Source: an optimization exercise on an open RTL-to-GDS flow (aim: small area, a short achievable clock period and few clock cycles per item). Production flows keep margins and buffers that such runs may drop. Where RTL was checked, it was by simulation tests only, not by an equivalence proof against the original. The series may have gaps, and a smaller design here may also do less where the tests do not look. The RTL of runs 2 to 4 and 8 to 12 was laid out without a check of its function.

==> run_1/met2.png <==
Drawn at 1 px/um. Cells faint in the background.
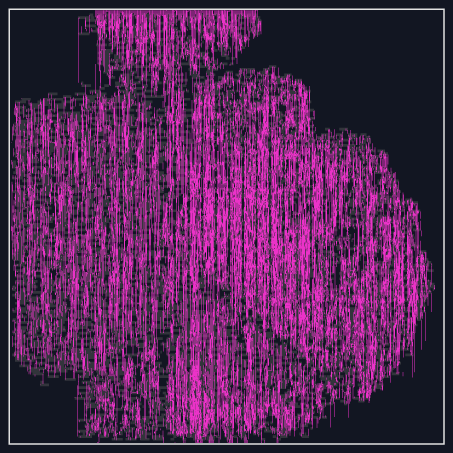
==> run_1/final_worst_path.png <==
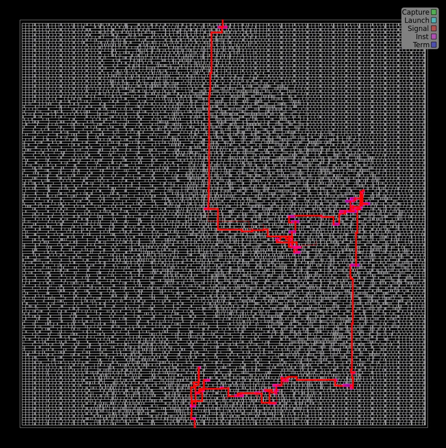
==> run_1/pins.png <==
Drawn at 1 px/um. Pins as bars across the die edge, other pins in gray.
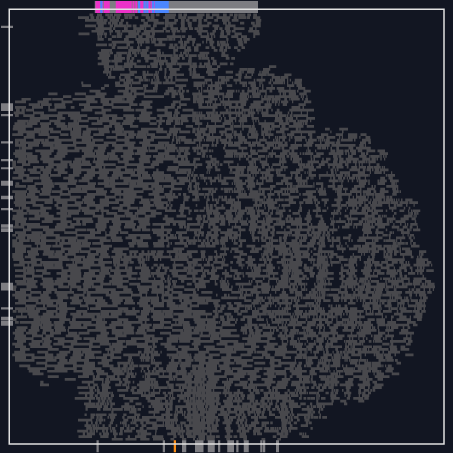
==> run_1/hierarchy.png <==
Drawn at 1 px/um.
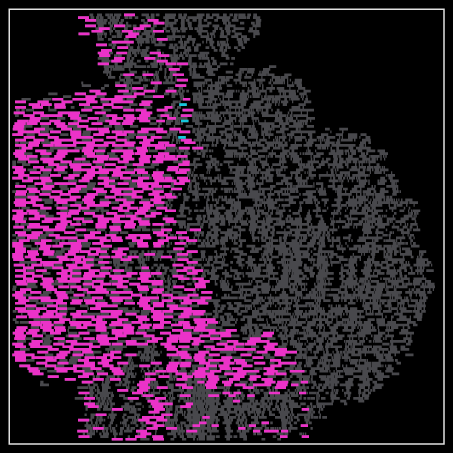
$ cat design/flow/run.sh
#!/bin/bash
# synth_recipe.tcl (not shown) runs the flow's synth.tcl, then flattens the netlist and writes it again
# the make line also repeats each setting of config.mk as NAME=value (left out here)
make -C /OpenROAD-flow-scripts/flow DESIGN_CONFIG=/design/flow/config.mk WORK_HOME=/design/flow/orfs CLKGATE_MAP_FILE= SYNTH_SCRIPT=/design/flow/synth_recipe.tcl finish
$ cat design/flow/constraint.sdc
create_clock -name core_clock -period 20.0 [get_ports {clk}]
set_input_delay 4.0000 -clock core_clock [delete_from_list [all_inputs] [get_ports {clk}]]
set_output_delay 4.0000 -clock core_clock [all_outputs]
set_load 0.01 [all_outputs]
$ cat design/flow/design.v
`default_nettype none
module fuseMultAdd #(
	parameter WIDTH = 32
) (
	input wire clk,
	input wire rst_n,
	input wire signed [WIDTH - 1:0] a,
	input wire signed [WIDTH - 1:0] b,
	input wire signed [$clog2(WIDTH) - 1:0] scaleFactor,
	output wire signed [WIDTH - 1:0] accumulatorOut,
	input wire signed [WIDTH - 1:0] seed,
	input wire updateAccumulator,
	input wire en
);
	reg signed [WIDTH - 1:0] accumulator;
	wire signed [(2 * WIDTH) - 1:0] product;
	wire signed [WIDTH - 1:0] shiftResult;
	assign product = a * b;
	assign shiftResult = product >>> scaleFactor;
	wire signed [WIDTH - 1:0] accumulatorSrc;
	assign accumulatorSrc = (updateAccumulator) ? seed : accumulator;
	wire signed [WIDTH - 1:0] currentSum;
	assign currentSum = accumulatorSrc + shiftResult;
	assign accumulatorOut = currentSum;
	always @(posedge clk) begin
		if (~rst_n) begin
			accumulator <= 0;
		end else begin
			if (en) begin
				accumulator <= currentSum;
			end
		end
	end
endmodule
`default_nettype none
module divider #(
		parameter WIDTH=32
	) (
	input wire clk,
	input wire rst_n,
	input wire start,
	input wire signed [WIDTH - 1:0] numerator,
	input wire signed [WIDTH - 1:0] denominator, 
	output wire signed [WIDTH - 1:0] quotient,
	output wire finished
	);
	parameter WAIT = 1'b0;
	parameter DIVIDE = 1'b1;
	reg signCorrect;
	reg [(WIDTH * 2) - 1:0] quotientInternal;
	reg [(WIDTH * 2) - 1:0] dividendSignCorrect;  
	reg [WIDTH - 1:0] divisorSignCorrect;
	reg [WIDTH - 1:0] remainder;
	wire [WIDTH - 1:0] nextRemainder;
	assign quotient = signCorrect ? (~(quotientInternal[WIDTH - 1:0])) + 1 : quotientInternal[31:0];
	reg state;
	reg [$clog2(WIDTH * 2) - 1:0] count;
	assign finished = ~state;
	assign nextRemainder = {remainder, dividendSignCorrect[count]};
	always @(posedge clk) begin
		if (~rst_n) begin
			state <= WAIT;
		end else begin
		if (start) begin  
			state <= DIVIDE;
			count <= (WIDTH * 2) - 1;
			signCorrect <= numerator[31] ^ denominator[31];
			dividendSignCorrect <= (numerator[31] ? ~numerator + 1 : numerator) << 16;
			divisorSignCorrect <= (denominator[31] ? ~denominator + 1 : denominator);
			remainder <= 0;
			quotientInternal <= 0;
		end
		if (state == DIVIDE) begin  
			if (nextRemainder >= divisorSignCorrect) begin
				remainder <= nextRemainder - divisorSignCorrect;
				quotientInternal[count] <= 1;
			end else begin
				remainder <= nextRemainder;
			end
			if (count == 0) begin
				state <= WAIT;
			end
			count <= count - 1;
		end
		end
	end
endmodule
`default_nettype none
module matrixProcessorController (
	input wire clk,
	input wire rst_n,
	input wire start,
	input wire workItemCountZero,
	input wire [3:0] matrixRegValue,
	input wire divFinished,
	output logic matrixRegIncrument,
	output logic writeEn,
	output logic pmvcWriteEn,
	output logic wiSource,
	output logic wiInit,
	output logic load,
	output logic loadMatrix,
	output logic loadVector,
	output logic resetMatrixReg,
	output logic readAddrSrc,
	output logic enFMA,
	output logic startDiv
	);
	typedef enum logic [2:0] {IDLE, LOADMATRIX, LOADVECTOR, PROCESSING, STARTDIV, INVERTW, NORMALIZE} statetype;
	statetype state, nextstate;
	wire matrixMax = (matrixRegValue == 4'hF);
	wire vectorMax = (matrixRegValue == 4'h3);
	wire coordsMax = (matrixRegValue == 4'h2);  
	assign wiInit = (state == IDLE && start);
	always @(*) begin
		if (~rst_n) begin
			nextstate = IDLE;
			wiSource = 0;
			writeEn = 0;
			load = 0;
			loadMatrix = 0;
			loadVector = 0;
			matrixRegIncrument = 0;
			resetMatrixReg = 0;
			readAddrSrc = 0;
			enFMA = 0;
			pmvcWriteEn = 0;
			startDiv = 0;
		end else case (state)
			IDLE: begin
				if (start) nextstate = LOADMATRIX;
				else 	   nextstate = IDLE;
				wiSource = start;
				writeEn = 0;
				load = 0;
				loadMatrix = 0;
				loadVector = 0;
				matrixRegIncrument = 0;
				resetMatrixReg = 0;
				readAddrSrc = 0;
				enFMA = 0;
				pmvcWriteEn = 0;
				startDiv = 0;
			end
			LOADMATRIX: begin
				if (matrixMax) nextstate = LOADVECTOR;
				else 						nextstate = LOADMATRIX;
				wiSource = 0;
				writeEn = 0;
				load = 1;
				loadMatrix = 1;
				loadVector = 0;
				matrixRegIncrument = 1;
				resetMatrixReg = 0;  
				readAddrSrc = 0;
				enFMA = 0;
				pmvcWriteEn = 0;
				startDiv = 0;
			end
			LOADVECTOR: begin
				if (vectorMax)  nextstate = PROCESSING;  
				else 			nextstate = LOADVECTOR;
				wiSource = 0;
				writeEn = 0;
				load = 1;
				loadMatrix = 0;
				loadVector = 1;
				matrixRegIncrument = 1;
				resetMatrixReg = vectorMax;  
				readAddrSrc = 1;
				enFMA = 0;
				pmvcWriteEn = 0;
				startDiv = 0;
			end
			PROCESSING: begin
				if (matrixMax) 	nextstate = STARTDIV;
				else 			nextstate = PROCESSING;
				wiSource = 0;
				writeEn = 0;
				load = 1;
				loadMatrix = 0;
				loadVector = 0;
				matrixRegIncrument = 1;
				resetMatrixReg = 0;
				readAddrSrc = 0;
				enFMA = 1;
				pmvcWriteEn = (matrixRegValue[1:0] == 4'h3);
				startDiv = 0;
			end
			STARTDIV: begin
				nextstate = INVERTW;
				wiSource = 0;
				writeEn = 0;
				load = 1;
				loadMatrix = 0;
				loadVector = 0;
				matrixRegIncrument = 0;
				resetMatrixReg = 0;
				readAddrSrc = 0;
				enFMA = 0;
				pmvcWriteEn = 0;
				startDiv = 1;
			end
			INVERTW: begin
				if (divFinished) nextstate = NORMALIZE;
				else 			 nextstate = INVERTW;
				wiSource = 0;
				writeEn = 0;
				load = 0;
				loadMatrix = 0;
				loadVector = 0;
				matrixRegIncrument = 0;
				resetMatrixReg = 0;
				readAddrSrc = 0;
				enFMA = 0;
				pmvcWriteEn = 0;
				startDiv = 0;
			end
			NORMALIZE: begin
				if (workItemCountZero && vectorMax) 	nextstate = IDLE;
				else if (vectorMax)						nextstate = LOADVECTOR;
				else 									nextstate = NORMALIZE;
				wiSource = vectorMax;
				writeEn = 1;
				load = 0;
				loadMatrix = 0;
				loadVector = 0;
				matrixRegIncrument = 1;
				resetMatrixReg = vectorMax;
				readAddrSrc = 0;
				enFMA = 1;
				pmvcWriteEn = 0;
				startDiv = 0;
			end
			default: begin
				nextstate = IDLE;
				wiSource = 0;
				writeEn = 0;
				load = 0;
				loadMatrix = 0;
				loadVector = 0;
				matrixRegIncrument = 0;
				resetMatrixReg = 0;
				readAddrSrc = 0;
				enFMA = 0;
				pmvcWriteEn = 0;
				startDiv = 0;
			end
		endcase
	end
	always @(posedge clk) begin
		if (~rst_n) begin
			state <= IDLE;
		end else begin
			state <= nextstate;
		end
	end
endmodule
`default_nettype none
module matrixProcessorDatapath #(
	parameter WIDTH = 32
) (
	input wire clk,
	input wire rst_n,
	input wire start,
	input wire wiSource,
	input wire wiInit,
	input wire resetMatrixReg,
	input wire matrixRegIncrument,
	input wire load,  
	input wire loadMatrix,  
	input wire loadVector,
	input wire readAddrSrc,
	input wire enFMA,
	input wire controllerWriteEn,
	input wire pmvcWriteEn,
	input wire startDiv,
	input wire [13:0] workItemCount,  
	input wire [WIDTH - 1:0] matrixInAddr,  
	input wire [WIDTH - 1:0] dataInAddr,
	input wire [WIDTH - 1:0] dataOutAddr,
	input wire [WIDTH - 1:0] dataIn,
	output wire [WIDTH - 1:0] readAddr,
	output wire [WIDTH - 1:0] writeAddr,
	output wire [WIDTH - 1:0] writeData,
	output wire workItemCountZero,
	output wire [3:0] matrixRegValue,
	output wire writeEn,
	output wire divFinished
	);
	reg [13:0] workItemReg;
	reg [3:0] matrixReg;
	wire [13:0] workItemNext;
	wire [3:0] matrixCountNext;
	assign workItemNext = wiInit ? workItemCount : (workItemReg - 1);
	reg [3:0] matrixRegPipeline;
	reg dataConsumePipeline;
	reg loadMatrixPipeline;
	reg loadVectorPipeline;
	reg writeEnPipeline;
	wire updateAccumulator;
	reg updateAccumulatorPipeline;
	reg pmvcWriteEnPipeline;
	assign updateAccumulator = load ? (matrixReg[1:0] == 0) : 1;
	reg [WIDTH - 1:0] matrixCache [15:0];  
	reg [WIDTH - 1:0] vectorCache [3:0];  
	reg [WIDTH - 1:0] postMultVecCache [3:0];  
	reg [WIDTH - 1:0] matrixReadReg;
	reg [WIDTH - 1:0] vectorReadReg;
	wire [17:0] vectorReadIndex;
	assign vectorReadIndex = {workItemReg, matrixReg[1:0]};
	wire [17:0] vectorWriteIndex;
	assign vectorWriteIndex = {workItemReg, matrixReg[1:0]};
	wire [WIDTH - 1:0] writeAddrInternal;
	reg [WIDTH - 1:0] writeAddrPipeline;
	assign readAddr = (readAddrSrc ? (dataInAddr) : matrixInAddr) + (readAddrSrc ? (vectorReadIndex << 2) : (matrixReg << 2));
	assign writeAddrInternal = dataOutAddr + vectorWriteIndex;
	assign writeAddr = writeAddrPipeline;
	wire [WIDTH - 1:0] multResult;
	wire [WIDTH - 1:0] quotient;
	assign writeData = multResult;
	assign writeEn = writeEnPipeline;
	assign workItemCountZero = (workItemReg == 0);
	assign matrixRegValue = matrixReg;
	wire [WIDTH - 1:0] nonVecMultInput;
	wire [WIDTH - 1:0] vecMultInput;
	assign nonVecMultInput = (load && !writeEnPipeline) ? matrixReadReg : quotient;
	assign vecMultInput = (load && !writeEnPipeline) ? vectorReadReg : postMultVecCache[matrixRegPipeline[1:0]];
	wire [WIDTH - 1:0] debug = postMultVecCache[matrixRegPipeline[1:0]];
	fuseMultAdd #(.WIDTH(WIDTH)) fma(
		.clk(clk),
		.rst_n(rst_n),
		.a(nonVecMultInput),
		.b(vecMultInput),
		.scaleFactor(5'd16),
		.accumulatorOut(multResult),
		.seed(0),
		.updateAccumulator(updateAccumulatorPipeline),
		.en(enFMA)
	);
	divider #(.WIDTH(WIDTH)) div(
		.clk(clk),
		.rst_n(rst_n),
		.start(startDiv),
		.numerator(32'h10000),
		.denominator(multResult),
		.quotient(quotient),
		.finished(divFinished)
	);
	always @(posedge clk) begin
		if (~rst_n) begin
			matrixReg <= 0;
			matrixRegPipeline <= 0;
			writeEnPipeline <= 0;
			updateAccumulatorPipeline <= 0;
			dataConsumePipeline <= 0;
			loadMatrixPipeline <= 0;
			loadVectorPipeline <= 0;
		end else begin
			if (wiSource) begin
				workItemReg <= workItemNext;
			end
			if (resetMatrixReg) begin
				matrixReg <= 4'b0;
			end else if (matrixRegIncrument) begin
				matrixReg <= matrixReg + 1;
			end
			if (load) begin
				dataConsumePipeline <= 1;
				loadMatrixPipeline <= loadMatrix;
				loadVectorPipeline <= loadVector;
			end else begin
				dataConsumePipeline <= 0;
			end
			if (dataConsumePipeline && loadMatrixPipeline) begin
				matrixCache[matrixRegPipeline] <= dataIn;
			end
			if (dataConsumePipeline && loadVectorPipeline) begin
				vectorCache[matrixRegPipeline] <= dataIn;
			end
			if (controllerWriteEn) begin
				writeAddrPipeline <= writeAddrInternal;
			end
			if (pmvcWriteEnPipeline) begin
				postMultVecCache[matrixRegPipeline[3:2]] <= multResult;
			end 
			matrixRegPipeline <= matrixReg;
			writeEnPipeline <= controllerWriteEn;
			updateAccumulatorPipeline <= updateAccumulator;
			pmvcWriteEnPipeline <= pmvcWriteEn;
			matrixReadReg <= matrixCache[matrixReg];
			vectorReadReg <= vectorCache[matrixReg[1:0]];
		end
	end
endmodule
`default_nettype none
module matrixProcessor #(
	parameter WIDTH = 32
) (
	input wire clk,
	input wire rst_n,
	input wire start,
	input wire [13:0] workItemCount,  
	input wire [WIDTH - 1:0] matrixInAddr,  
	input wire [WIDTH - 1:0] dataInAddr,
	input wire [WIDTH - 1:0] dataOutAddr,
	input wire [WIDTH - 1:0] dataIn,
	output wire [WIDTH - 1:0] readAddr,
	output wire [WIDTH - 1:0] writeAddr,
	output wire [WIDTH - 1:0] writeData,
	output wire writeEn
	);
	wire controllerWriteEn, pmvcWriteEn;
	wire wiSource, wiInit;
	wire workItemCountZero;
	wire [3:0] matrixRegValue;
	wire resetMatrixReg, matrixRegIncrument;
	wire load, loadMatrix, loadVector;
	wire readAddrSrc;
	wire enFMA;
	wire startDiv;
	wire divFinished;
	matrixProcessorDatapath #(.WIDTH(WIDTH)) datapath (
		.clk(clk),
		.rst_n(rst_n),
		.start(start),
		.wiSource(wiSource),
		.wiInit(wiInit),
		.resetMatrixReg(resetMatrixReg),
		.matrixRegIncrument(matrixRegIncrument),
		.workItemCount(workItemCount),
		.matrixInAddr(matrixInAddr),
		.dataInAddr(dataInAddr),
		.dataOutAddr(dataOutAddr),
		.dataIn(dataIn),
		.readAddr(readAddr),
		.writeAddr(writeAddr),
		.writeData(writeData),
		.workItemCountZero(workItemCountZero),
		.matrixRegValue(matrixRegValue),
		.load(load),
		.loadMatrix(loadMatrix),
		.loadVector(loadVector),
		.readAddrSrc(readAddrSrc),
		.enFMA(enFMA),
		.controllerWriteEn(controllerWriteEn),
		.pmvcWriteEn(pmvcWriteEn),
		.writeEn(writeEn),
		.startDiv(startDiv),
		.divFinished(divFinished)
	);
	matrixProcessorController controller (
		.clk(clk),
		.rst_n(rst_n),
		.start(start),
		.workItemCountZero(workItemCountZero),
		.matrixRegValue(matrixRegValue),
		.divFinished(divFinished),
		.matrixRegIncrument(matrixRegIncrument),
		.writeEn(controllerWriteEn),
		.pmvcWriteEn(pmvcWriteEn),
		.wiSource(wiSource),
		.wiInit(wiInit),
		.load(load),
		.loadMatrix(loadMatrix),
		.loadVector(loadVector),
		.resetMatrixReg(resetMatrixReg),
		.readAddrSrc(readAddrSrc),
		.enFMA(enFMA),
		.startDiv(startDiv)
	);
endmodule
$ cat design/flow/config.mk
export PLATFORM = sky130hd
export DESIGN_NAME = matrixProcessor
export DESIGN_NICKNAME = matrixProcessor
export VERILOG_FILES = /design/flow/design.v
export SDC_FILE = /design/flow/constraint.sdc
export NUM_CORES = 4
export LEC_CHECK = 0
export ABC_CLOCK_PERIOD_IN_PS = 16000
export CAP_MARGIN = 20
export CORE_MARGIN = 2
export CORE_UTILIZATION = 40
export SETUP_SLACK_MARGIN = 2
export SLEW_MARGIN = 20
==> run summary, run 1 <==
kind of critical path=in -> out; Top Family by Delay on Critical Path=compound AO/OA/AOI/OAI gates; status=timing/DRC/antenna clean; Die Area=188000 um2; Initial Util=40.3%; Min-Delay Endpoint=datapath.fma.accumulator[21]; slowest cell on the critical path=or4b_4; register bit total from synthesis=1030; Placed Cells=8682; Clk Latency, worst-skew pair=0.72 ns; cells taking the most area after synthesis=edfxtp_1, fa_1, mux4_2; EDFF count, synth=981; H-Tree Depth=3; Final Cell Area=88000 um2; most frequent cell on the critical path=fa_1; hold_sp=datapath.fma.accumulator[21]; commonest non-fill, non-tap cell in the layout=edfxtp_1; Worst setup EP type=primary output; post-synth cell types=84; Crit path largest cell delay=0.62 ns; Worst setup endpoint=writeData[31]; sequential area share after synthesis=41.3%; DR vias/cell=5.38; commonest non-fill, non-tap cells in the layout=edfxtp_1, inv_1, fa_1; Max Clock Freq=54.1 MHz; area fraction of the dominant cell type after synthesis=40.0%; clk buf depth=3; R2R Path End=datapath.div.divisorSignCorrect[31]; post-synthesis area per instance=12.2 um2; r2r worst-path depth=91; Top Ports=242
Testbench counts for the RTL of run 1, summed over its fixed seeds: cycles 148,068, items 1,630.
Back to the opening pictures, met2.png:
main direction	vertical
share of all routed wire	48%
wire length on this layer	111 mm
nets with wire on the layer	6816
longest straight run	158 um

Back to the opening pictures, final_worst_path.png:
Layout Utilization: 48.1%
min cycle time layout: 18.50 ns
Fin Setup TNS: 0 ns
Layout Cells excl Fill: 9108
Final WS setup: 1.51 ns

Back to the opening pictures, pins.png:
port	color	pins	direction	edge
workItemCount	blue	14	input	top
dataOutAddr	magenta	32	input	top
writeEn	orange	1	output	bottom
all pins by edge	176 top, 35 bottom, 31 left
Die W: 433 um
IO Port Bufs: 241
Die H: 433 um

Back to the opening pictures, hierarchy.png:
scope	color	flops
controller	cyan	3
datapath	magenta	1027

[run 1: cells by family after synthesis]
logic type	synth area share [%]
adders and majority gates	27.4
buffers and inverters	5.93
muxes	8.14
AOI/OAI and AO/OA	4.45
DFF	41.3
and+or+nand+nor	9.76
xor gates and xnor gates	3.01
[run 1: sequential cells by signal, indices dropped and copies added (netlist names), 31 cells and up]
signal,cells
datapath.vectorReadReg,32
datapath.postMultVecCache,128
datapath.matrixReadReg,32
datapath.div.remainder,31
datapath.writeAddrPipeline,32
datapath.vectorCache,128
datapath.div.divisorSignCorrect,32
datapath.div.quotientInternal,32
datapath.fma.accumulator,32
datapath.matrixCache,512
[run 1: layout make-up]
cell class                 count  area [um2]  share of cell area, %
timing repair buffer         692        6980                   7.93
multi-input combinational   3842       40900                   46.4
tap                         2464        3080                   3.50
inverter                     898        3380                   3.84
clock buffer                 125        2580                   2.93
clock inverter                54         652                  0.741
sequential                  1030       30500                   34.6
antenna                        3        7.51                0.00853
[run 1: repair_timing]
item                                    CTS  global route
buffers inserted                        183            48
resized for setup                       391           163
pin swaps                               112           102
cloned                                   11             0
endpoints found under the setup margin   27            28
[run 1: worst min-delay path, delay by kind of cell, from the launching register on]
family,cells,cell delay (ns)
flip-flops,1,0.31
AND/OR/NAND/NOR,1,0.04
AO/OA/AOI/OAI,1,0.06
[run 1: stage by stage]
step | utilization, % | hold WS [ns]
floorplan | - | 0.439
global placement | 43.9 | 0.448
detailed placement | 43.9 | 0.456
CTS | 47.5 | 0.465
global route | 48.1 | 0.488
finish | 48.1 | 0.464
[run 1: layer usage]
metal / routed length (um) / GRT usage, % / vias to the layer above
met5: 108 / 0 / -
met4: 13500 / 12.3 / 16
met3: 14900 / 3.34 / 492
met2: 111000 / 40.3 / 1922
met1: 92400 / 32.6 / 25400
li1: - / - / 21100
==> run 2: too many edits to list; what changed since run 1 <==
design/flow/design.v: 472 -> 2641 lines; modules unchanged: 0
  fxMulStage1: new, 2479 lines
  recipStep2: new, 18 lines
  matrixProcessor: edited, 76 -> 139 lines
  removed: fuseMultAdd, divider, matrixProcessorController, matrixProcessorDatapath
==> module recipStep2 as of run 2 <==
module recipStep2 (
	input wire [31:0] rem,
	input wire [31:0] m,
	output wire [31:0] remNext,
	output wire q1,
	output wire q0
	);
	wire [34:0] r4 = {1'b0, rem, 2'b00};
	wire [34:0] m1 = {3'b000, m};
	wire [34:0] m2 = {2'b00, m, 1'b0};
	wire [34:0] t1 = {1'b0, rem, 1'b0} - m1;       
	wire [34:0] ta = r4 - m1 - m2;                 
	wire [34:0] tb = r4 - m1;                      
	assign q1 = ~t1[34];
	assign q0 = q1 ? ~ta[34] : ~tb[34];
	assign remNext = q1 ? (q0 ? ta[31:0] : {t1[30:0], 1'b0})
	                    : (q0 ? tb[31:0] : {rem[29:0], 2'b00});
endmodule
==> module matrixProcessor as of run 2 <==
module matrixProcessor #(
	parameter WIDTH = 32
) (
	input wire clk,
	input wire rst_n,
	input wire start,
	input wire [13:0] workItemCount,
	input wire [WIDTH - 1:0] matrixInAddr,
	input wire [WIDTH - 1:0] dataInAddr,
	input wire [WIDTH - 1:0] dataOutAddr,
	input wire [WIDTH - 1:0] dataIn,
	output reg [WIDTH - 1:0] readAddr,
	output reg [WIDTH - 1:0] writeAddr,
	output reg [WIDTH - 1:0] writeData,
	output reg writeEn
	);
	reg busy;
	reg [4:0] rs;
	reg pro;           
	reg macOn;         
	reg divOn;         
	reg wrOn;          
	reg [13:0] fcnt;   
	reg accept;        
	reg notLast;       
	wire finalW = busy & wrOn & ~divOn & (rs == 5'd3);
	wire frameEnd = (rs == 5'd19);
	wire [4:0] rsNext = accept ? 5'd16 : (frameEnd ? 5'd0 : rs + 5'd1);
	wire wrOnNext = accept ? 1'b0 : (frameEnd ? divOn : wrOn);
	wire busyNext = accept | (busy & ~finalW);
	always @(posedge clk) begin
		if (~rst_n) begin
			busy <= 1'b0;
			writeEn <= 1'b0;
			accept <= 1'b0;
		end else begin
			accept <= start & (~busy | finalW);
			busy <= busyNext;
			writeEn <= busyNext & wrOnNext & (rsNext <= 5'd3);
		end
	end
	reg atRs0;     
	reg atMac;     
	reg atVLoad;   
	reg atS2Mac;   
	always @(posedge clk) begin
		atRs0 <= (rsNext == 5'd0);
		atMac <= (rsNext >= 5'd1) & (rsNext <= 5'd16);
		atVLoad <= (rsNext >= 5'd17) | (rsNext == 5'd0);
		atS2Mac <= (rsNext >= 5'd3) & (rsNext <= 5'd18);
	end
	always @(posedge clk) begin
		notLast <= (fcnt != workItemCount);
		rs <= rsNext;
		wrOn <= wrOnNext;
		if (accept) begin
			pro <= 1'b1;
			macOn <= 1'b0;
			divOn <= 1'b0;
			fcnt <= 14'd0;
		end else if (frameEnd) begin
			pro <= 1'b0;
			divOn <= macOn;
			macOn <= pro | (macOn & notLast);
			if (~pro) fcnt <= fcnt + 14'd1;
		end
	end
	reg [WIDTH - 1:0] vptr;   
	wire [WIDTH - 1:0] readAddrInc = readAddr + 32'd4;
	always @(posedge clk) begin
		if (accept) readAddr <= dataInAddr;
		else if (frameEnd) readAddr <= matrixInAddr;
		else if (rs == 5'd15) readAddr <= vptr;
		else readAddr <= readAddrInc;
		if (frameEnd) vptr <= readAddrInc;
		writeAddr <= accept ? dataOutAddr : writeAddr + {31'd0, writeEn};
	end
	reg [WIDTH - 1:0] vb0, vb1, vb2, vb3;
	reg [WIDTH - 1:0] opA, opB;
	reg [WIDTH - 1:0] racc [0:3];
	reg [WIDTH - 1:0] rh0, rh1, rh2;   
	reg [WIDTH - 1:0] m;               
	reg wneg;                          
	reg [WIDTH - 1:0] q;               
	reg [WIDTH - 1:0] rem;
	wire [WIDTH - 1:0] qs = wneg ? (~q + 32'd1) : q;
	wire [WIDTH - 1:0] w = wneg ? (~m + 32'd1) : m;
	always @(posedge clk) begin
		vb0 <= vb1;
		vb1 <= vb2;
		vb2 <= vb3;
		vb3 <= atVLoad ? dataIn : vb0;
		opA <= atMac ? dataIn : qs;
		case (rs)
			5'd17: opB <= rh0;
			5'd18: opB <= rh1;
			5'd19: opB <= rh2;
			5'd0:  opB <= w;
			default: opB <= vb0;
		endcase
	end
	wire [WIDTH - 1:0] t0, t1, t2;
	wire [1:0] tc;
	fxMulStage1 mul1 (.a(opA), .b(opB), .hi0(t0), .hi1(t1), .hi2(t2), .c16(tc));
	reg [WIDTH - 1:0] p0, p1, p2;
	reg [1:0] pc;
	always @(posedge clk) begin
		p0 <= t0;
		p1 <= t1;
		p2 <= t2;
		pc <= tc;
	end
	wire [3:0] j2 = rs[3:0] - 4'd3;
	wire accHold = atS2Mac & (j2[1:0] != 2'd0);
	wire [WIDTH - 1:0] accIn = accHold ? writeData : {WIDTH{1'b0}};
	wire [WIDTH - 1:0] sum = accIn + p0 + p1 + p2 + {30'd0, pc};
	always @(posedge clk) begin
		writeData <= sum;
		if (atS2Mac & (j2[1:0] == 2'd3)) racc[j2[3:2]] <= sum;
	end
	wire [WIDTH - 1:0] r3 = racc[3];
	wire remInit = ~((r3 == 32'd0) | (r3 == 32'd1) | (r3 == 32'hFFFFFFFF));
	wire [WIDTH - 1:0] rem2;
	wire qb1, qb0;
	recipStep2 st (.rem(rem), .m(m), .remNext(rem2), .q1(qb1), .q0(qb0));
	always @(posedge clk) begin
		if (atRs0) begin
			rh0 <= racc[0];
			rh1 <= racc[1];
			rh2 <= racc[2];
			m <= r3[WIDTH - 1] ? (~r3 + 32'd1) : r3;
			wneg <= r3[WIDTH - 1];
			rem <= {31'd0, remInit};
		end else begin
			rem <= rem2;
		end
		if (atMac) q <= {q[WIDTH - 3:0], qb1, qb0};
	end
endmodule
==> design/flow/config.mk (replaced) <==
export PLATFORM = sky130hd
export DESIGN_NAME = matrixProcessor
export DESIGN_NICKNAME = matrixProcessor
export VERILOG_FILES = /design/flow/design.v
export SDC_FILE = /design/flow/constraint.sdc
export NUM_CORES = 4
export LEC_CHECK = 0
export ABC_CLOCK_PERIOD_IN_PS = 4500
export CAP_MARGIN = 50
export CORE_MARGIN = 2
export CORE_UTILIZATION = 55
export SLEW_MARGIN = 70
==> run_2/final_worst_path.png <==
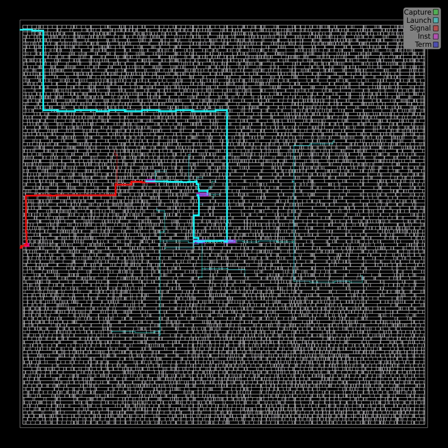
Final WS setup: 14.21 ns
min cycle time layout: 5.79 ns
Layout Utilization: 63.6%
Layout Cells excl Fill: 7312

==> run_2/met2.png <==
Drawn at 1.5 px/um. Cells faint in the background.
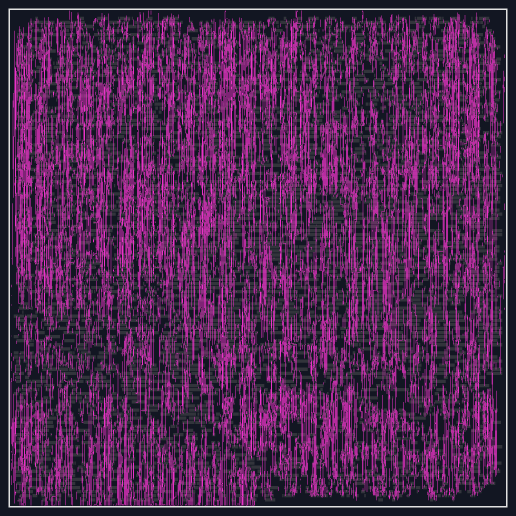
wire length on this layer	83.1 mm
share of all routed wire	47%
WL final: 178 mm
DR vias: 41400
met2 Usage GRT: 53.2%

==> run_2/pdn.png <==
Drawn at 1.5 px/um. Pins as bars on the die edge.
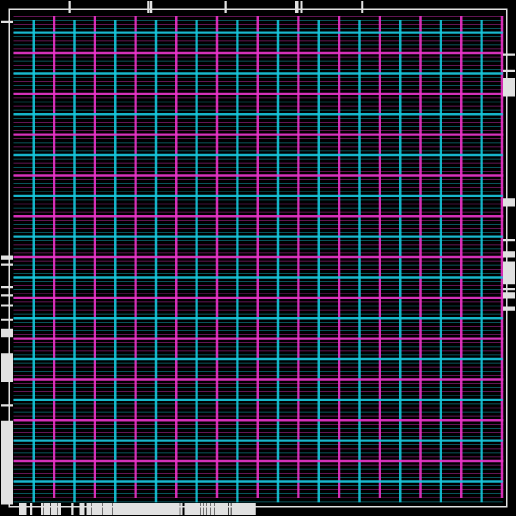
net	color
VDD	magenta
VSS	cyan
met5 straps	23
met4 straps	24
signal pins	242
rows	119
met1 rails	120
Die W: 331 um
core area: 106000 um2
Die H: 331 um

==> run 2 against run 1 <==
Still clean; worst setup slack improved by 13 ns; first-iteration DRC count shrank 25%; register-to-register slack improved by 11 ns; synthesized cell count down 6.1%; maximum frequency increased to 3.2 times the previous value.
==> run summary, run 2 <==
DRC viols=0 (unchanged); post-route ant nets=0 (unchanged); Crit path largest cell delay=0.61 ns (was 0.62 ns); layout cells sized above 1=7.71% (was 18.5%); Setup Fix Bufs, Post-CTS=0 (was 183); IO Port Bufs=241 (unchanged); Clk Latency, worst-skew pair=0.65 ns (was 0.72 ns); Crit Path Max Fanout=2 (was 7); commonest non-fill, non-tap cell in the layout=inv_1 (was edfxtp_1); clk root buf=clkbuf_16 (unchanged); Final Cell Area=67200 um2 (was 88000 um2); Top Ports=242 (unchanged); Max Clock Freq=173 MHz (was 54.1 MHz); Mapped Area=58700 um2 (was 73700 um2); commonest non-fill, non-tap cells in the layout=inv_1, fa_1, and2_1 (was edfxtp_1, inv_1, fa_1); cells taking the most area after synthesis=fa_1, edfxtp_1, dfxtp_1 (was edfxtp_1, fa_1, mux4_2); CP Launch Type=register (was input pin); clk buf depth=3 (unchanged); GRT Overall Usage=33.3% (was 24.8%); Initial Util=55.6% (was 40.3%); post-synth cell types=74 (was 84); most common cell in the netlist=inv_1 (was edfxtp_1); Worst setup EP type=primary output (unchanged); worst path buffer plus inverter count=1 (was 9); post-synthesis area per instance=10.4 um2 (was 12.2 um2); H-Tree Depth=3 (unchanged); Fin Setup TNS=0 ns (unchanged); status=timing/DRC/antenna clean (unchanged); hold slack=0.301 ns (was 0.464 ns); DRT iter0 DRCs=3374 (was 4492); sequential area share after synthesis=31.8% (was 41.3%); area fraction of the dominant cell type after synthesis=27.8% (was 40.0%); Placed Cells=7141 (was 8682); Slew @ Worst Pin=0.492 ns (was 1.08 ns); kind of critical path=reg -> out (was in -> out); EDFF count, synth=323 (was 981); final period utilization=28.9% (was 92.5%); detailed placement HPWL=125 mm (was 172 mm); initial antenna violation count=15 (was 10); P&R area growth vs syn=14.5% (was 19.4%); clk sinks=770 (was 1030); max reg flops=128 (was 512); cts repair resizes=0 (was 391); slowest cell on the critical path=clkdlybuf4s50_1 (was or4b_4); Die Area=109000 um2 (was 188000 um2); pre-CTS setup slack=14.35 ns (was 0.151 ns); FP Rows=119 (was 157); DR vias/cell=5.66 (was 5.38); register bit total from synthesis=770 (was 1030); Post-DP Area=64100 um2 (was 80300 um2); Top Family by Delay on Critical Path=buffers and inverters (was compound AO/OA/AOI/OAI gates); crit-path cells=clkdlybuf4s50_1; nets@finish=6984 (was 7815)
## run 2: cell count changes in the layout (fill, tap and decap cells not counted), sizes merged, moves of 45 or more
cell / before / now
and2: 38 / 766
nor2: 752 / 168
o21ai: 102 / 147
edfxtp: 981 / 323
nor2b: 75 / 22
ha: 268 / 182
nand2: 558 / 413
xnor2: 153 / 198
buf: 457 / 125
dfxtp: 49 / 447
mux4: 224 / 0
## run 2: area by class of cell
| class | count | area, um2 |
|---|---|---|
| diodes | 9 | 22.5 |
| clock buffers | 111 | 2280 |
| clock inverters | 42 | 518 |
| fillers | 8694 | 38400 |
| inverters | 898 | 3380 |
| multi-input cells | 3712 | 36200 |
| flip-flops and latches | 770 | 18700 |
| well taps | 1391 | 1740 |
| repair buffers | 379 | 4310 |
## run 2: worst register-to-register path: cells and delay by family, from the launching register on
family | cells | cell delay, ns
muxes | 1 | 0.15
adders and majority gates | 2 | 0.65
DFF | 1 | 0.50
xor gates and xnor gates | 1 | 0.24
and+or+nand+nor | 4 | 0.80
AOI/OAI and AO/OA | 11 | 2.68
buffers and inverters | 2 | 0.62
## run 2: logic make-up (layout without fill, tap and decap cells)
| group | after synthesis | after routing | synth area share, % |
|---|---|---|---|
| flip-flops | 770 | 770 | 31.8 |
| XOR/XNOR | 323 | 323 | 4.82 |
| AO/OA/AOI/OAI | 647 | 647 | 7.18 |
| adder cells (fa/ha/maj) | 996 | 996 | 31.7 |
| multiplexers | 120 | 120 | 2.16 |
| AND/OR/NAND/NOR | 1626 | 1626 | 14.9 |
| buffers and inverters | 1173 | 1430 | 7.54 |
| other | 0 | 9 | 0 |
## run 2: path summary, 6_finish.rpt
kind	from	to	slack [ns]	cells after the start
worst min-delay path	vb3[21]	vb2[21]	0.30	0
worst max register to register	m[1]	rem[24]	14.26	21
worst max-delay path	writeData[20]	writeData[20]	14.21	1
worst min register to register	vb3[21]	vb2[21]	0.30	0
## run 2: per-layer routing
metal | track usage [%] | vias to the layer above | part of all wire, %
met5 | 0 | - | 0.013
met2 | 53.2 | 1669 | 47
met1 | 46.4 | 21100 | 42
met3 | 6.17 | 348 | 7.9
met4 | 10.5 | 4 | 3.4
li1 | - | 18300 | -
## Run 3: what changed since run 2
==> design/flow/flow/run.sh (new file) <==
#!/bin/bash
set -euo pipefail
bash standard.sh SETUP_SLACK_MARGIN=14.5 finish > flow_make.log 2>&1
==> design/flow/standard.sh (new file) <==
#!/bin/bash
# synth_recipe.tcl (not shown) runs the flow's synth.tcl, then flattens the netlist and writes it again
# the make line also repeats each setting of config.mk as NAME=value (left out here)
make -C /OpenROAD-flow-scripts/flow DESIGN_CONFIG=/design/flow/config.mk WORK_HOME=/design/flow/orfs CLKGATE_MAP_FILE= SYNTH_SCRIPT=/design/flow/synth_recipe.tcl "${@:-finish}"
--- a/design/flow/config.mk
+++ b/design/flow/config.mk
@@ -8,5 +8,5 @@
 export ABC_CLOCK_PERIOD_IN_PS = 4500
-export CAP_MARGIN = 50
+export CAP_MARGIN = 20
 export CORE_MARGIN = 2
 export CORE_UTILIZATION = 55
-export SLEW_MARGIN = 70
+export SLEW_MARGIN = 20
removed: design/flow/run.sh
==> run_3/met2.png <==
Drawn at 1.5 px/um. Cells faint in the background.
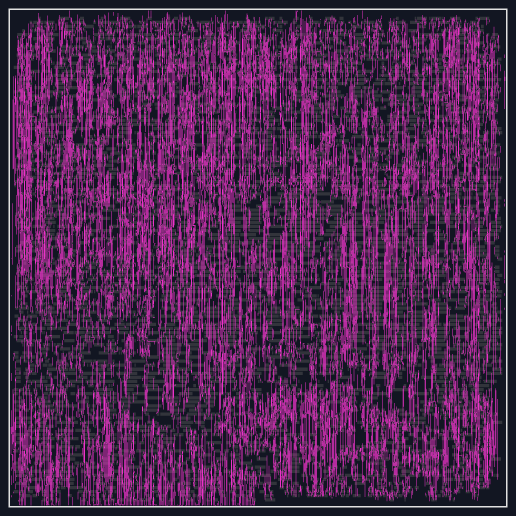
longest straight run	102 um
wire length on this layer	83.1 mm
share of all routed wire	46%
met2 Usage GRT: 53.1%
DR vias: 41500
WL final: 179 mm

==> run_3/density.png <==
Drawn at 1 px/um. The die is cut into 33 by 33 equal tiles; black is low, pale yellow is high, 0 to 100% covered.
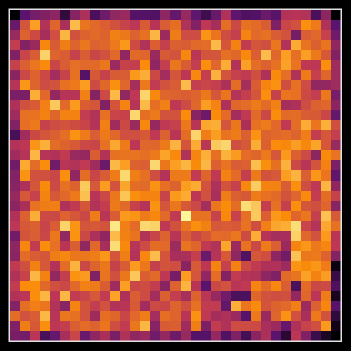
tiles over 75% full	14%
nearly empty tiles	0.30%
fullest tile	98%
mean over tiles	59%

==> run_3/pins.png <==
Drawn at 1.5 px/um. Pins as bars across the die edge, other pins in gray.
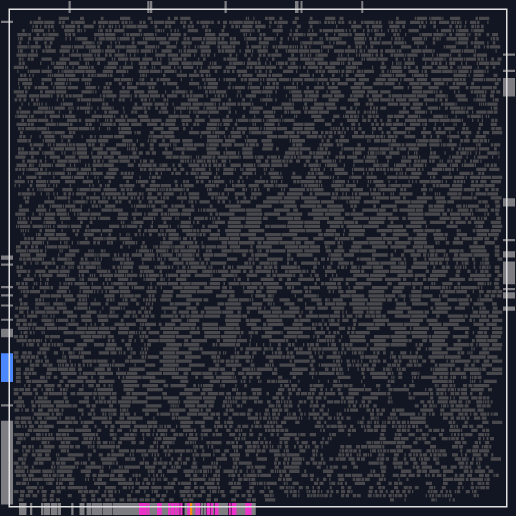
port	color	pins	direction	edge
writeEn	orange	1	output	bottom
dataOutAddr	magenta	32	input	bottom
workItemCount	blue	14	input	left
all pins by edge	130 bottom, 68 left, 36 right, 8 top

==> run 3 against run 2 <==
Highest routed layer is now met4; worst hold slack better by 0.0085 ns; worst setup slack better by 0.37 ns; critical path depth unchanged; maximum frequency up 6.8%; largest cell class unchanged; first-iteration DRC count up 8.8%; critical path type unchanged; critical endpoint is now writeData[1]; sequential share of layout area up 0.65 points; clock skew down 0.0025 ns.
==> run summary, run 3 <==
P&R area growth vs syn=12.1% (was 14.5%); post-synthesis area per instance=10.4 um2 (unchanged); register bit total from synthesis=770 (unchanged); Fin Setup TNS=0 ns (unchanged); Crit Path Max Fanout=3 (was 2); cells taking the most area after synthesis=fa_1, edfxtp_1, dfxtp_1 (unchanged); clk buf depth=3 (unchanged); status=timing/DRC/antenna clean (unchanged); Die W=331 um (unchanged); detailed placement HPWL=121 mm (was 125 mm); GRT Overall Usage=33.3% (about the same); hold_sp=vb1[27] (was vb3[21]); FF-to-FF Start=m[2] (was m[1]); clk root buf=clkbuf_16 (unchanged); commonest non-fill, non-tap cell in the layout=inv_1 (unchanged); nets@finish=6952 (was 6984); Top Ports=242 (unchanged); hold slack=0.310 ns (was 0.301 ns); clk sinks=770 (unchanged); core area=106000 um2 (unchanged); Final WS setup=14.58 ns (was 14.21 ns); Top Family by Delay on Critical Path=flip-flops (was buffers and inverters); DR vias/cell=5.70 (was 5.66); Initial Util=55.6% (unchanged); DRT iter0 DRCs=3671 (was 3374); Max Clock Freq=185 MHz (was 173 MHz); slowest cell on the critical path=dfxtp_1 (was clkdlybuf4s50_1); final period utilization=27.1% (was 28.9%); EDFF count, synth=323 (unchanged); Worst Setup SP=writeData[1] (was writeData[20])
==> run 3: cell counts after synthesis <==
No cell type changed its count.
==> run 3: area by class of cell <==
class                   count  area, um2
fillers                  8899      39800
well taps                1391       1740
clock inverters            45        470
multi-input cells        3713      35900
inverters                 898       3370
flip-flops and latches    770      18800
clock buffers             109       2310
repair buffers            346       3170
diodes                      6       15.0
==> run 3: worst paths after layout <==
check                               endpoint  slack [ns]  depth (start not counted)
worst max-delay path            writeData[1]       14.58                          1
worst min-delay path                 vb0[27]        0.31                          0
worst max register to register        rem[1]       14.67                         23
worst min register to register       vb0[27]        0.31                          0
==> run 3: routing by layer <==
metal | wire (um) | track usage, % | vias to the layer above
met3 | 15800 | 6.59 | 363
met5 | 0 | 0 | -
met4 | 5800 | 9.76 | 0
met2 | 83100 | 53.1 | 1816
met1 | 74700 | 46.3 | 21100
li1 | - | - | 18300
==> run 3: cells by family (layout without fill, tap and decap cells) <==
family	Yosys count	in the layout	share of synthesized area, %
compound gates	647	647	7.18
simple gates	1626	1627	14.9
fa+ha+maj	996	996	31.7
flops	770	770	31.8
buf+inv	1173	1398	7.54
xor+xnor	323	323	4.82
mux	120	120	2.16
other cells	0	6	0
==> run 3: timing repair <==
| item | CTS | global route |
|---|---|---|
| hold buffers | 0 | 0 |
| setup endpoints to repair | 165 | 39 |
| setup buffers | 3 | 21 |
| gates cloned | 1 | 2 |
| pin swaps | 1 | 9 |
| gates resized for setup | 150 | 48 |
==> run 3: metrics by stage <==
stage                     util, %
final                        62.3
after floorplan                 -
after CTS                    61.8
after global placement       59.2
after detailed placement     59.2
after global routing         62.3
## Run 4: what changed since run 3
==> design/flow/flow/run.sh (replaced) <==
#!/bin/bash
set -euo pipefail
bash standard.sh SETUP_SLACK_MARGIN=15.0 MATCH_CELL_FOOTPRINT=0 \
	"BUFFER_PORTS_ARGS=-buffer_cell sky130_fd_sc_hd__buf_4" finish > flow_make.log 2>&1
==> run_4/pins.png <==
Drawn at 1.5 px/um. Pins as bars across the die edge, other pins in gray.
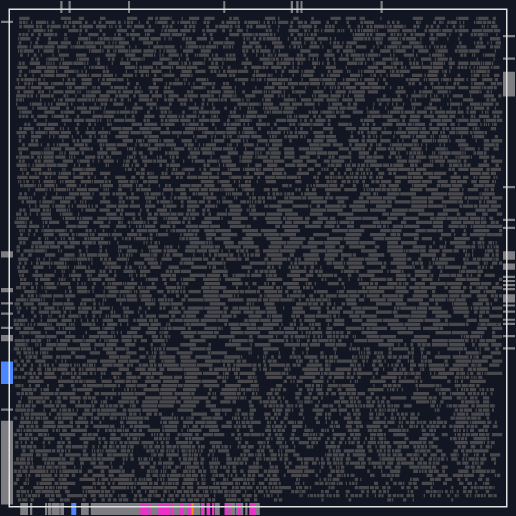
port	color	pins	direction	edge
dataOutAddr	magenta	32	input	bottom
workItemCount	blue	14	input	11 left, 3 bottom
writeEn	orange	1	output	bottom
all pins by edge	131 bottom, 65 left, 38 right, 8 top

==> run_4/density.png <==
Drawn at 1 px/um. The die is cut into 33 by 33 equal tiles; black is low, pale yellow is high, 0 to 100% covered.
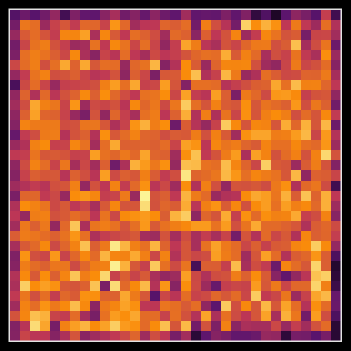
tiles over 75% full	16%
fullest tile	98%
mean over tiles	60%

==> run 4 against run 3 <==
Critical path depth is the same; utilization is 1.2 points higher; via count up 1.4%; count of clock-buffer cells in the layout down 8; synthesized area unchanged; first-iteration DRC count down 8.7%; worst hold slack worse by 0.012 ns; maximum frequency increased by 4.6%; cell count up 1.6%; clock skew fell by 0.0022 ns.
==> run summary, run 4 <==
status=timing/DRC/antenna clean (unchanged); WHS Path Cells=0 (unchanged); P&R area growth vs syn=14.3% (was 12.1%); XOR/XNOR Fraction of Synth Area=4.82% (unchanged); simple logic cell fraction of the synthesized area=14.9% (unchanged); initial antenna violation count=17 (was 20); Worst setup EP type=primary output (unchanged); DR vias=42100 (was 41500); clk buf depth=3 (unchanged); Top Family by Delay on Critical Path=flip-flops (unchanged); largest family of logic cells by synthesized area=adder cells (unchanged); IO Port Bufs=241 (unchanged); slowest cell on the critical path=edfxtp_1 (was dfxtp_1); sequential area share after synthesis=31.8% (unchanged); Top Ports=242 (unchanged); clk sinks=770 (unchanged); EDFF count, synth=323 (unchanged); hold_sp=vb3[21] (was vb1[27]); commonest non-fill, non-tap cells in the layout=inv_1, fa_1, and2_1 (unchanged); WL final=183 mm (was 179 mm); Register Area=19000 um2 (was 18800 um2); Post-Synth Adder-Cell Area=31.7% (unchanged); DRT iter0 DRCs=3350 (was 3671); Initial Util=55.6% (unchanged); Post-DP Area=61900 um2 (was 62400 um2); r2r worst-path depth=22 (was 23)
==> run_4/final_worst_path.png <==
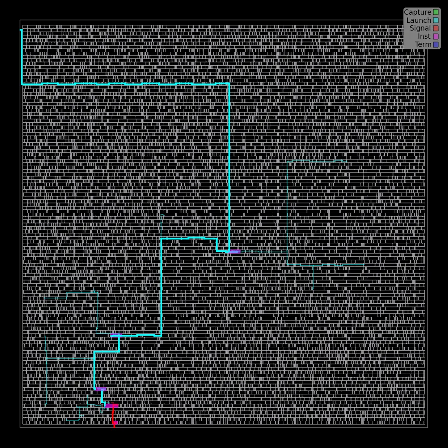
min cycle time layout: 5.18 ns
Layout Utilization: 63.5%
Layout Cells excl Fill: 7394
Final WS setup: 14.82 ns

-- run 4: cell type report --
type / instances / area share (%)
multi-input cells: 3713 / 54.0
flip-flops and latches: 770 / 28.3
repair buffers: 473 / 6.04
inverters: 898 / 5.03
clock buffers: 101 / 3.30
well taps: 1391 / 2.60
clock inverters: 46 / 0.767
diodes: 2 / 0.00746
-- run 4: worst register-to-register path, delay by kind of cell (launching register included) --
kind                     cells  cell delay [ns]
AO/OA/AOI/OAI               13             2.60
XOR/XNOR                     1             0.14
adder cells (fa/ha/maj)      2             0.52
buffers and inverters        3             0.48
flip-flops                   1             0.45
AND/OR/NAND/NOR              3             0.58
-- run 4: kinds of logic after synthesis --
group | count (synthesis)
AND/OR/NAND/NOR | 1626
buffers and inverters | 1173
adder cells (fa/ha/maj) | 996
flip-flops | 770
AO/OA/AOI/OAI | 647
XOR/XNOR | 323
multiplexers | 120
-- run 4: worst max path at each step --
stage                 from           to  slack [ns]  cells past startpoint
3_3_place_gp          m[2]      rem[26]       13.72                     21
5_1_grt        readAddr[1]  readAddr[1]       14.78                      1
3_5_place_dp          m[2]      rem[26]       13.54                     21
6_report       readAddr[1]  readAddr[1]       14.82                      1
4_1_cts        readAddr[1]  readAddr[1]       14.79                      1
2_1_floorplan         m[4]      rem[20]       15.13                     22
-- run 4: stage by stage --
stage	setup slack [ns]	instances
floorplan	15.13	5655
global placement	13.72	7099
detailed placement	13.54	7099
CTS	14.79	7338
global route	14.78	7393
finish	14.82	7394
-- run 4: repair_timing --
item                       in CTS  in global routing
resized for setup             304                 84
gates cloned                    2                  2
hold buffers                    0                  0
setup buffers                  90                 51
pin swaps                      15                 39
setup endpoints to repair     190                150
-- run 4: layer usage --
metal	part of all wire, %	routed length [um]	track usage [%]	vias to the layer above
li1	-	-	-	18500
met1	41	75400	46.3	21400
met2	47	85600	55.0	1758
met3	8.3	15100	5.61	380
met4	3.6	6590	10.7	0
met5	0	0	0	-
==> run_4/pdn.png <==
Drawn at 1.5 px/um. Pins as bars on the die edge.
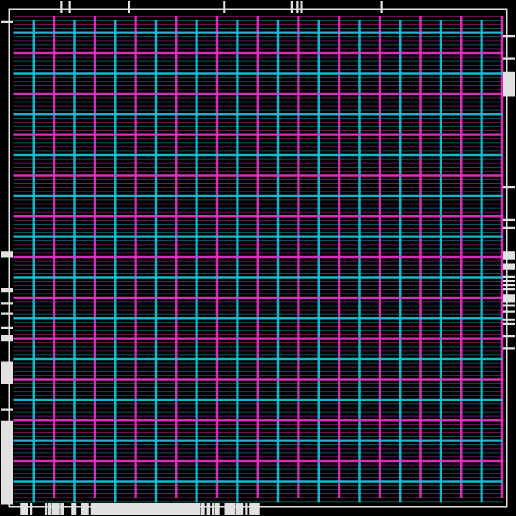

## Run 5: what changed since run 4
--- a/design/flow/design.v
+++ b/design/flow/design.v
@@ -2525,5 +2525,4 @@
 	reg [13:0] fcnt;   
-	reg accept;        
-	reg notLast;       
 	wire finalW = busy & wrOn & ~divOn & (rs == 5'd3);
+	wire accept = start & (~busy | finalW);
 	wire frameEnd = (rs == 5'd19);
@@ -2536,5 +2535,3 @@
 			writeEn <= 1'b0;
-			accept <= 1'b0;
 		end else begin
-			accept <= start & (~busy | finalW);
 			busy <= busyNext;
@@ -2554,3 +2551,2 @@
 	always @(posedge clk) begin
-		notLast <= (fcnt != workItemCount);
 		rs <= rsNext;
@@ -2565,3 +2561,3 @@
 			divOn <= macOn;
-			macOn <= pro | (macOn & notLast);
+			macOn <= pro | (macOn & (fcnt != workItemCount));
 			if (~pro) fcnt <= fcnt + 14'd1;
==> design/flow/run.sh (new file) <==
#!/bin/bash
# synth_recipe.tcl (not shown) runs the flow's synth.tcl, then flattens the netlist and writes it again
# the make line also repeats each setting of config.mk as NAME=value (left out here)
make -C /OpenROAD-flow-scripts/flow DESIGN_CONFIG=/design/flow/config.mk WORK_HOME=/design/flow/orfs CLKGATE_MAP_FILE= SYNTH_SCRIPT=/design/flow/synth_recipe.tcl finish
removed: design/flow/flow/run.sh
removed: design/flow/standard.sh
==> run_5/pdn.png <==
Drawn at 1.5 px/um. Pins as bars on the die edge.
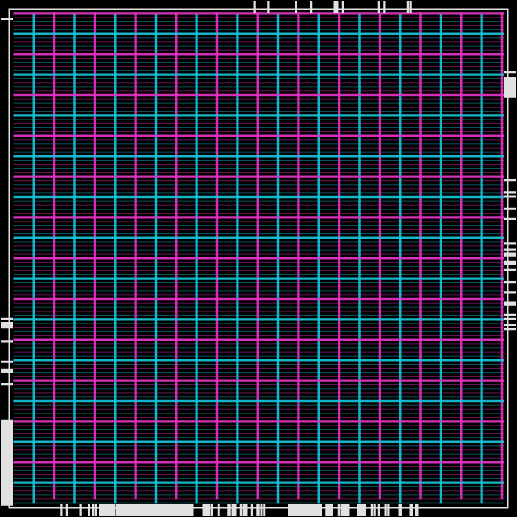
net	color
VDD	magenta
VSS	cyan
met5 straps	24
met4 straps	24
met1 rails	121
rows	120

==> run_5/pins.png <==
Drawn at 1.5 px/um. Pins as bars across the die edge, other pins in gray.
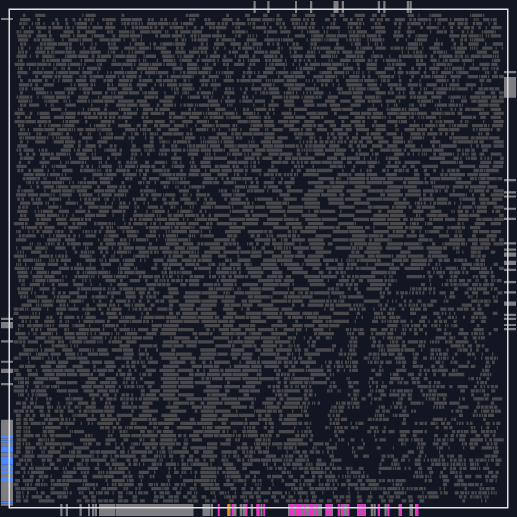
port	color	pins	direction	edge
dataOutAddr	magenta	32	input	bottom
workItemCount	blue	14	input	left
writeEn	orange	1	output	bottom
all pins by edge	147 bottom, 52 left, 31 right, 12 top

==> run_5/final_worst_path.png <==
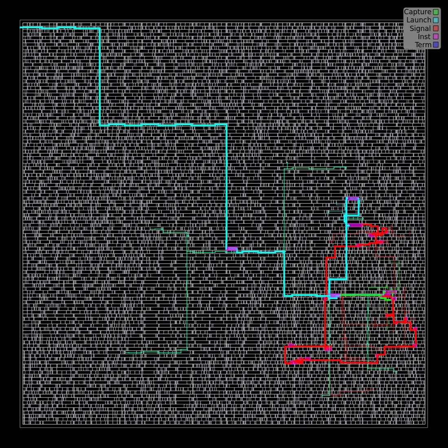
Final WS setup: 12.26 ns
Layout Utilization: 61.2%
Layout Cells excl Fill: 7355
min cycle time layout: 7.74 ns

==> run 5 against run 4 <==
Still clean on timing, DRC and antenna; die area is 0.48% higher; worst setup slack worse by 2.6 ns; critical path type is now reg -> reg; highest routed layer is now met5.
==> run summary, run 5 <==
status=timing/DRC/antenna clean (unchanged); Die H=331 um (about the same); Max Clock Freq=129 MHz (was 193 MHz); H-Tree Depth=3 (unchanged); Worst setup EP type=register (was primary output); max layer used=met5 (was met4); DRC viols=0 (unchanged); nets@finish=7024 (was 7077); Crit Path Max Fanout=18 (was 2); commonest non-fill, non-tap cell in the layout=inv_1 (unchanged); Mapped Area=59000 um2 (was 58700 um2); most common cell in the netlist=inv_1 (unchanged); EDFF count, synth=323 (unchanged); DR vias/cell=5.72 (was 5.69); commonest non-fill, non-tap cells in the layout=inv_1, fa_1, and2_1 (unchanged); P&R area growth vs syn=10.9% (was 14.3%); hold slack=0.322 ns (was 0.298 ns); # hold bufs at CTS=0 (unchanged); metal2 WL=83.7 mm (was 85.6 mm); DR WL met3=13.0 mm (was 15.1 mm); FP Rows=120 (was 119); Metal-1 WL=76.0 mm (was 75.4 mm); max reg flops=128 (unchanged); cts repair resizes=0 (was 304); DRT iter0 DRCs=3423 (was 3350); area fraction of the dominant cell type after synthesis=27.6% (was 27.8%); initial antenna violation count=18 (was 17); clk sinks=768 (was 770); kind of critical path=reg -> reg (was reg -> out); WL final=180 mm (was 183 mm)
Testbench counts for the RTL of run 5, summed over its fixed seeds: cycles 34,848, items 1,630.
run 5: cell count changes in the layout (fill, tap and decap cells not counted), sizes merged, moves of 19 or more:
cell,previous run,this run
clkdlybuf4s50,0,241
buf,470,78
a31oi,51,79
nand2,413,477
o21ai,147,171
mux2i,66,33
nor3,22,41
run 5: routing by layer:
metal | track usage, % | up-vias
li1 | - | 18600
met1 | 46.2 | 21500
met2 | 53.1 | 1616
met3 | 4.72 | 351
met4 | 12.1 | 4
met5 | 0 | -
run 5: path summary, 6_finish.rpt:
path                              from      to  slack (ns)  cells past startpoint
worst max-delay path              m[1]  rem[7]       12.26                     20
worst max register to register    m[1]  rem[7]       12.26                     20
worst min-delay path            vb3[3]  vb2[3]        0.32                      0
worst min register to register  vb3[3]  vb2[3]        0.32                      0
run 5: kinds of logic (layout without fill, tap and decap cells):
kind of cell / after synthesis / in the layout / synth area share [%]
flops: 768 / 768 / 31.6
compound gates: 697 / 697 / 7.84
other cells: 0 / 4 / 0
mux: 69 / 69 / 1.25
simple gates: 1738 / 1738 / 15.6
buf+inv: 1179 / 1362 / 7.53
xor+xnor: 318 / 318 / 4.72
fa+ha+maj: 996 / 996 / 31.5
run 5: through the flow:
stage / worst slack [ns] / util (%)
after global placement: 12.58 / 58.8
after detailed placement: 12.48 / 58.8
after floorplan: 14.73 / -
after global routing: 11.89 / 61.2
after CTS: 12.45 / 61.2
final: 12.26 / 61.2
run 5: cell type report:
cell class / count / area (um2) / area share (%)
Timing Repair Buffer: 319 / 3020 / 4.62
Multi-Input combinational cell: 3818 / 36000 / 55.0
Inverter: 897 / 3370 / 5.15
Antenna cell: 4 / 10.0 / 0.0153
Clock inverter: 45 / 429 / 0.657
Clock buffer: 101 / 2140 / 3.28
Tap cell: 1403 / 1760 / 2.69
Sequential cell: 768 / 18700 / 28.6
run 5: critical path, delay by kind of cell (launching register included):
family	cells	cell delay [ns]
XOR/XNOR	1	0.26
buffers and inverters	2	0.54
flip-flops	1	0.46
adder cells (fa/ha/maj)	2	0.80
AND/OR/NAND/NOR	6	2.52
AO/OA/AOI/OAI	9	3.03
==> run_5/density.png <==
Drawn at 1 px/um. The die is cut into 33 by 33 equal tiles; black is low, pale yellow is high, 0 to 100% covered.
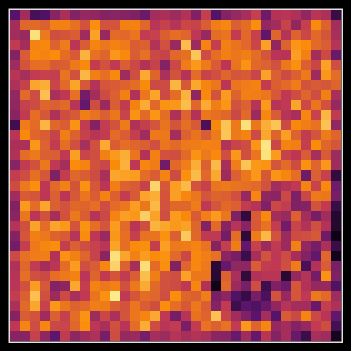

## Run 6: what changed since run 5
--- a/design/flow/design.v
+++ b/design/flow/design.v
@@ -2525,4 +2525,5 @@
 	reg [13:0] fcnt;   
+	reg accept;        
+	reg notLast;       
 	wire finalW = busy & wrOn & ~divOn & (rs == 5'd3);
-	wire accept = start & (~busy | finalW);
 	wire frameEnd = (rs == 5'd19);
@@ -2535,3 +2536,5 @@
 			writeEn <= 1'b0;
+			accept <= 1'b0;
 		end else begin
+			accept <= start & (~busy | finalW);
 			busy <= busyNext;
@@ -2551,2 +2554,3 @@
 	always @(posedge clk) begin
+		notLast <= (fcnt != workItemCount);
 		rs <= rsNext;
@@ -2561,3 +2565,3 @@
 			divOn <= macOn;
-			macOn <= pro | (macOn & (fcnt != workItemCount));
+			macOn <= pro | (macOn & notLast);
 			if (~pro) fcnt <= fcnt + 14'd1;
@@ -2565,10 +2569,12 @@
 	end
-	reg [WIDTH - 1:0] vptr;   
+	reg [WIDTH - 1:2] vptr;   
 	wire [WIDTH - 1:0] readAddrInc = readAddr + 32'd4;
+	wire readMatrixNext = (rsNext <= 5'd15);
 	always @(posedge clk) begin
-		if (accept) readAddr <= dataInAddr;
-		else if (frameEnd) readAddr <= matrixInAddr;
-		else if (rs == 5'd15) readAddr <= vptr;
-		else readAddr <= readAddrInc;
-		if (frameEnd) vptr <= readAddrInc;
+		if (accept) readAddr[31:2] <= dataInAddr[31:2];
+		else if (frameEnd) readAddr[31:2] <= matrixInAddr[31:2];
+		else if (rs == 5'd15) readAddr[31:2] <= vptr[31:2];
+		else readAddr[31:2] <= readAddrInc[31:2];
+		readAddr[1:0] <= readMatrixNext ? matrixInAddr[1:0] : dataInAddr[1:0];
+		if (frameEnd) vptr[31:2] <= readAddrInc[31:2];
 		writeAddr <= accept ? dataOutAddr : writeAddr + {31'd0, writeEn};
==> design/flow/flow/run.sh (new file) <==
#!/bin/bash
set -euo pipefail
bash standard.sh SETUP_SLACK_MARGIN=15.0 MATCH_CELL_FOOTPRINT=0 \
	"BUFFER_PORTS_ARGS=-buffer_cell sky130_fd_sc_hd__buf_4" finish > flow_make.log 2>&1
==> design/flow/standard.sh (new file) <==
#!/bin/bash
# synth_recipe.tcl (not shown) runs the flow's synth.tcl, then flattens the netlist and writes it again
# the make line also repeats each setting of config.mk as NAME=value (left out here)
make -C /OpenROAD-flow-scripts/flow DESIGN_CONFIG=/design/flow/config.mk WORK_HOME=/design/flow/orfs CLKGATE_MAP_FILE= SYNTH_SCRIPT=/design/flow/synth_recipe.tcl "${@:-finish}"
--- a/design/flow/config.mk
+++ b/design/flow/config.mk
@@ -7,2 +7,3 @@
 export LEC_CHECK = 0
+export ABC_AREA = 1
 export ABC_CLOCK_PERIOD_IN_PS = 4500
removed: design/flow/run.sh
==> run_6/density.png <==
Drawn at 1 px/um. The die is cut into 34 by 34 equal tiles; black is low, pale yellow is high, 0 to 100% covered.
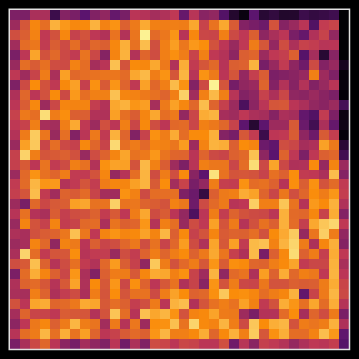
fullest tile	97%
tiles over 75% full	17%
emptiest ninth of the die	top right
nearly empty tiles	0.70%

==> run_6/pins.png <==
Drawn at 1.5 px/um. Pins as bars across the die edge, other pins in gray.
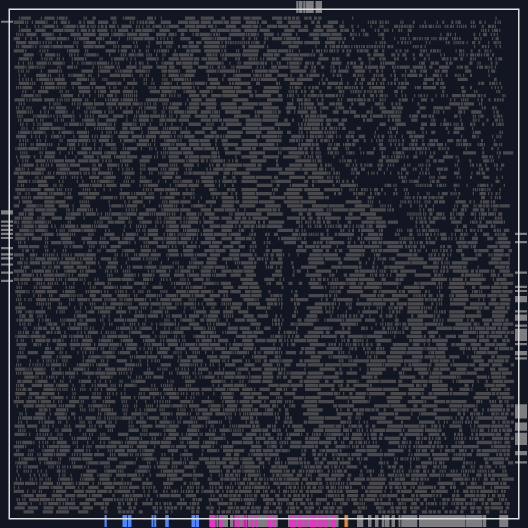
port	color	pins	direction	edge
writeEn	orange	1	output	bottom
dataOutAddr	magenta	32	input	bottom
workItemCount	blue	14	input	bottom
all pins by edge	172 bottom, 43 right, 14 left, 13 top
Die H: 339 um
Die W: 339 um

==> run_6/pdn.png <==
Drawn at 1.5 px/um. Pins as bars on the die edge.
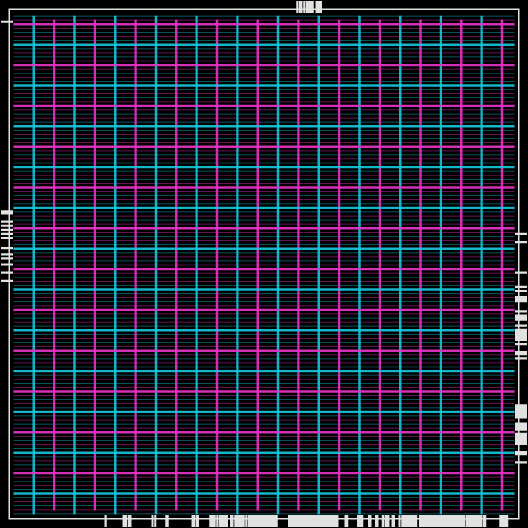
net	color
VSS	cyan
VDD	magenta
signal pins	242
rows	122
met1 rails	123
core area: 111000 um2

==> run 6 against run 5 <==
Synthesized area is 4.5% higher; critical endpoint is now writeData[14]; global-route usage is 2.1 points higher; still clean on timing, DRC and antenna; critical path type is now reg -> out; maximum frequency is 49% higher; final area is 6.5% higher; clock skew is 0.046 ns higher; worst setup slack better by 2.5 ns; routed wire length is 12% higher; register-to-register slack better by 2.9 ns; critical path depth is 19 lower.
==> run summary, run 6 <==
DRC viols=0 (unchanged); most common cell in the netlist=inv_1 (unchanged); Initial Util=55.6% (was 55.2%); slowest cell on the critical path=dfxtp_4 (was nor4_1); Fillers=9707 (was 9182); IO Port Bufs=241 (unchanged); Slew @ Worst Pin=1.25 ns (was 1.15 ns); Register Area=18800 um2 (was 18700 um2); pre-CTS setup slack=14.34 ns (was 12.48 ns); clk buf depth=3 (unchanged); max reg flops=128 (unchanged); area fraction of the dominant cell type after synthesis=26.5% (was 27.6%); EDFF count, synth=319 (was 323); Final Cell Area=69600 um2 (was 65400 um2); Worst setup EP type=primary output (was register); kind of critical path=reg -> out (was reg -> reg); nets@finish=8693 (was 7024); min cycle time layout=5.20 ns (was 7.74 ns); FF-to-FF Start=opB[9] (was m[1]); detailed placement HPWL=144 mm (was 125 mm); register-to-register path setup slack=15.12 ns (was 12.26 ns); cells taking the most area after synthesis=fa_1, edfxtp_1, dfxtp_1 (unchanged); sequential area share after synthesis=30.1% (was 31.6%); WL final=202 mm (was 180 mm); layout cells sized above 1=10.5% (was 5.45%); Worst setup endpoint=writeData[14] (was rem[7]); status=timing/DRC/antenna clean (unchanged); R2R Path End=p2[18] (was rem[7]); post-route ant nets=0 (unchanged); Worst Setup SP=writeData[14] (was m[1]); DR vias/cell=5.36 (was 5.72); clk root buf=clkbuf_16 (unchanged); Mapped Area=61600 um2 (was 59000 um2); Max Clock Freq=192 MHz (was 129 MHz); final period utilization=26.0% (was 38.7%); H-Tree Depth=3 (unchanged); Fin Setup TNS=0 ns (unchanged); FP Rows=122 (was 120); post-synth cell types=66 (was 78); Die Area=115000 um2 (was 110000 um2); post-synthesis area per instance=8.42 um2 (was 10.2 um2)
Testbench counts for the RTL of run 6, summed over its fixed seeds: cycles 34,928, items 1,630.
## run 6: cell type report
type	instances	share of cell area, %
antenna	1	0.00359
clock buffer	105	3.31
clock inverter	57	1.04
inverter	1931	10.4
multi-input combinational	4347	50.2
sequential	768	27.0
tap	1488	2.67
timing repair buffer	417	5.27
timing repair inverter	1	0.0108
## run 6: metal layers
| metal | up-vias | global-route usage, % | routed length (um) | part of all wire, % |
|---|---|---|---|---|
| met3 | 493 | 7.96 | 20800 | 10 |
| met1 | 23800 | 47.7 | 80800 | 40 |
| met4 | 4 | 13.6 | 8730 | 4.3 |
| met2 | 2318 | 55.5 | 91500 | 45 |
| met5 | - | 0 | 27 | 0.013 |
| li1 | 22200 | - | - | - |
## run 6: what timing repair did
action,in CTS,in global routing
cloned,5,2
setup buffers,68,28
setup endpoints to repair,156,177
gates resized for setup,250,71
pin swaps,4,10
endpoints found under the hold margin,0,0
## run 6: metrics by stage
step	instances	hold slack [ns]	utilization, %
after floorplan	7315	0.310	-
after global placement	8849	0.310	58.5
after detailed placement	8849	0.312	58.5
after CTS	9084	0.296	62.4
after global routing	9115	0.303	62.8
final	9115	0.305	62.8
## run 6: worst min path at each step
stage | startpoint | slack [ns] | end
after floorplan | vb1[0] | 0.31 | vb0[0]
after global placement | vb2[6] | 0.31 | vb1[6]
after detailed placement | vb2[12] | 0.31 | vb1[12]
after CTS | vb3[6] | 0.30 | vb2[6]
after global routing | vb3[6] | 0.30 | vb2[6]
final | vb3[6] | 0.30 | vb2[6]
## run 6: kinds of logic (layout without fill, tap and decap cells)
group | count (synthesis) | count (layout) | synth area share (%)
compound gates | 665 | 665 | 6.25
xor+xnor | 243 | 243 | 3.46
fa+ha+maj | 996 | 996 | 30.2
buf+inv | 2204 | 2511 | 13.5
flops | 768 | 768 | 30.1
mux | 25 | 25 | 0.457
other cells | 0 | 1 | 0
simple gates | 2414 | 2418 | 16.0
## run 6: worst register-to-register path, stage by stage (launching register included)
cell and delay (ns):
dfxtp_1 0.58, buf_4 0.55, nand2_1 0.11, inv_1 0.09, fa_1 0.43, fa_1 0.42, fa_1 0.54, inv_1 0.05
fa_1 0.48, fa_1 0.58, inv_1 0.07, fa_1 0.39, fa_1 0.45
## Run 7: what changed since run 6
--- a/design/flow/config.mk
+++ b/design/flow/config.mk
@@ -7,3 +7,2 @@
 export LEC_CHECK = 0
-export ABC_AREA = 1
 export ABC_CLOCK_PERIOD_IN_PS = 4500
==> run_7/pdn.png <==
Drawn at 1.5 px/um. Pins as bars on the die edge.
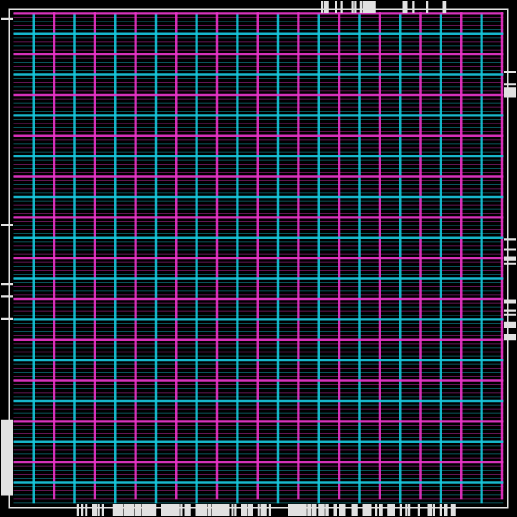
net	color
VSS	cyan
VDD	magenta
signal pins	242
met1 rails	121
met5 straps	24
met4 straps	24

==> run_7/final_worst_path.png <==
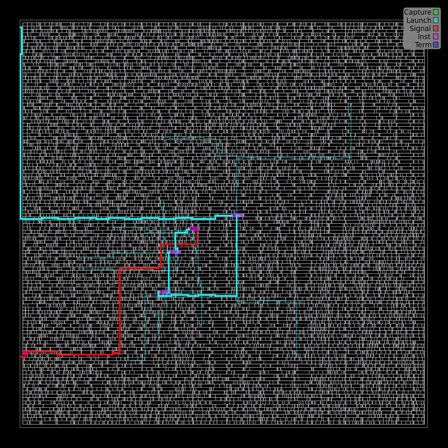
Layout Utilization: 63.3%
min cycle time layout: 5.25 ns
Layout Cells excl Fill: 7493
Final WS setup: 14.75 ns

==> run 7 against run 6 <==
Final area is 3.1% lower; critical endpoint is now writeData[20]; synthesized cell count is 22% lower; first-iteration DRC count is 17% lower; utilization is 0.46 points higher; cell count is 18% lower; critical path depth stayed put; die area is 4.3% lower; still clean.
==> run summary, run 7 <==
worst path buffer plus inverter count=1 (unchanged); WL final=182 mm (was 202 mm); P&R area growth vs syn=14.5% (was 13.0%); detailed placement HPWL=124 mm (was 144 mm); commonest non-fill, non-tap cell in the layout=inv_1 (unchanged); Clk Latency, worst-skew pair=0.68 ns (was 0.71 ns); register bit total from synthesis=768 (unchanged); hold slack=0.312 ns (was 0.305 ns); clk buf depth=3 (unchanged); FP Rows=120 (was 122); DR vias=42500 (was 48800); core area=107000 um2 (was 111000 um2); GRT Overall Usage=33.2% (was 35.3%); clk root buf=clkbuf_16 (unchanged); Final Cell Area=67500 um2 (was 69600 um2); Top Family by Delay on Critical Path=flip-flops (unchanged); Max Clock Freq=191 MHz (was 192 MHz); Top Ports=242 (unchanged); area fraction of the dominant cell type after synthesis=27.6% (was 26.5%); Crit path largest cell delay=0.43 ns (was 0.38 ns); Crit Path Max Fanout=2 (unchanged); EDFF count, synth=319 (unchanged); slowest cell on the critical path=dfxtp_4 (unchanged); DRT iter0 DRCs=3796 (was 4547); final period utilization=26.2% (was 26.0%); Die Area=110000 um2 (was 115000 um2); DR vias/cell=5.67 (was 5.36); Slew @ Worst Pin=1.24 ns (was 1.25 ns); status=timing/DRC/antenna clean (unchanged); # hold bufs at CTS=0 (unchanged); IO Port Bufs=241 (unchanged); cells taking the most area after synthesis=fa_1, edfxtp_1, dfxtp_1 (unchanged); post-synth cell types=82 (was 66)
==> run_7/pins.png <==
Drawn at 1.5 px/um. Pins as bars across the die edge, other pins in gray.
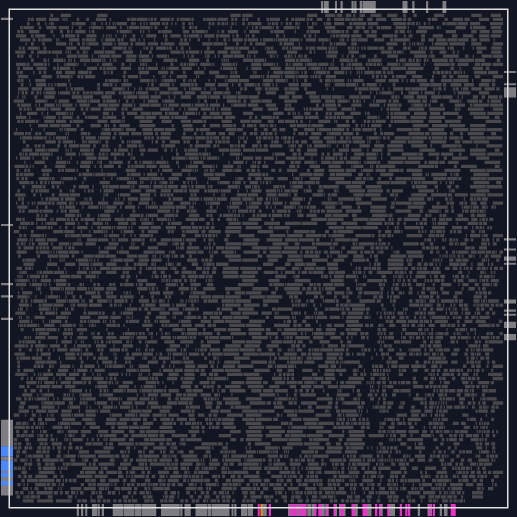
port	color	pins	direction	edge
workItemCount	blue	14	input	left
writeEn	orange	1	output	bottom
dataOutAddr	magenta	32	input	bottom
all pins by edge	153 bottom, 42 left, 25 top, 22 right
Die H: 331 um
Die W: 331 um

-- run 7: cell types whose count changed after synthesis, moves of 41 or more --
cell     before  now
xnor2_1      87  200
nor2_1      382  170
nand2_1    1621  473
o21ai_1      58    2
inv_1      1911  900
mux2i_1       0   41
nand3_1     195   64
a21oi_1     247  143
xor2_1      156  113
and2_1        1  763
-- run 7: area by class of cell --
type | count | area, um2 | share of cell area [%]
timing repair buffer | 468 | 3970 | 5.88
inverter | 903 | 3410 | 5.05
tap | 1403 | 1760 | 2.60
clock buffer | 101 | 2280 | 3.38
antenna | 3 | 7.51 | 0.0111
sequential | 768 | 18900 | 28.0
clock inverter | 57 | 648 | 0.961
multi-input combinational | 3790 | 36500 | 54.1
-- run 7: layer usage --
layer | vias to the layer above | track usage [%] | wire [um]
li1 | 18800 | - | -
met1 | 21600 | 47.4 | 77200
met2 | 1722 | 51.7 | 82600
met3 | 366 | 5.96 | 15300
met4 | 2 | 10.6 | 6540
met5 | - | 0 | 11
-- run 7: final timing paths --
path                                    start       endpoint  slack, ns  cells past startpoint
worst max-delay path            writeData[20]  writeData[20]      14.75                      1
worst min-delay path                  vb2[29]        vb1[29]       0.31                      0
worst max register to register           m[2]        rem[15]      15.11                     20
worst min register to register        vb2[29]        vb1[29]       0.31                      0
-- run 7: repair_timing --
action,in CTS,in global routing
resized for setup,296,102
buffers inserted,91,53
gates cloned,1,0
pin swaps,11,40
endpoints found under the setup margin,189,155
-- run 7: cell families after synthesis --
logic type,share of synthesized area (%)
AND/OR/NAND/NOR,15.3
buffers and inverters,7.55
adder cells (fa/ha/maj),31.5
flip-flops,31.5
AO/OA/AOI/OAI,7.57
XOR/XNOR,4.74
multiplexers,1.86
## Run 8: what changed since run 7
--- a/design/flow/design.v
+++ b/design/flow/design.v
@@ -2525,5 +2525,5 @@
 	reg [13:0] fcnt;   
-	reg accept;        
 	reg notLast;       
 	wire finalW = busy & wrOn & ~divOn & (rs == 5'd3);
+	wire accept = start & (~busy | finalW);
 	wire frameEnd = (rs == 5'd19);
@@ -2536,5 +2536,3 @@
 			writeEn <= 1'b0;
-			accept <= 1'b0;
 		end else begin
-			accept <= start & (~busy | finalW);
 			busy <= busyNext;
==> design/flow/flow/run.sh (replaced) <==
#!/bin/bash
# The standard layout with these changes to how it is made:
# - synthesis maps the logic without Yosys's early "abc -fast" pass (the
#   registers are the standard synthesis's; full adders are then found in the
#   RTL's own adder structure rather than in ABC's restructured gates);
# - timing repair aims well past the clock period: repair_timing treats any
#   path with less than SETUP_SLACK_MARGIN of slack as failing;
set -euo pipefail
bash standard.sh SYNTH_ARGS=-noabc SETUP_SLACK_MARGIN=15.0 MATCH_CELL_FOOTPRINT=0 \
	"BUFFER_PORTS_ARGS=-buffer_cell sky130_fd_sc_hd__buf_4" finish > flow_make.log 2>&1
==> run_8/final_worst_path.png <==
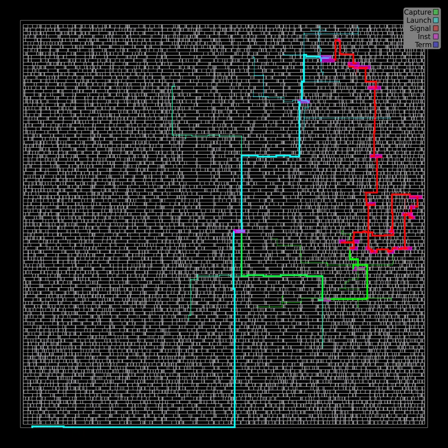
Final WS setup: 14.70 ns
min cycle time layout: 5.30 ns

==> run_8/met2.png <==
Drawn at 1.5 px/um. Cells faint in the background.
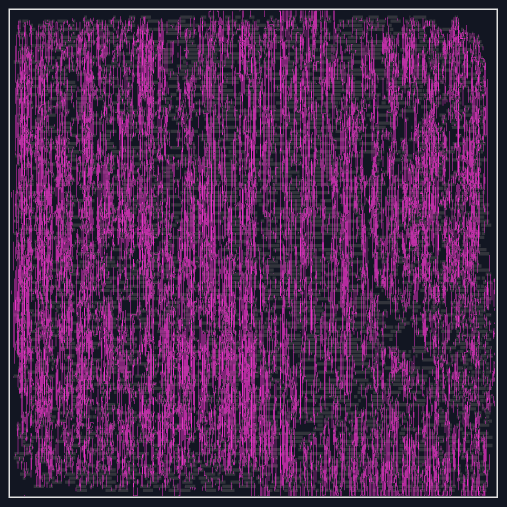
nets with wire on the layer	5555
wire length on this layer	82.9 mm
main direction	vertical
longest straight run	117 um

==> run 8 against run 7 <==
Utilization rose by 0.82 points; critical endpoint is now rem[28]; flip-flop and latch count fell by 1; via count fell by 6.0%.
==> run summary, run 8 <==
DR vias=39900 (was 42500); H-Tree Depth=3 (unchanged); initial antenna violation count=11 (was 15); Die W=324 um (was 331 um); R2R Path End=rem[28] (was rem[15]); Min-Delay Endpoint=vb2[24] (was vb1[29]); CP Launch Type=register (unchanged); DR vias/cell=5.94 (was 5.67); clk buf depth=3 (unchanged); post-route ant nets=0 (unchanged); Max Clock Freq=189 MHz (was 191 MHz); Die H=324 um (was 331 um); Initial Util=55.5% (was 55.3%); post-synthesis area per instance=11.3 um2 (was 10.3 um2); mux share of post-synthesis cell area=1.66% (was 1.86%); commonest non-fill, non-tap cells in the layout=and2_1, fa_1, buf_4 (was inv_1, fa_1, and2_1); WHS Path Cells=0 (unchanged); register-to-register path setup slack=14.70 ns (was 15.11 ns); DR WL met3=14.9 mm (was 15.3 mm); core area=102000 um2 (was 107000 um2); Top Ports=242 (unchanged); cells taking the most area after synthesis=fa_1, edfxtp_1, dfxtp_1 (unchanged); final period utilization=26.5% (was 26.2%); max reg flops=128 (unchanged); GRT Overall Usage=33.4% (was 33.2%); clk root buf=clkbuf_16 (unchanged); commonest non-fill, non-tap cell in the layout=and2_1 (was inv_1); kind of critical path=reg -> reg (was reg -> out); Fin Setup TNS=0 ns (unchanged); Crit Path Max Fanout=5 (was 2); Worst Setup SP=m[2] (was writeData[20]); FF-to-FF Start=m[2] (unchanged); Fillers=8085 (was 8978); most common cell in the netlist=and2_1 (was inv_1); register bit total from synthesis=767 (was 768); simple logic cell fraction of the synthesized area=16.5% (was 15.3%); status=timing/DRC/antenna clean (unchanged); area fraction of the dominant cell type after synthesis=28.9% (was 27.6%); sequential area share after synthesis=32.9% (was 31.5%)
==> run_8/pins.png <==
Drawn at 1.5 px/um. Pins as bars across the die edge, other pins in gray.
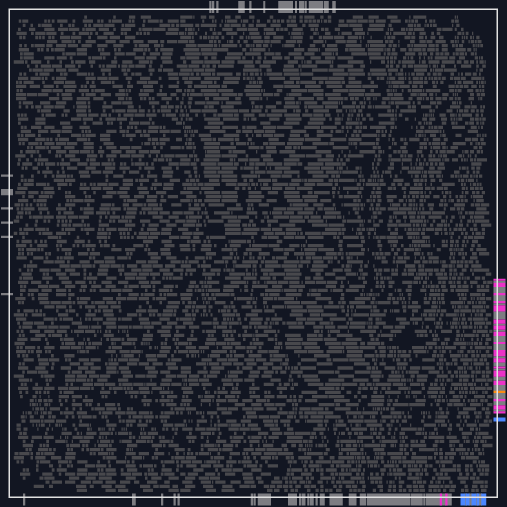
port	color	pins	direction	edge
dataOutAddr	magenta	32	input	30 right, 2 bottom
workItemCount	blue	14	input	12 bottom, 2 right
writeEn	orange	1	output	right
all pins by edge	127 bottom, 68 right, 39 top, 8 left

run 8: final cells by class:
cell class / instances / area (um2) / share of cell area, %
diodes: 8 / 20.0 / 0.0307
clock buffers: 119 / 2410 / 3.70
clock inverters: 37 / 385 / 0.591
inverters: 148 / 558 / 0.856
multi-input cells: 3793 / 37100 / 56.9
flip-flops and latches: 767 / 18800 / 28.9
well taps: 1368 / 1710 / 2.62
repair buffers: 476 / 4200 / 6.45
run 8: per-layer routing:
metal  up-vias  track usage, %
li1      17300               -
met1     20400            45.9
met2      1861            53.7
met3       319            6.08
met4         2            11.4
met5         -               0
run 8: stage by stage:
step           worst slack [ns]  cells  hold slack (ns)  util [%]  area [um2]
6_report                  14.70   6716            0.307      64.1       65200
5_1_grt                   14.59   6708            0.317      64.1       65200
4_1_cts                   14.70   6642            0.313      63.0       64100
3_5_place_dp              13.72   6380            0.312      58.6       59600
3_3_place_gp              13.76   6380            0.310      58.6       59600
2_1_floorplan             14.95   4976            0.310         -       56500
run 8: how the worst max path moves through the flow:
| stage | end | slack, ns | cells after the start |
|---|---|---|---|
| detailed placement | rem[2] | 13.72 | 20 |
| global route | rem[28] | 14.59 | 22 |
| floorplan | atS2Mac | 14.95 | 6 |
| CTS | rem[29] | 14.70 | 21 |
| global placement | rem[2] | 13.76 | 20 |
| finish | rem[28] | 14.70 | 22 |
run 8: timing repair:
item                                    in CTS  in global routing
hold buffers                                 0                  0
pin swaps                                   38                 56
gates cloned                                 3                  2
endpoints found under the setup margin     187                166
gates resized for setup                    297                137
setup buffers                              103                 64
run 8: worst max-delay path: stages, from the launching register on:
cell	delay (ns)
edfxtp_1	0.38
inv_2	0.07
ha_4	0.26
or3b_4	0.39
a221oi_4	0.36
a2111oi_4	0.18
a311oi_4	0.46
a41oi_2	0.24
o221ai_1	0.24
a21oi_1	0.10
xnor2_1	0.22
ha_1	0.30
a21oi_2	0.12
nor2b_1	0.06
a2111oi_2	0.26
o21ai_1	0.13
a211oi_2	0.22
buf_4	0.16
and3_4	0.21
xnor2_4	0.10
buf_6	0.18
or4b_4	0.48
o211ai_2	0.07
==> run_8/pdn.png <==
Drawn at 1.5 px/um. Pins as bars on the die edge.
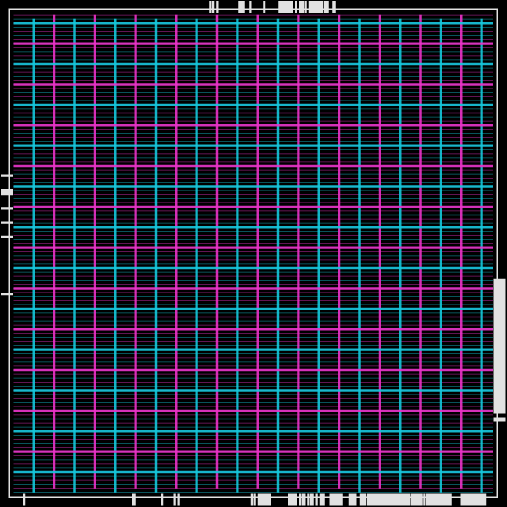

## Run 9: what changed since run 8
--- a/design/flow/design.v
+++ b/design/flow/design.v
@@ -2488,8 +2488,11 @@
 	);
+	wire [34:0] r2 = {2'b00, rem, 1'b0};
 	wire [34:0] r4 = {1'b0, rem, 2'b00};
-	wire [34:0] m1 = {3'b000, m};
-	wire [34:0] m2 = {2'b00, m, 1'b0};
-	wire [34:0] t1 = {1'b0, rem, 1'b0} - m1;       
-	wire [34:0] ta = r4 - m1 - m2;                 
-	wire [34:0] tb = r4 - m1;                      
+	wire [34:0] nm1 = ~{3'b000, m};
+	wire [34:0] nm2 = ~{2'b00, m, 1'b0};
+	wire [34:0] cs = r4 ^ nm1 ^ nm2;
+	wire [34:0] cc = (r4 & nm1) | (r4 & nm2) | (nm1 & nm2);
+	wire [34:0] t1 = r2 + nm1 + 35'd1;                  
+	wire [34:0] ta = cs + {cc[33:0], 1'b0} + 35'd2;     
+	wire [34:0] tb = r4 + nm1 + 35'd1;                  
 	assign q1 = ~t1[34];
@@ -2544,3 +2547,4 @@
 	reg atVLoad;   
-	reg atS2Mac;   
+	reg accHold;   
+	reg [3:0] rowEnd;   
 	always @(posedge clk) begin
@@ -2549,3 +2553,7 @@
 		atVLoad <= (rsNext >= 5'd17) | (rsNext == 5'd0);
-		atS2Mac <= (rsNext >= 5'd3) & (rsNext <= 5'd18);
+		accHold <= (rsNext >= 5'd3) & (rsNext <= 5'd18) & (rsNext[1:0] != 2'd3);
+		rowEnd[0] <= (rsNext == 5'd6);
+		rowEnd[1] <= (rsNext == 5'd10);
+		rowEnd[2] <= (rsNext == 5'd14);
+		rowEnd[3] <= (rsNext == 5'd18);
 	end
@@ -2614,4 +2622,2 @@
 	end
-	wire [3:0] j2 = rs[3:0] - 4'd3;
-	wire accHold = atS2Mac & (j2[1:0] != 2'd0);
 	wire [WIDTH - 1:0] accIn = accHold ? writeData : {WIDTH{1'b0}};
@@ -2620,3 +2626,6 @@
 		writeData <= sum;
-		if (atS2Mac & (j2[1:0] == 2'd3)) racc[j2[3:2]] <= sum;
+		if (rowEnd[0]) racc[0] <= sum;
+		if (rowEnd[1]) racc[1] <= sum;
+		if (rowEnd[2]) racc[2] <= sum;
+		if (rowEnd[3]) racc[3] <= sum;
 	end
==> run_9/pdn.png <==
Drawn at 1.5 px/um. Pins as bars on the die edge.
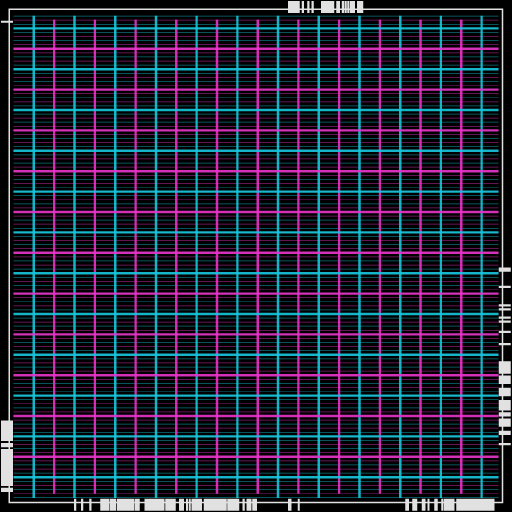
net	color
VDD	magenta
VSS	cyan
met5 straps	23
met1 rails	119
Die H: 328 um
Die W: 328 um
core area: 104000 um2

==> run_9/met2.png <==
Drawn at 1.5 px/um. Cells faint in the background.
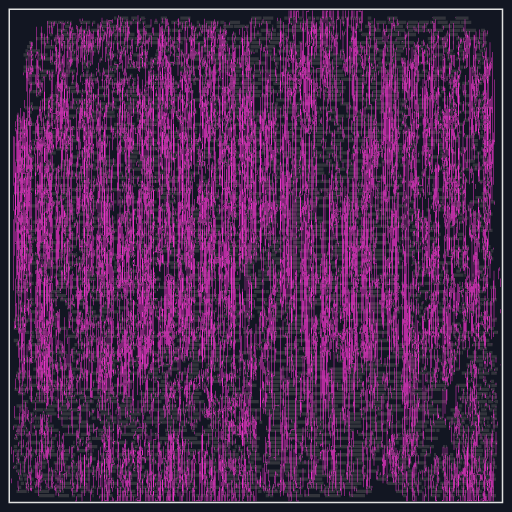
share of all routed wire	47%
longest straight run	147 um
nets with wire on the layer	5560
DR vias: 40100
met2 Usage GRT: 55.5%
WL final: 180 mm

==> run_9/density.png <==
Drawn at 1 px/um. The die is cut into 33 by 33 equal tiles; black is low, pale yellow is high, 0 to 100% covered.
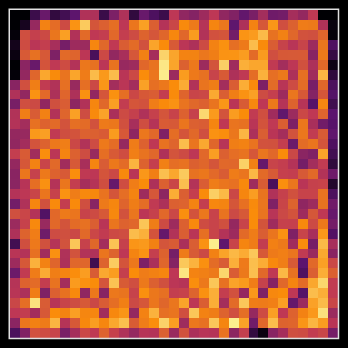
nearly empty tiles	0.80%
fullest tile	96%
tiles over 75% full	15%
mean over tiles	59%

==> run 9 against run 8 <==
Synthesized area is 2.2% higher; sequential share of layout area is 0.19 points higher; non-clock buffer count is 87 lower; via count is 0.35% higher; critical path depth is 21 lower; final area is 0.54% lower.
==> run summary, run 9 <==
commonest non-fill, non-tap cells in the layout=and2_1, fa_1, nand2_1 (was and2_1, fa_1, buf_4); Placed Cells=6556 (was 6380); mux share of post-synthesis cell area=1.09% (was 1.66%); initial antenna violation count=15 (was 11); status=timing/DRC/antenna clean (unchanged); hold slack=0.295 ns (was 0.307 ns); Layout Cells excl Fill=6798 (was 6716); clk root buf=clkbuf_16 (unchanged); GRT Overall Usage=34.1% (was 33.4%); IO Port Bufs=241 (unchanged); DR vias/cell=5.89 (was 5.94); WP depth=1 (was 22); commonest non-fill, non-tap cell in the layout=and2_1 (unchanged); DRT iter0 DRCs=3200 (was 3564); kind of critical path=reg -> out (was reg -> reg); post-synthesis area per instance=11.2 um2 (was 11.3 um2); sequential area share after synthesis=32.3% (was 32.9%); min cycle time layout=5.22 ns (was 5.30 ns); WHS Path Cells=0 (unchanged); Slew @ Worst Pin=1.28 ns (was 1.21 ns); crit-path cells=buf_6 (was inv_2 > ha_4 > or3b_4 > a221oi_4 > a2111oi_4 > a311oi_4 > a41oi_2 > o221ai_1 > a21oi_1 > xnor2_1 > ha_1 > a21oi_2 > nor2b_1 > a2111oi_2 > o21ai_1 > a211oi_2 > buf_4 > and3_4 > xnor2_4 > buf_6 > or4b_4 > o211ai_2); Initial Util=55.6% (was 55.5%); Clk Latency, worst-skew pair=0.71 ns (was 0.66 ns); nets@finish=6545 (was 6413); Final WS setup=14.78 ns (was 14.70 ns); Post-Synth Adder-Cell Area=34.0% (was 33.0%); r2r worst-path depth=10 (was 22); clk sinks=771 (was 767); simple logic cell fraction of the synthesized area=16.2% (was 16.5%); Top Ports=242 (unchanged); pre-CTS setup slack=14.09 ns (was 13.72 ns)
## run 9: cell types whose count changed in the layout (fill, tap and decap cells not counted), sizes merged, moves of 19 or more
cell    change
fa         +30
inv        +96
buf        -86
o21ai      +27
clkbuf     -19
ha         +34
mux2i      -31
## run 9: area by class of cell
cell class / instances / area, um2 / area share, %
inverter: 240 / 903 / 1.39
sequential: 771 / 18900 / 29.1
clock buffer: 101 / 2280 / 3.52
antenna: 9 / 22.5 / 0.0347
multi-input combinational: 3851 / 37100 / 57.2
tap: 1380 / 1730 / 2.66
clock inverter: 57 / 653 / 1.01
timing repair buffer: 389 / 3330 / 5.14
## run 9: worst paths after layout
check                                   from      endpoint  slack (ns)
worst max-delay path            writeData[6]  writeData[6]       14.78
worst min-delay path                  vb1[6]        vb0[6]        0.29
worst max register to register        opA[9]         pc[1]       15.18
worst min register to register        vb1[6]        vb0[6]        0.29
## run 9: kinds of logic after synthesis
family | count (synthesis)
AOI/OAI and AO/OA | 718
xor gates and xnor gates | 311
adders and majority gates | 1062
buffers and inverters | 521
DFF | 771
muxes | 58
and+or+nand+nor | 1702
## run 9: metrics by stage
| step | area, um2 |
|---|---|
| finish | 64900 |
| detailed placement | 60700 |
| floorplan | 57700 |
| CTS | 64700 |
| global route | 64800 |
| global placement | 60700 |
## run 9: worst reg2reg max path, delay by kind of cell, from the launching register on
| kind | cells | cell delay [ns] |
|---|---|---|
| simple gates | 2 | 0.47 |
| flops | 1 | 0.93 |
| fa+ha+maj | 6 | 2.62 |
| compound gates | 2 | 0.71 |
## run 9: timing repair
| action | CTS | global route |
|---|---|---|
| pin swaps | 0 | 0 |
| hold buffers | 0 | 0 |
| setup buffers | 63 | 12 |
| gates resized for setup | 223 | 21 |
| setup endpoints to repair | 102 | 131 |
## run 9: per-layer routing
| metal | up-vias | GRT usage (%) | routed length [um] |
|---|---|---|---|
| met5 | - | 0 | 0 |
| met4 | 0 | 14.8 | 8510 |
| met3 | 375 | 5.73 | 12900 |
| met2 | 1649 | 55.5 | 85200 |
| met1 | 20500 | 45.2 | 72900 |
| li1 | 17500 | - | - |
## Run 10: what changed since run 9
--- a/design/flow/flow/run.sh
+++ b/design/flow/flow/run.sh
@@ -8,3 +8,3 @@
 set -euo pipefail
-bash standard.sh SYNTH_ARGS=-noabc SETUP_SLACK_MARGIN=15.0 MATCH_CELL_FOOTPRINT=0 \
+bash standard.sh SETUP_SLACK_MARGIN=15.0 MATCH_CELL_FOOTPRINT=0 \
 	"BUFFER_PORTS_ARGS=-buffer_cell sky130_fd_sc_hd__buf_4" finish > flow_make.log 2>&1
==> run_10/pins.png <==
Drawn at 1.5 px/um. Pins as bars across the die edge, other pins in gray.
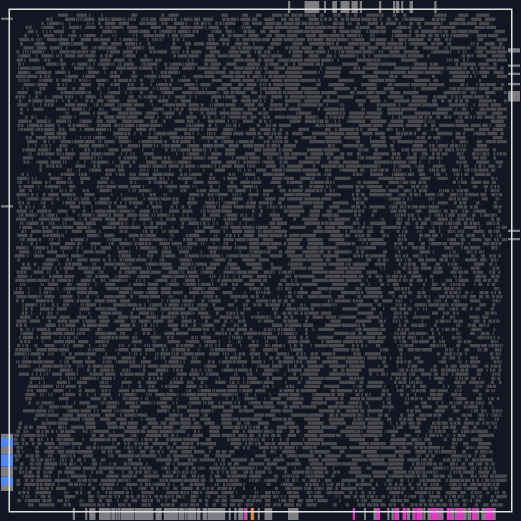
port	color	pins	direction	edge
dataOutAddr	magenta	32	input	bottom
workItemCount	blue	14	input	left
writeEn	orange	1	output	bottom
all pins by edge	166 bottom, 34 top, 30 left, 12 right

==> run_10/pdn.png <==
Drawn at 1.5 px/um. Pins as bars on the die edge.
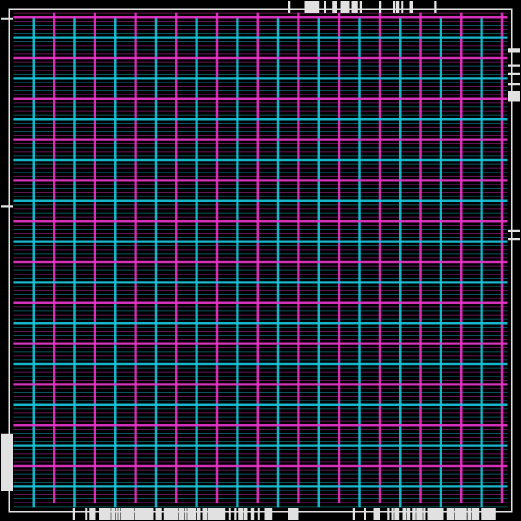
net	color
VDD	magenta
VSS	cyan
signal pins	242
met1 rails	122
met4 straps	24

==> run_10/final_worst_path.png <==
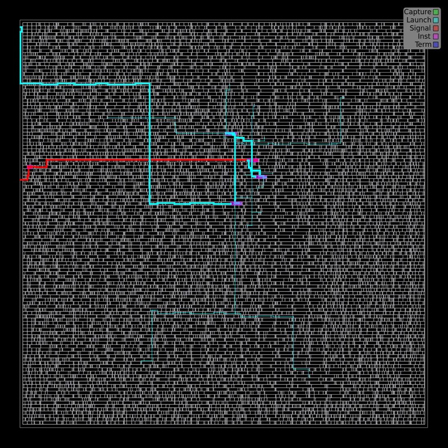
min cycle time layout: 5.20 ns
Layout Utilization: 62.3%
Layout Cells excl Fill: 7591
Final WS setup: 14.80 ns

==> run 10 against run 9 <==
Critical endpoint is now writeData[11]; still clean on timing, DRC and antenna; utilization shrank 0.22 points; critical path type unchanged; die area grew 3.8%; routed wire length increased by 0.96%.
==> run summary, run 10 <==
status=timing/DRC/antenna clean (unchanged); Final Cell Area=67500 um2 (was 64900 um2); Initial Util=55.2% (was 55.6%); detailed placement HPWL=124 mm (about the same); DR vias/cell=5.63 (was 5.89); Slew @ Worst Pin=1.11 ns (was 1.28 ns); Die H=334 um (was 328 um); Post-DP Area=63000 um2 (was 60700 um2); Die Area=112000 um2 (was 107000 um2); slowest cell on the critical path=dfxtp_4 (unchanged); sequential area share after synthesis=31.1% (was 32.3%); Die W=334 um (was 328 um); crit-path cells=buf_6 (unchanged); H-Tree Depth=3 (unchanged); post-synth cell types=94 (was 77); EDFF count, synth=319 (unchanged); GRT Overall Usage=32.6% (was 34.1%); Clk Latency, worst-skew pair=0.70 ns (was 0.71 ns); commonest non-fill, non-tap cells in the layout=inv_1, fa_1, and2_1 (was and2_1, fa_1, nand2_1); Max Clock Freq=192 MHz (about the same); clk buf depth=3 (unchanged); layout cells sized above 1=12.0% (was 13.3%); cells taking the most area after synthesis=fa_1, edfxtp_1, dfxtp_1 (unchanged); Placed Cells=7336 (was 6556); DR vias=42700 (was 40100)
[run 10: changes by cell type after synthesis, moves of 13 or more]
cell and delta:
mux2i_1 +30, a211oi_1 -21, nand2_1 +284, clkbuf_1 -13, nand3_1 +15, o21a_1 -15
and3_1 -17, inv_1 +727, o211ai_1 -25, and2_1 -264
[run 10: path summary, 6_finish.rpt]
check / startpoint / to / slack, ns / depth (start not counted)
worst max-delay path: writeData[11] / writeData[11] / 14.80 / 1
worst min-delay path: vb1[27] / vb0[27] / 0.30 / 0
worst max register to register: p0[0] / racc[0][22] / 15.17 / 15
worst min register to register: vb1[27] / vb0[27] / 0.30 / 0
[run 10: cells by family after synthesis]
family,Yosys count,share of synthesized area (%)
simple gates,1737,14.8
buf+inv,1243,7.86
fa+ha+maj,1060,32.7
flops,771,31.1
compound gates,677,7.54
xor+xnor,310,4.53
mux,82,1.44
[run 10: metal layers]
| metal | part of all wire (%) | global-route usage [%] | wire [um] |
|---|---|---|---|
| met5 | 0.0044 | 0 | 8 |
| met3 | 8.1 | 5.31 | 14700 |
| met4 | 3.5 | 10.6 | 6410 |
| met2 | 47 | 52.7 | 84500 |
| met1 | 42 | 45.2 | 75600 |
[run 10: area by class of cell]
cell class	count	share of cell area, %
inverter	969	5.40
clock buffer	115	3.53
clock inverter	45	0.779
sequential	771	28.0
multi-input combinational	3868	54.3
tap	1414	2.62
antenna	1	0.00371
timing repair buffer	408	5.43
[run 10: repair_timing]
| item | CTS | global route |
|---|---|---|
| gates cloned | 0 | 5 |
| resized for setup | 246 | 63 |
| endpoints found under the setup margin | 152 | 144 |
| pin swaps | 0 | 6 |
| hold endpoints to repair | 0 | 0 |
| buffers inserted | 67 | 21 |
[run 10: stage by stage]
| stage | util [%] | setup WS [ns] |
|---|---|---|
| global route | 62.3 | 14.75 |
| global placement | 58.1 | 14.32 |
| floorplan | - | 15.03 |
| detailed placement | 58.1 | 14.30 |
| finish | 62.3 | 14.80 |
| CTS | 61.8 | 14.76 |
## Run 11: what changed since run 10
--- a/design/flow/design.v
+++ b/design/flow/design.v
@@ -2483,3 +2483,3 @@
 	input wire [31:0] rem,
-	input wire [31:0] m,
+	input wire [31:0] w,
 	output wire [31:0] remNext,
@@ -2488,11 +2488,12 @@
 	);
+	wire c = ~w[31];
+	wire [34:0] x1 = {3'b111, w ^ {32{c}}};
+	wire [34:0] x2 = {x1[33:0], 1'b0};
 	wire [34:0] r2 = {2'b00, rem, 1'b0};
 	wire [34:0] r4 = {1'b0, rem, 2'b00};
-	wire [34:0] nm1 = ~{3'b000, m};
-	wire [34:0] nm2 = ~{2'b00, m, 1'b0};
-	wire [34:0] cs = r4 ^ nm1 ^ nm2;
-	wire [34:0] cc = (r4 & nm1) | (r4 & nm2) | (nm1 & nm2);
-	wire [34:0] t1 = r2 + nm1 + 35'd1;                  
-	wire [34:0] ta = cs + {cc[33:0], 1'b0} + 35'd2;     
-	wire [34:0] tb = r4 + nm1 + 35'd1;                  
+	wire [34:0] cs = r4 ^ x1 ^ x2;
+	wire [34:0] cc = (r4 & x1) | (r4 & x2) | (x1 & x2);
+	wire [34:0] t1 = r2 + x1 + {34'd0, c};                      
+	wire [34:0] ta = cs + {cc[33:0], 1'b0} + {33'd0, c, c};     
+	wire [34:0] tb = r4 + x1 + {34'd0, c};                      
 	assign q1 = ~t1[34];
@@ -2591,8 +2592,6 @@
 	reg [WIDTH - 1:0] rh0, rh1, rh2;   
-	reg [WIDTH - 1:0] m;               
-	reg wneg;                          
+	reg [WIDTH - 1:0] w;               
 	reg [WIDTH - 1:0] q;               
 	reg [WIDTH - 1:0] rem;
-	wire [WIDTH - 1:0] qs = wneg ? (~q + 32'd1) : q;
-	wire [WIDTH - 1:0] w = wneg ? (~m + 32'd1) : m;
+	wire [WIDTH - 1:0] qs = w[WIDTH - 1] ? (~q + 32'd1) : q;
 	always @(posedge clk) begin
@@ -2635,3 +2634,3 @@
 	wire qb1, qb0;
-	recipStep2 st (.rem(rem), .m(m), .remNext(rem2), .q1(qb1), .q0(qb0));
+	recipStep2 st (.rem(rem), .w(w), .remNext(rem2), .q1(qb1), .q0(qb0));
 	always @(posedge clk) begin
@@ -2641,4 +2640,3 @@
 			rh2 <= racc[2];
-			m <= r3[WIDTH - 1] ? (~r3 + 32'd1) : r3;
-			wneg <= r3[WIDTH - 1];
+			w <= r3;
 			rem <= {31'd0, remInit};
--- a/design/flow/flow/run.sh
+++ b/design/flow/flow/run.sh
@@ -8,3 +8,3 @@
 set -euo pipefail
-bash standard.sh SETUP_SLACK_MARGIN=15.0 MATCH_CELL_FOOTPRINT=0 \
+bash standard.sh SYNTH_ARGS=-noabc SETUP_SLACK_MARGIN=15.0 MATCH_CELL_FOOTPRINT=0 \
 	"BUFFER_PORTS_ARGS=-buffer_cell sky130_fd_sc_hd__buf_4" finish > flow_make.log 2>&1
==> run 11 against run 10 <==
Via count shrank 10%; still clean; cell count decreased by 14%; critical path depth did not move; critical endpoint is now writeData[21]; first-iteration DRC count fell by 8.2%; sequential share of layout area is 1.8 points higher; routed wire length decreased by 6.0%; global-route usage rose by 0.47 points; maximum frequency grew 0.50%; final area is 6.2% lower; synthesized area decreased by 6.6%; flip-flop and latch count is 1 lower.
==> run summary, run 11 <==
Top Ports=242 (unchanged); Die W=323 um (was 334 um); FF-to-FF Start=opB[1] (was p0[0]); final period utilization=25.9% (was 26.0%); commonest non-fill, non-tap cells in the layout=and2_1, fa_1, edfxtp_1 (was inv_1, fa_1, and2_1); detailed placement HPWL=115 mm (was 124 mm); Placed Cells=6258 (was 7336); # hold bufs at CTS=0 (unchanged); status=timing/DRC/antenna clean (unchanged); Max Clock Freq=193 MHz (was 192 MHz); Crit path largest cell delay=0.40 ns (was 0.41 ns); sequential area share after synthesis=33.3% (was 31.1%); Top Family by Delay on Critical Path=flip-flops (unchanged); GRT Overall Usage=33.1% (was 32.6%); R2R Path End=pc[1] (was racc[0][22]); Mapped Area=55900 um2 (was 59900 um2); met2 Usage GRT=52.5% (was 52.7%); cells taking the most area after synthesis=fa_1, edfxtp_1, dfxtp_1 (unchanged); DR vias=38500 (was 42700); EDFF count, synth=318 (was 319); Fin Setup TNS=0 ns (unchanged); WHS Path Cells=0 (unchanged); clk root buf=clkbuf_16 (unchanged); Worst Setup SP=writeData[21] (was writeData[11]); clk sinks=770 (was 771); met3 Resource Use GR=5.88% (was 5.31%); Min-Delay Endpoint=vb2[3] (was vb0[27]); busiest grt layer=met2 (unchanged); P&R area growth vs syn=13.3% (was 12.7%); crit-path cells=buf_6 (unchanged); DR vias/cell=5.91 (was 5.63); kind of critical path=reg -> out (unchanged); clk buf depth=3 (unchanged); pre-CTS setup slack=14.04 ns (was 14.30 ns); register-to-register path setup slack=15.11 ns (was 15.17 ns); nets@finish=6249 (was 7308); post-synth cell types=79 (was 94); Final Cell Area=63300 um2 (was 67500 um2); post-synthesis area per instance=11.5 um2 (was 10.2 um2); Die H=323 um (was 334 um); post-route ant nets=0 (unchanged); Die Area=104000 um2 (was 112000 um2); H-Tree Depth=3 (unchanged); Crit Path Max Fanout=2 (unchanged); IO Port Bufs=241 (unchanged); FP Rows=116 (was 121)
[run 11: repair_timing]
item	4_1_cts	5_1_grt
endpoints found under the setup margin	138	137
gates resized for setup	250	50
buffers inserted	69	17
pin swaps	0	2
gates cloned	1	2
[run 11: metal layers]
layer / wire length (um) / vias up
li1: - / 16700
met1: 70900 / 19700
met2: 79200 / 1640
met3: 13200 / 412
met4: 6950 / 4
met5: 27 / -
[run 11: area by class of cell]
type | instances | area [um2]
fill | 8153 | 37100
multi-input combinational | 3708 | 36200
sequential | 770 | 18900
timing repair buffer | 395 | 3420
clock buffer | 119 | 2300
tap | 1357 | 1700
inverter | 117 | 444
clock inverter | 37 | 437
antenna | 4 | 10.0
[run 11: how the worst max path moves through the flow]
stage                          to  slack [ns]  cells after the start
finish              writeData[21]       14.83                      1
global route        writeData[21]       14.76                      1
CTS                 writeData[21]       14.78                      1
detailed placement         rem[5]       14.04                     15
global placement           rem[5]       14.10                     15
floorplan               rowEnd[1]       14.94                      6
[run 11: cell families (layout without fill, tap and decap cells)]
kind of cell	Yosys count	in the layout	share of synthesized area, %
AO/OA/AOI/OAI	667	668	7.81
flip-flops	770	770	33.3
AND/OR/NAND/NOR	1652	1653	16.1
multiplexers	69	69	1.32
buffers and inverters	390	668	2.67
other	2	8	0.0134
adder cells (fa/ha/maj)	1029	1029	34.4
XOR/XNOR	285	285	4.46
[run 11: metrics by stage]
stage               hold slack (ns)
CTS                           0.316
global placement              0.310
detailed placement            0.312
floorplan                     0.310
finish                        0.321
global route                  0.325
==> run_11/density.png <==
Drawn at 1 px/um. The die is cut into 32 by 32 equal tiles; black is low, pale yellow is high, 0 to 100% covered.
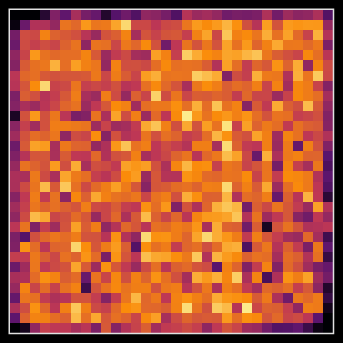
fullest tile	96%
mean over tiles	59%
tiles over 75% full	16%
nearly empty tiles	0.60%
Initial Util: 55.7%
core area: 100000 um2
Layout Utilization: 63.1%

==> run_11/final_worst_path.png <==
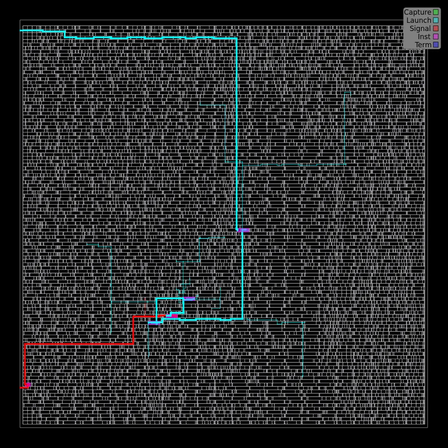
Final WS setup: 14.83 ns
min cycle time layout: 5.17 ns
Layout Cells excl Fill: 6507

==> run_11/met2.png <==
Drawn at 1.5 px/um. Cells faint in the background.
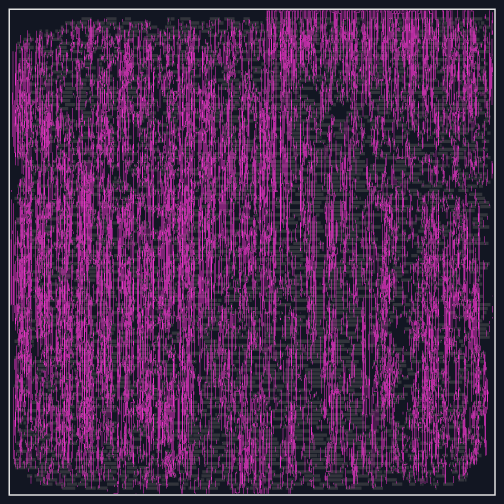
wire length on this layer	79.2 mm
nets with wire on the layer	5356
longest straight run	158 um
main direction	vertical
share of all routed wire	47%

## Run 12: what changed since run 11
--- a/design/flow/flow/run.sh
+++ b/design/flow/flow/run.sh
@@ -9,2 +9,2 @@
 bash standard.sh SYNTH_ARGS=-noabc SETUP_SLACK_MARGIN=15.0 MATCH_CELL_FOOTPRINT=0 \
-	"BUFFER_PORTS_ARGS=-buffer_cell sky130_fd_sc_hd__buf_4" finish > flow_make.log 2>&1
+	"BUFFER_PORTS_ARGS=-buffer_cell sky130_fd_sc_hd__buf_1" finish > flow_make.log 2>&1
==> run_12/met2.png <==
Drawn at 1.5 px/um. Cells faint in the background.
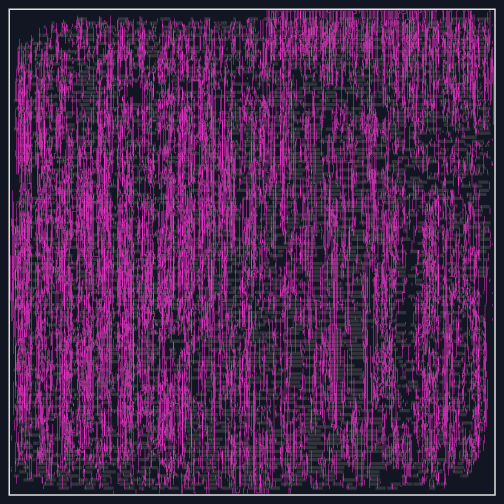
main direction	vertical
wire length on this layer	79.2 mm
nets with wire on the layer	5336
share of all routed wire	47%
longest straight run	158 um

==> run_12/final_worst_path.png <==
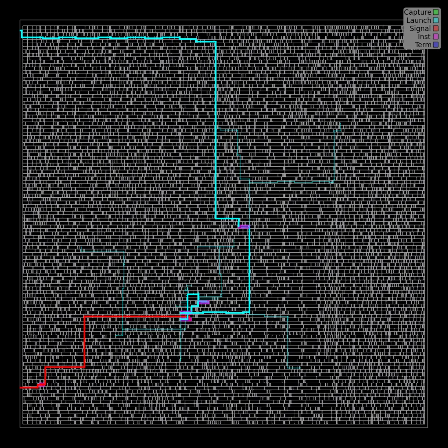
Layout Utilization: 62.4%
Layout Cells excl Fill: 6508
Final WS setup: 14.83 ns
min cycle time layout: 5.17 ns

==> run 12 against run 11 <==
Still clean on timing, DRC and antenna; global-route usage barely moved; via count fell by 0.89%; synthesized area did not move; die area did not move; worst setup slack better by 0.00090 ns; register-to-register slack gained 0.07 ns; routed wire length down 0.24%; sequential share of layout area rose by 0.29 points; final area decreased by 1.0%.
==> run summary, run 12 <==
status=timing/DRC/antenna clean (unchanged); Initial Util=55.7% (unchanged); GRT Overall Usage=33.1% (about the same); post-route ant nets=0 (unchanged); Top Family by Delay on Critical Path=flip-flops (unchanged); clk sinks=770 (unchanged); slowest cell on the critical path=dfxtp_4 (unchanged); nets@finish=6249 (unchanged); initial antenna violation count=7 (unchanged); DRT iter0 DRCs=3158 (was 3151); Slew @ Worst Pin=1.24 ns (was 1.16 ns); CP Launch Type=register (unchanged); Max Clock Freq=193 MHz (about the same); FP Rows=116 (unchanged); cells taking the most area after synthesis=fa_1, edfxtp_1, dfxtp_1 (unchanged); Crit path largest cell delay=0.41 ns (was 0.40 ns); detailed placement HPWL=114 mm (was 115 mm); register-to-register path setup slack=15.18 ns (was 15.11 ns); Fin Setup TNS=0 ns (unchanged); WL final=170 mm (about the same); commonest non-fill, non-tap cell in the layout=and2_1 (unchanged); DR vias=38100 (was 38500); Placed Cells=6260 (was 6258); Mapped Area=55900 um2 (unchanged); kind of critical path=reg -> out (unchanged); clk root buf=clkbuf_16 (unchanged); Clk Latency, worst-skew pair=0.64 ns (was 0.66 ns); IO Port Bufs=241 (unchanged); crit-path cells=buf_6 (unchanged); Fillers=8267 (was 8153); area fraction of the dominant cell type after synthesis=30.3% (unchanged); Crit Path Max Fanout=2 (unchanged); post-synth cell types=79 (unchanged); most common cell in the netlist=and2_1 (unchanged); final period utilization=25.9% (about the same); H-Tree Depth=3 (unchanged)
==> run_12/pdn.png <==
Drawn at 1.5 px/um. Pins as bars on the die edge.
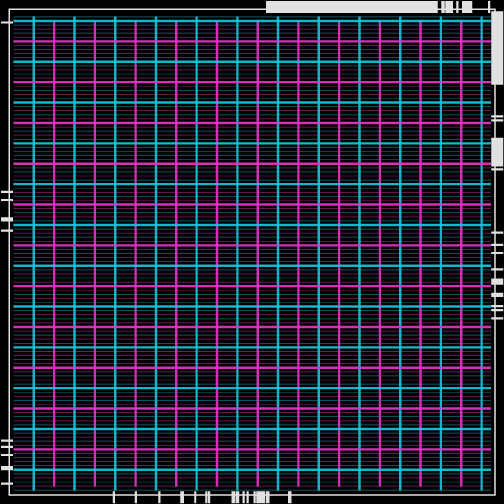
net	color
VDD	magenta
VSS	cyan
met4 straps	23
signal pins	242
met1 rails	117
rows	116
Die W: 323 um
Die H: 323 um

-- run 12: cell counts after synthesis --
No cell type changed its count.
-- run 12: area by class of cell --
class	count	area [um2]	share of cell area, %
Multi-Input combinational cell	3707	36000	57.4
Sequential cell	770	18900	30.1
Timing Repair Buffer	397	2880	4.60
Clock buffer	107	2280	3.64
Tap cell	1357	1700	2.71
Clock inverter	47	517	0.824
Inverter	117	444	0.708
Antenna cell	6	15.0	0.0239
-- run 12: path summary, 6_finish.rpt --
| check | endpoint | from | cells after the start |
|---|---|---|---|
| worst max-delay path | writeData[21] | writeData[21] | 1 |
| worst min-delay path | vb1[19] | vb2[19] | 0 |
| worst min register to register | vb1[19] | vb2[19] | 0 |
| worst max register to register | pc[1] | opA[14] | 12 |
-- run 12: kinds of logic (layout without fill, tap and decap cells) --
group,after synthesis,after routing,synth area share (%)
flip-flops,770,770,33.3
XOR/XNOR,285,285,4.46
multiplexers,69,69,1.32
adder cells (fa/ha/maj),1029,1029,34.4
buffers and inverters,390,668,2.67
AND/OR/NAND/NOR,1652,1653,16.1
other,2,10,0.0134
AO/OA/AOI/OAI,667,667,7.81
-- run 12: routing by layer --
layer | track usage (%) | part of all wire (%) | vias to the layer above
li1 | - | - | 16700
met1 | 45.7 | 42 | 19500
met2 | 53.0 | 47 | 1559
met3 | 6.13 | 7.6 | 394
met4 | 11.3 | 3.7 | 0
met5 | 0 | 0 | -
-- run 12: stage by stage --
stage | hold WS [ns] | cell area, um2 | util [%]
detailed placement | 0.312 | 58100 | 57.8
global placement | 0.310 | 58100 | 57.8
CTS | 0.323 | 62400 | 62.1
finish | 0.322 | 62700 | 62.4
floorplan | 0.310 | 55900 | -
global route | 0.325 | 62700 | 62.4
-- run 12: timing repair --
| item | 4_1_cts | 5_1_grt |
|---|---|---|
| resized for setup | 467 | 27 |
| pin swaps | 1 | 0 |
| gates cloned | 1 | 1 |
| setup endpoints to repair | 153 | 136 |
| setup buffers | 66 | 20 |
## Run 13: what changed since run 12
--- a/design/flow/design.v
+++ b/design/flow/design.v
@@ -2529,2 +2529,3 @@
 	reg [13:0] fcnt;   
+	reg tailDiv;       
 	reg notLast;       
@@ -2533,3 +2534,5 @@
 	wire frameEnd = (rs == 5'd19);
-	wire [4:0] rsNext = accept ? 5'd16 : (frameEnd ? 5'd0 : rs + 5'd1);
+	reg [4:0] divLast;   
+	wire divDone = tailDiv & (rs == divLast);
+	wire [4:0] rsNext = accept ? 5'd16 : (frameEnd ? 5'd0 : (divDone ? 5'd17 : rs + 5'd1));
 	wire wrOnNext = accept ? 1'b0 : (frameEnd ? divOn : wrOn);
@@ -2632,2 +2635,12 @@
 	wire remInit = ~((r3 == 32'd0) | (r3 == 32'd1) | (r3 == 32'hFFFFFFFF));
+	wire [WIDTH - 1:0] r3Mag = r3 ^ {WIDTH{r3[WIDTH - 1]}};
+	reg [5:0] r3Len;
+	integer bi;
+	always @(*) begin
+		r3Len = 6'd0;
+		for (bi = 0; bi < WIDTH; bi = bi + 1)
+			if (r3Mag[bi]) r3Len = bi[5:0] + 6'd1;
+	end
+	wire [3:0] skip = (r3Len < 6'd2) ? 4'd0 : ((r3Len >= 6'd28) ? 4'd13 : r3Len[4:1] - 4'd1);
+	wire tailNow = divOn & ~macOn;
 	wire [WIDTH - 1:0] rem2;
@@ -2641,3 +2654,10 @@
 			w <= r3;
-			rem <= {31'd0, remInit};
+			if (tailNow & remInit) begin
+				rem <= 32'd1 << {skip, 1'b0};
+				divLast <= 5'd16 - {1'b0, skip};
+			end else begin
+				rem <= {31'd0, remInit};
+				divLast <= 5'd16;
+			end
+			q <= {WIDTH{1'b0}};
 		end else begin
@@ -2646,2 +2666,4 @@
 		if (atMac) q <= {q[WIDTH - 3:0], qb1, qb0};
+		if (accept) tailDiv <= 1'b0;
+		else if (atRs0) tailDiv <= tailNow;
 	end
==> run_13/met2.png <==
Drawn at 1.5 px/um. Cells faint in the background.
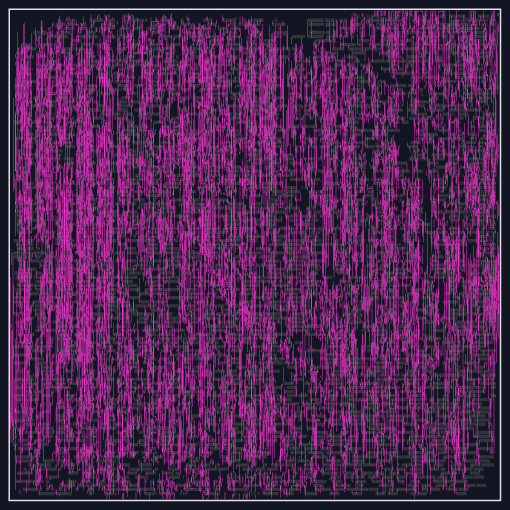
main direction	vertical
nets with wire on the layer	5551

==> run_13/final_worst_path.png <==
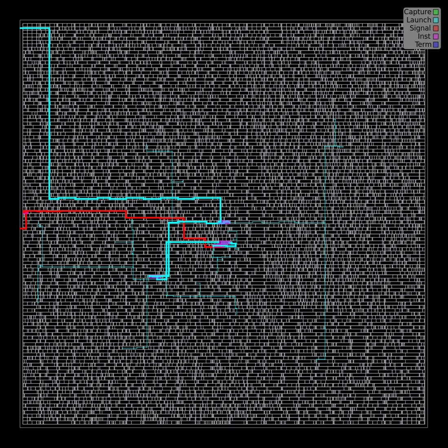
Layout Cells excl Fill: 6713
Final WS setup: 14.75 ns
Layout Utilization: 62.3%
min cycle time layout: 5.25 ns

==> run_13/pins.png <==
Drawn at 1.5 px/um. Pins as bars across the die edge, other pins in gray.
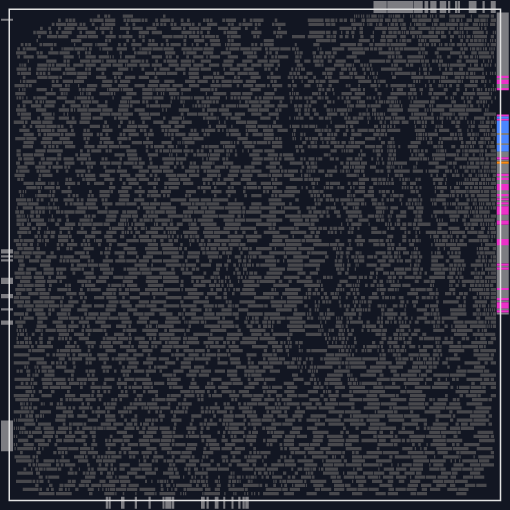
port	color	pins	direction	edge
workItemCount	blue	14	input	right
dataOutAddr	magenta	32	input	right
writeEn	orange	1	output	right
all pins by edge	136 right, 55 top, 28 left, 23 bottom

==> run 13 against run 12 <==
Still clean on timing, DRC and antenna; final area is 2.7% higher; count of clock-buffer cells in the layout is 16 higher; register-to-register slack worse by 0.05 ns; die area is 2.2% higher; worst hold slack worse by 0.031 ns; cell count is 3.1% higher; critical path type unchanged.
==> run summary, run 13 <==
status=timing/DRC/antenna clean (unchanged); GRT Overall Usage=35.3% (was 33.1%); EDFF count, synth=323 (was 318); largest family of logic cells by synthesized area=adder cells (unchanged); FP Rows=118 (was 116); Top Ports=242 (unchanged); XOR/XNOR Fraction of Synth Area=4.43% (was 4.46%); IO Port Bufs=241 (unchanged); CP Launch Type=register (unchanged); Top Family by Delay on Critical Path=flip-flops (unchanged); cells taking the most area after synthesis=fa_1, edfxtp_1, dfxtp_1 (unchanged); max reg flops=128 (unchanged); simple logic cell fraction of the synthesized area=16.4% (was 16.1%); final period utilization=26.3% (was 25.9%); crit-path cells=buf_6 (unchanged); Clk Latency, worst-skew pair=0.71 ns (was 0.64 ns); DR vias/cell=6.02 (was 5.86); Crit path largest cell delay=0.42 ns (was 0.41 ns); nets@finish=6423 (was 6249); sequential area share after synthesis=32.8% (was 33.3%); Final Cell Area=64400 um2 (was 62700 um2); clk buf depth=3 (unchanged); compound-cell area share of the yosys netlist=8.56% (was 7.81%); Fin Setup TNS=0 ns (unchanged); most common cell in the netlist=and2_1 (unchanged); layout cells sized above 1=12.3% (was 11.9%); core area=103000 um2 (was 100000 um2); post-synth cell types=86 (was 79); Post-Synth Adder-Cell Area=33.7% (was 34.4%); clk root buf=clkbuf_16 (unchanged); clk sinks=776 (was 770); post-synthesis area per instance=11.4 um2 (was 11.5 um2); DRC viols=0 (unchanged); register bit total from synthesis=776 (was 770); Crit Path Max Fanout=2 (unchanged); worst path buffer plus inverter count=1 (unchanged); Die H=326 um (was 323 um); DRT iter0 DRCs=3486 (was 3158); slowest cell on the critical path=dfxtp_4 (unchanged); # hold bufs at CTS=0 (unchanged); area fraction of the dominant cell type after synthesis=29.6% (was 30.3%); DR vias=40400 (was 38100)
Testbench counts for the RTL of run 13, summed over its fixed seeds: cycles 34,168, items 1,630.
## run 13: worst paths after layout
kind	endpoint	slack, ns	cells past startpoint	startpoint
worst max-delay path	writeData[16]	14.75	1	writeData[16]
worst min-delay path	vb1[25]	0.29	0	vb2[25]
worst min register to register	vb1[25]	0.29	0	vb2[25]
worst max register to register	p2[16]	15.13	9	opB[4]
## run 13: through the flow
stage | setup WS (ns) | util [%] | std cells
global placement | 14.55 | 57.5 | 6443
floorplan | 14.98 | - | 5013
finish | 14.75 | 62.3 | 6713
detailed placement | 14.50 | 57.5 | 6443
global route | 14.74 | 62.3 | 6700
CTS | 14.74 | 62.0 | 6682
## run 13: cells by family (layout without fill, tap and decap cells)
logic type	Yosys count	count (layout)
other	2	17
AO/OA/AOI/OAI	735	735
flip-flops	776	776
XOR/XNOR	289	289
multiplexers	79	79
adder cells (fa/ha/maj)	1034	1034
buffers and inverters	392	699
AND/OR/NAND/NOR	1704	1704
## run 13: timing repair
item / in CTS / in global routing
buffers inserted: 73 / 18
setup endpoints to repair: 145 / 147
pin swaps: 0 / 3
resized for setup: 465 / 28
## run 13: metal layers
layer | vias up | global-route usage, % | routed length (um)
met5 | - | 0 | 13
met4 | 2 | 13.5 | 7690
met3 | 420 | 7.68 | 16700
met2 | 1888 | 55.3 | 84200
met1 | 20800 | 48.5 | 77000
li1 | 17300 | - | -
## run 13: cell type report
type | instances | area, um2
tap | 1380 | 1730
fill | 8495 | 39000
timing repair buffer | 408 | 2900
sequential | 776 | 19100
antenna | 13 | 32.5
clock inverter | 43 | 529
multi-input combinational | 3845 | 37100
inverter | 125 | 475
clock buffer | 123 | 2510

[static timing again, ports no longer ideal]
The flow's constraints put no driver on any port. The routed layouts listed below were extracted and timed again, unchanged, in two steps. Step 1 (the two cells are an assumption about what drives the block):
set clk [get_ports {clk}]
set_driving_cell -lib_cell sky130_fd_sc_hd__clkbuf_16 $clk
set_driving_cell -lib_cell sky130_fd_sc_hd__buf_2 [delete_from_list [all_inputs] $clk]
Step 2 times the ports against the registers' clock, not the clock port: input delays grow and output delays shrink by t, the midpoint of the rising clock arrivals with the driver on. a / b / c = no drivers / after step 1 / after step 2; a / b = the first two.
run | t, ns | setup WS [ns] | worst setup path after step 2 | clock arrival spread, ns | slew at the worst register clock pin (ns)
run 1 | 0.769 | 1.505 / 1.416 / 0.915 | input to register | 0.055 / 0.054 | 0.08 / 0.08
run 2 | 0.718 | 14.215 / 14.132 / 14.261 | register to register | 0.037 / 0.037 | 0.07 / 0.07
run 3 | 0.720 | 14.582 / 14.500 / 14.673 | register to register | 0.037 / 0.037 | 0.07 / 0.07
run 4 | 0.709 | 14.822 / 14.736 / 14.986 | input to register | 0.036 / 0.036 | 0.07 / 0.07
run 5 | 0.720 | 12.261 / 12.261 / 12.261 | register to register | 0.033 / 0.032 | 0.07 / 0.07
run 6 | 0.752 | 14.797 / 14.717 / 15.070 | input to register | 0.078 / 0.079 | 0.08 / 0.08
run 7 | 0.721 | 14.752 / 14.681 / 15.106 | input to register | 0.067 / 0.068 | 0.08 / 0.08
run 8 | 0.712 | 14.698 / 14.698 / 14.494 | input to register | 0.041 / 0.041 | 0.07 / 0.07
run 9 | 0.750 | 14.783 / 14.709 / 14.482 | input to register | 0.066 / 0.066 | 0.07 / 0.07
run 10 | 0.738 | 14.802 / 14.725 / 14.553 | input to register | 0.084 / 0.085 | 0.07 / 0.07
run 11 | 0.726 | 14.828 / 14.746 / 14.472 | input to register | 0.026 / 0.026 | 0.07 / 0.07
run 12 | 0.703 | 14.828 / 14.749 / 14.492 | input to register | 0.034 / 0.034 | 0.07 / 0.07
run 13 | 0.759 | 14.746 / 14.664 / 14.483 | input to register | 0.075 / 0.074 | 0.07 / 0.07
After both steps setup and hold are still met in every run listed. For run 1, which loses most, drivers alone change the setup slack by -0.089 ns; drivers and shift together by -0.590 ns.
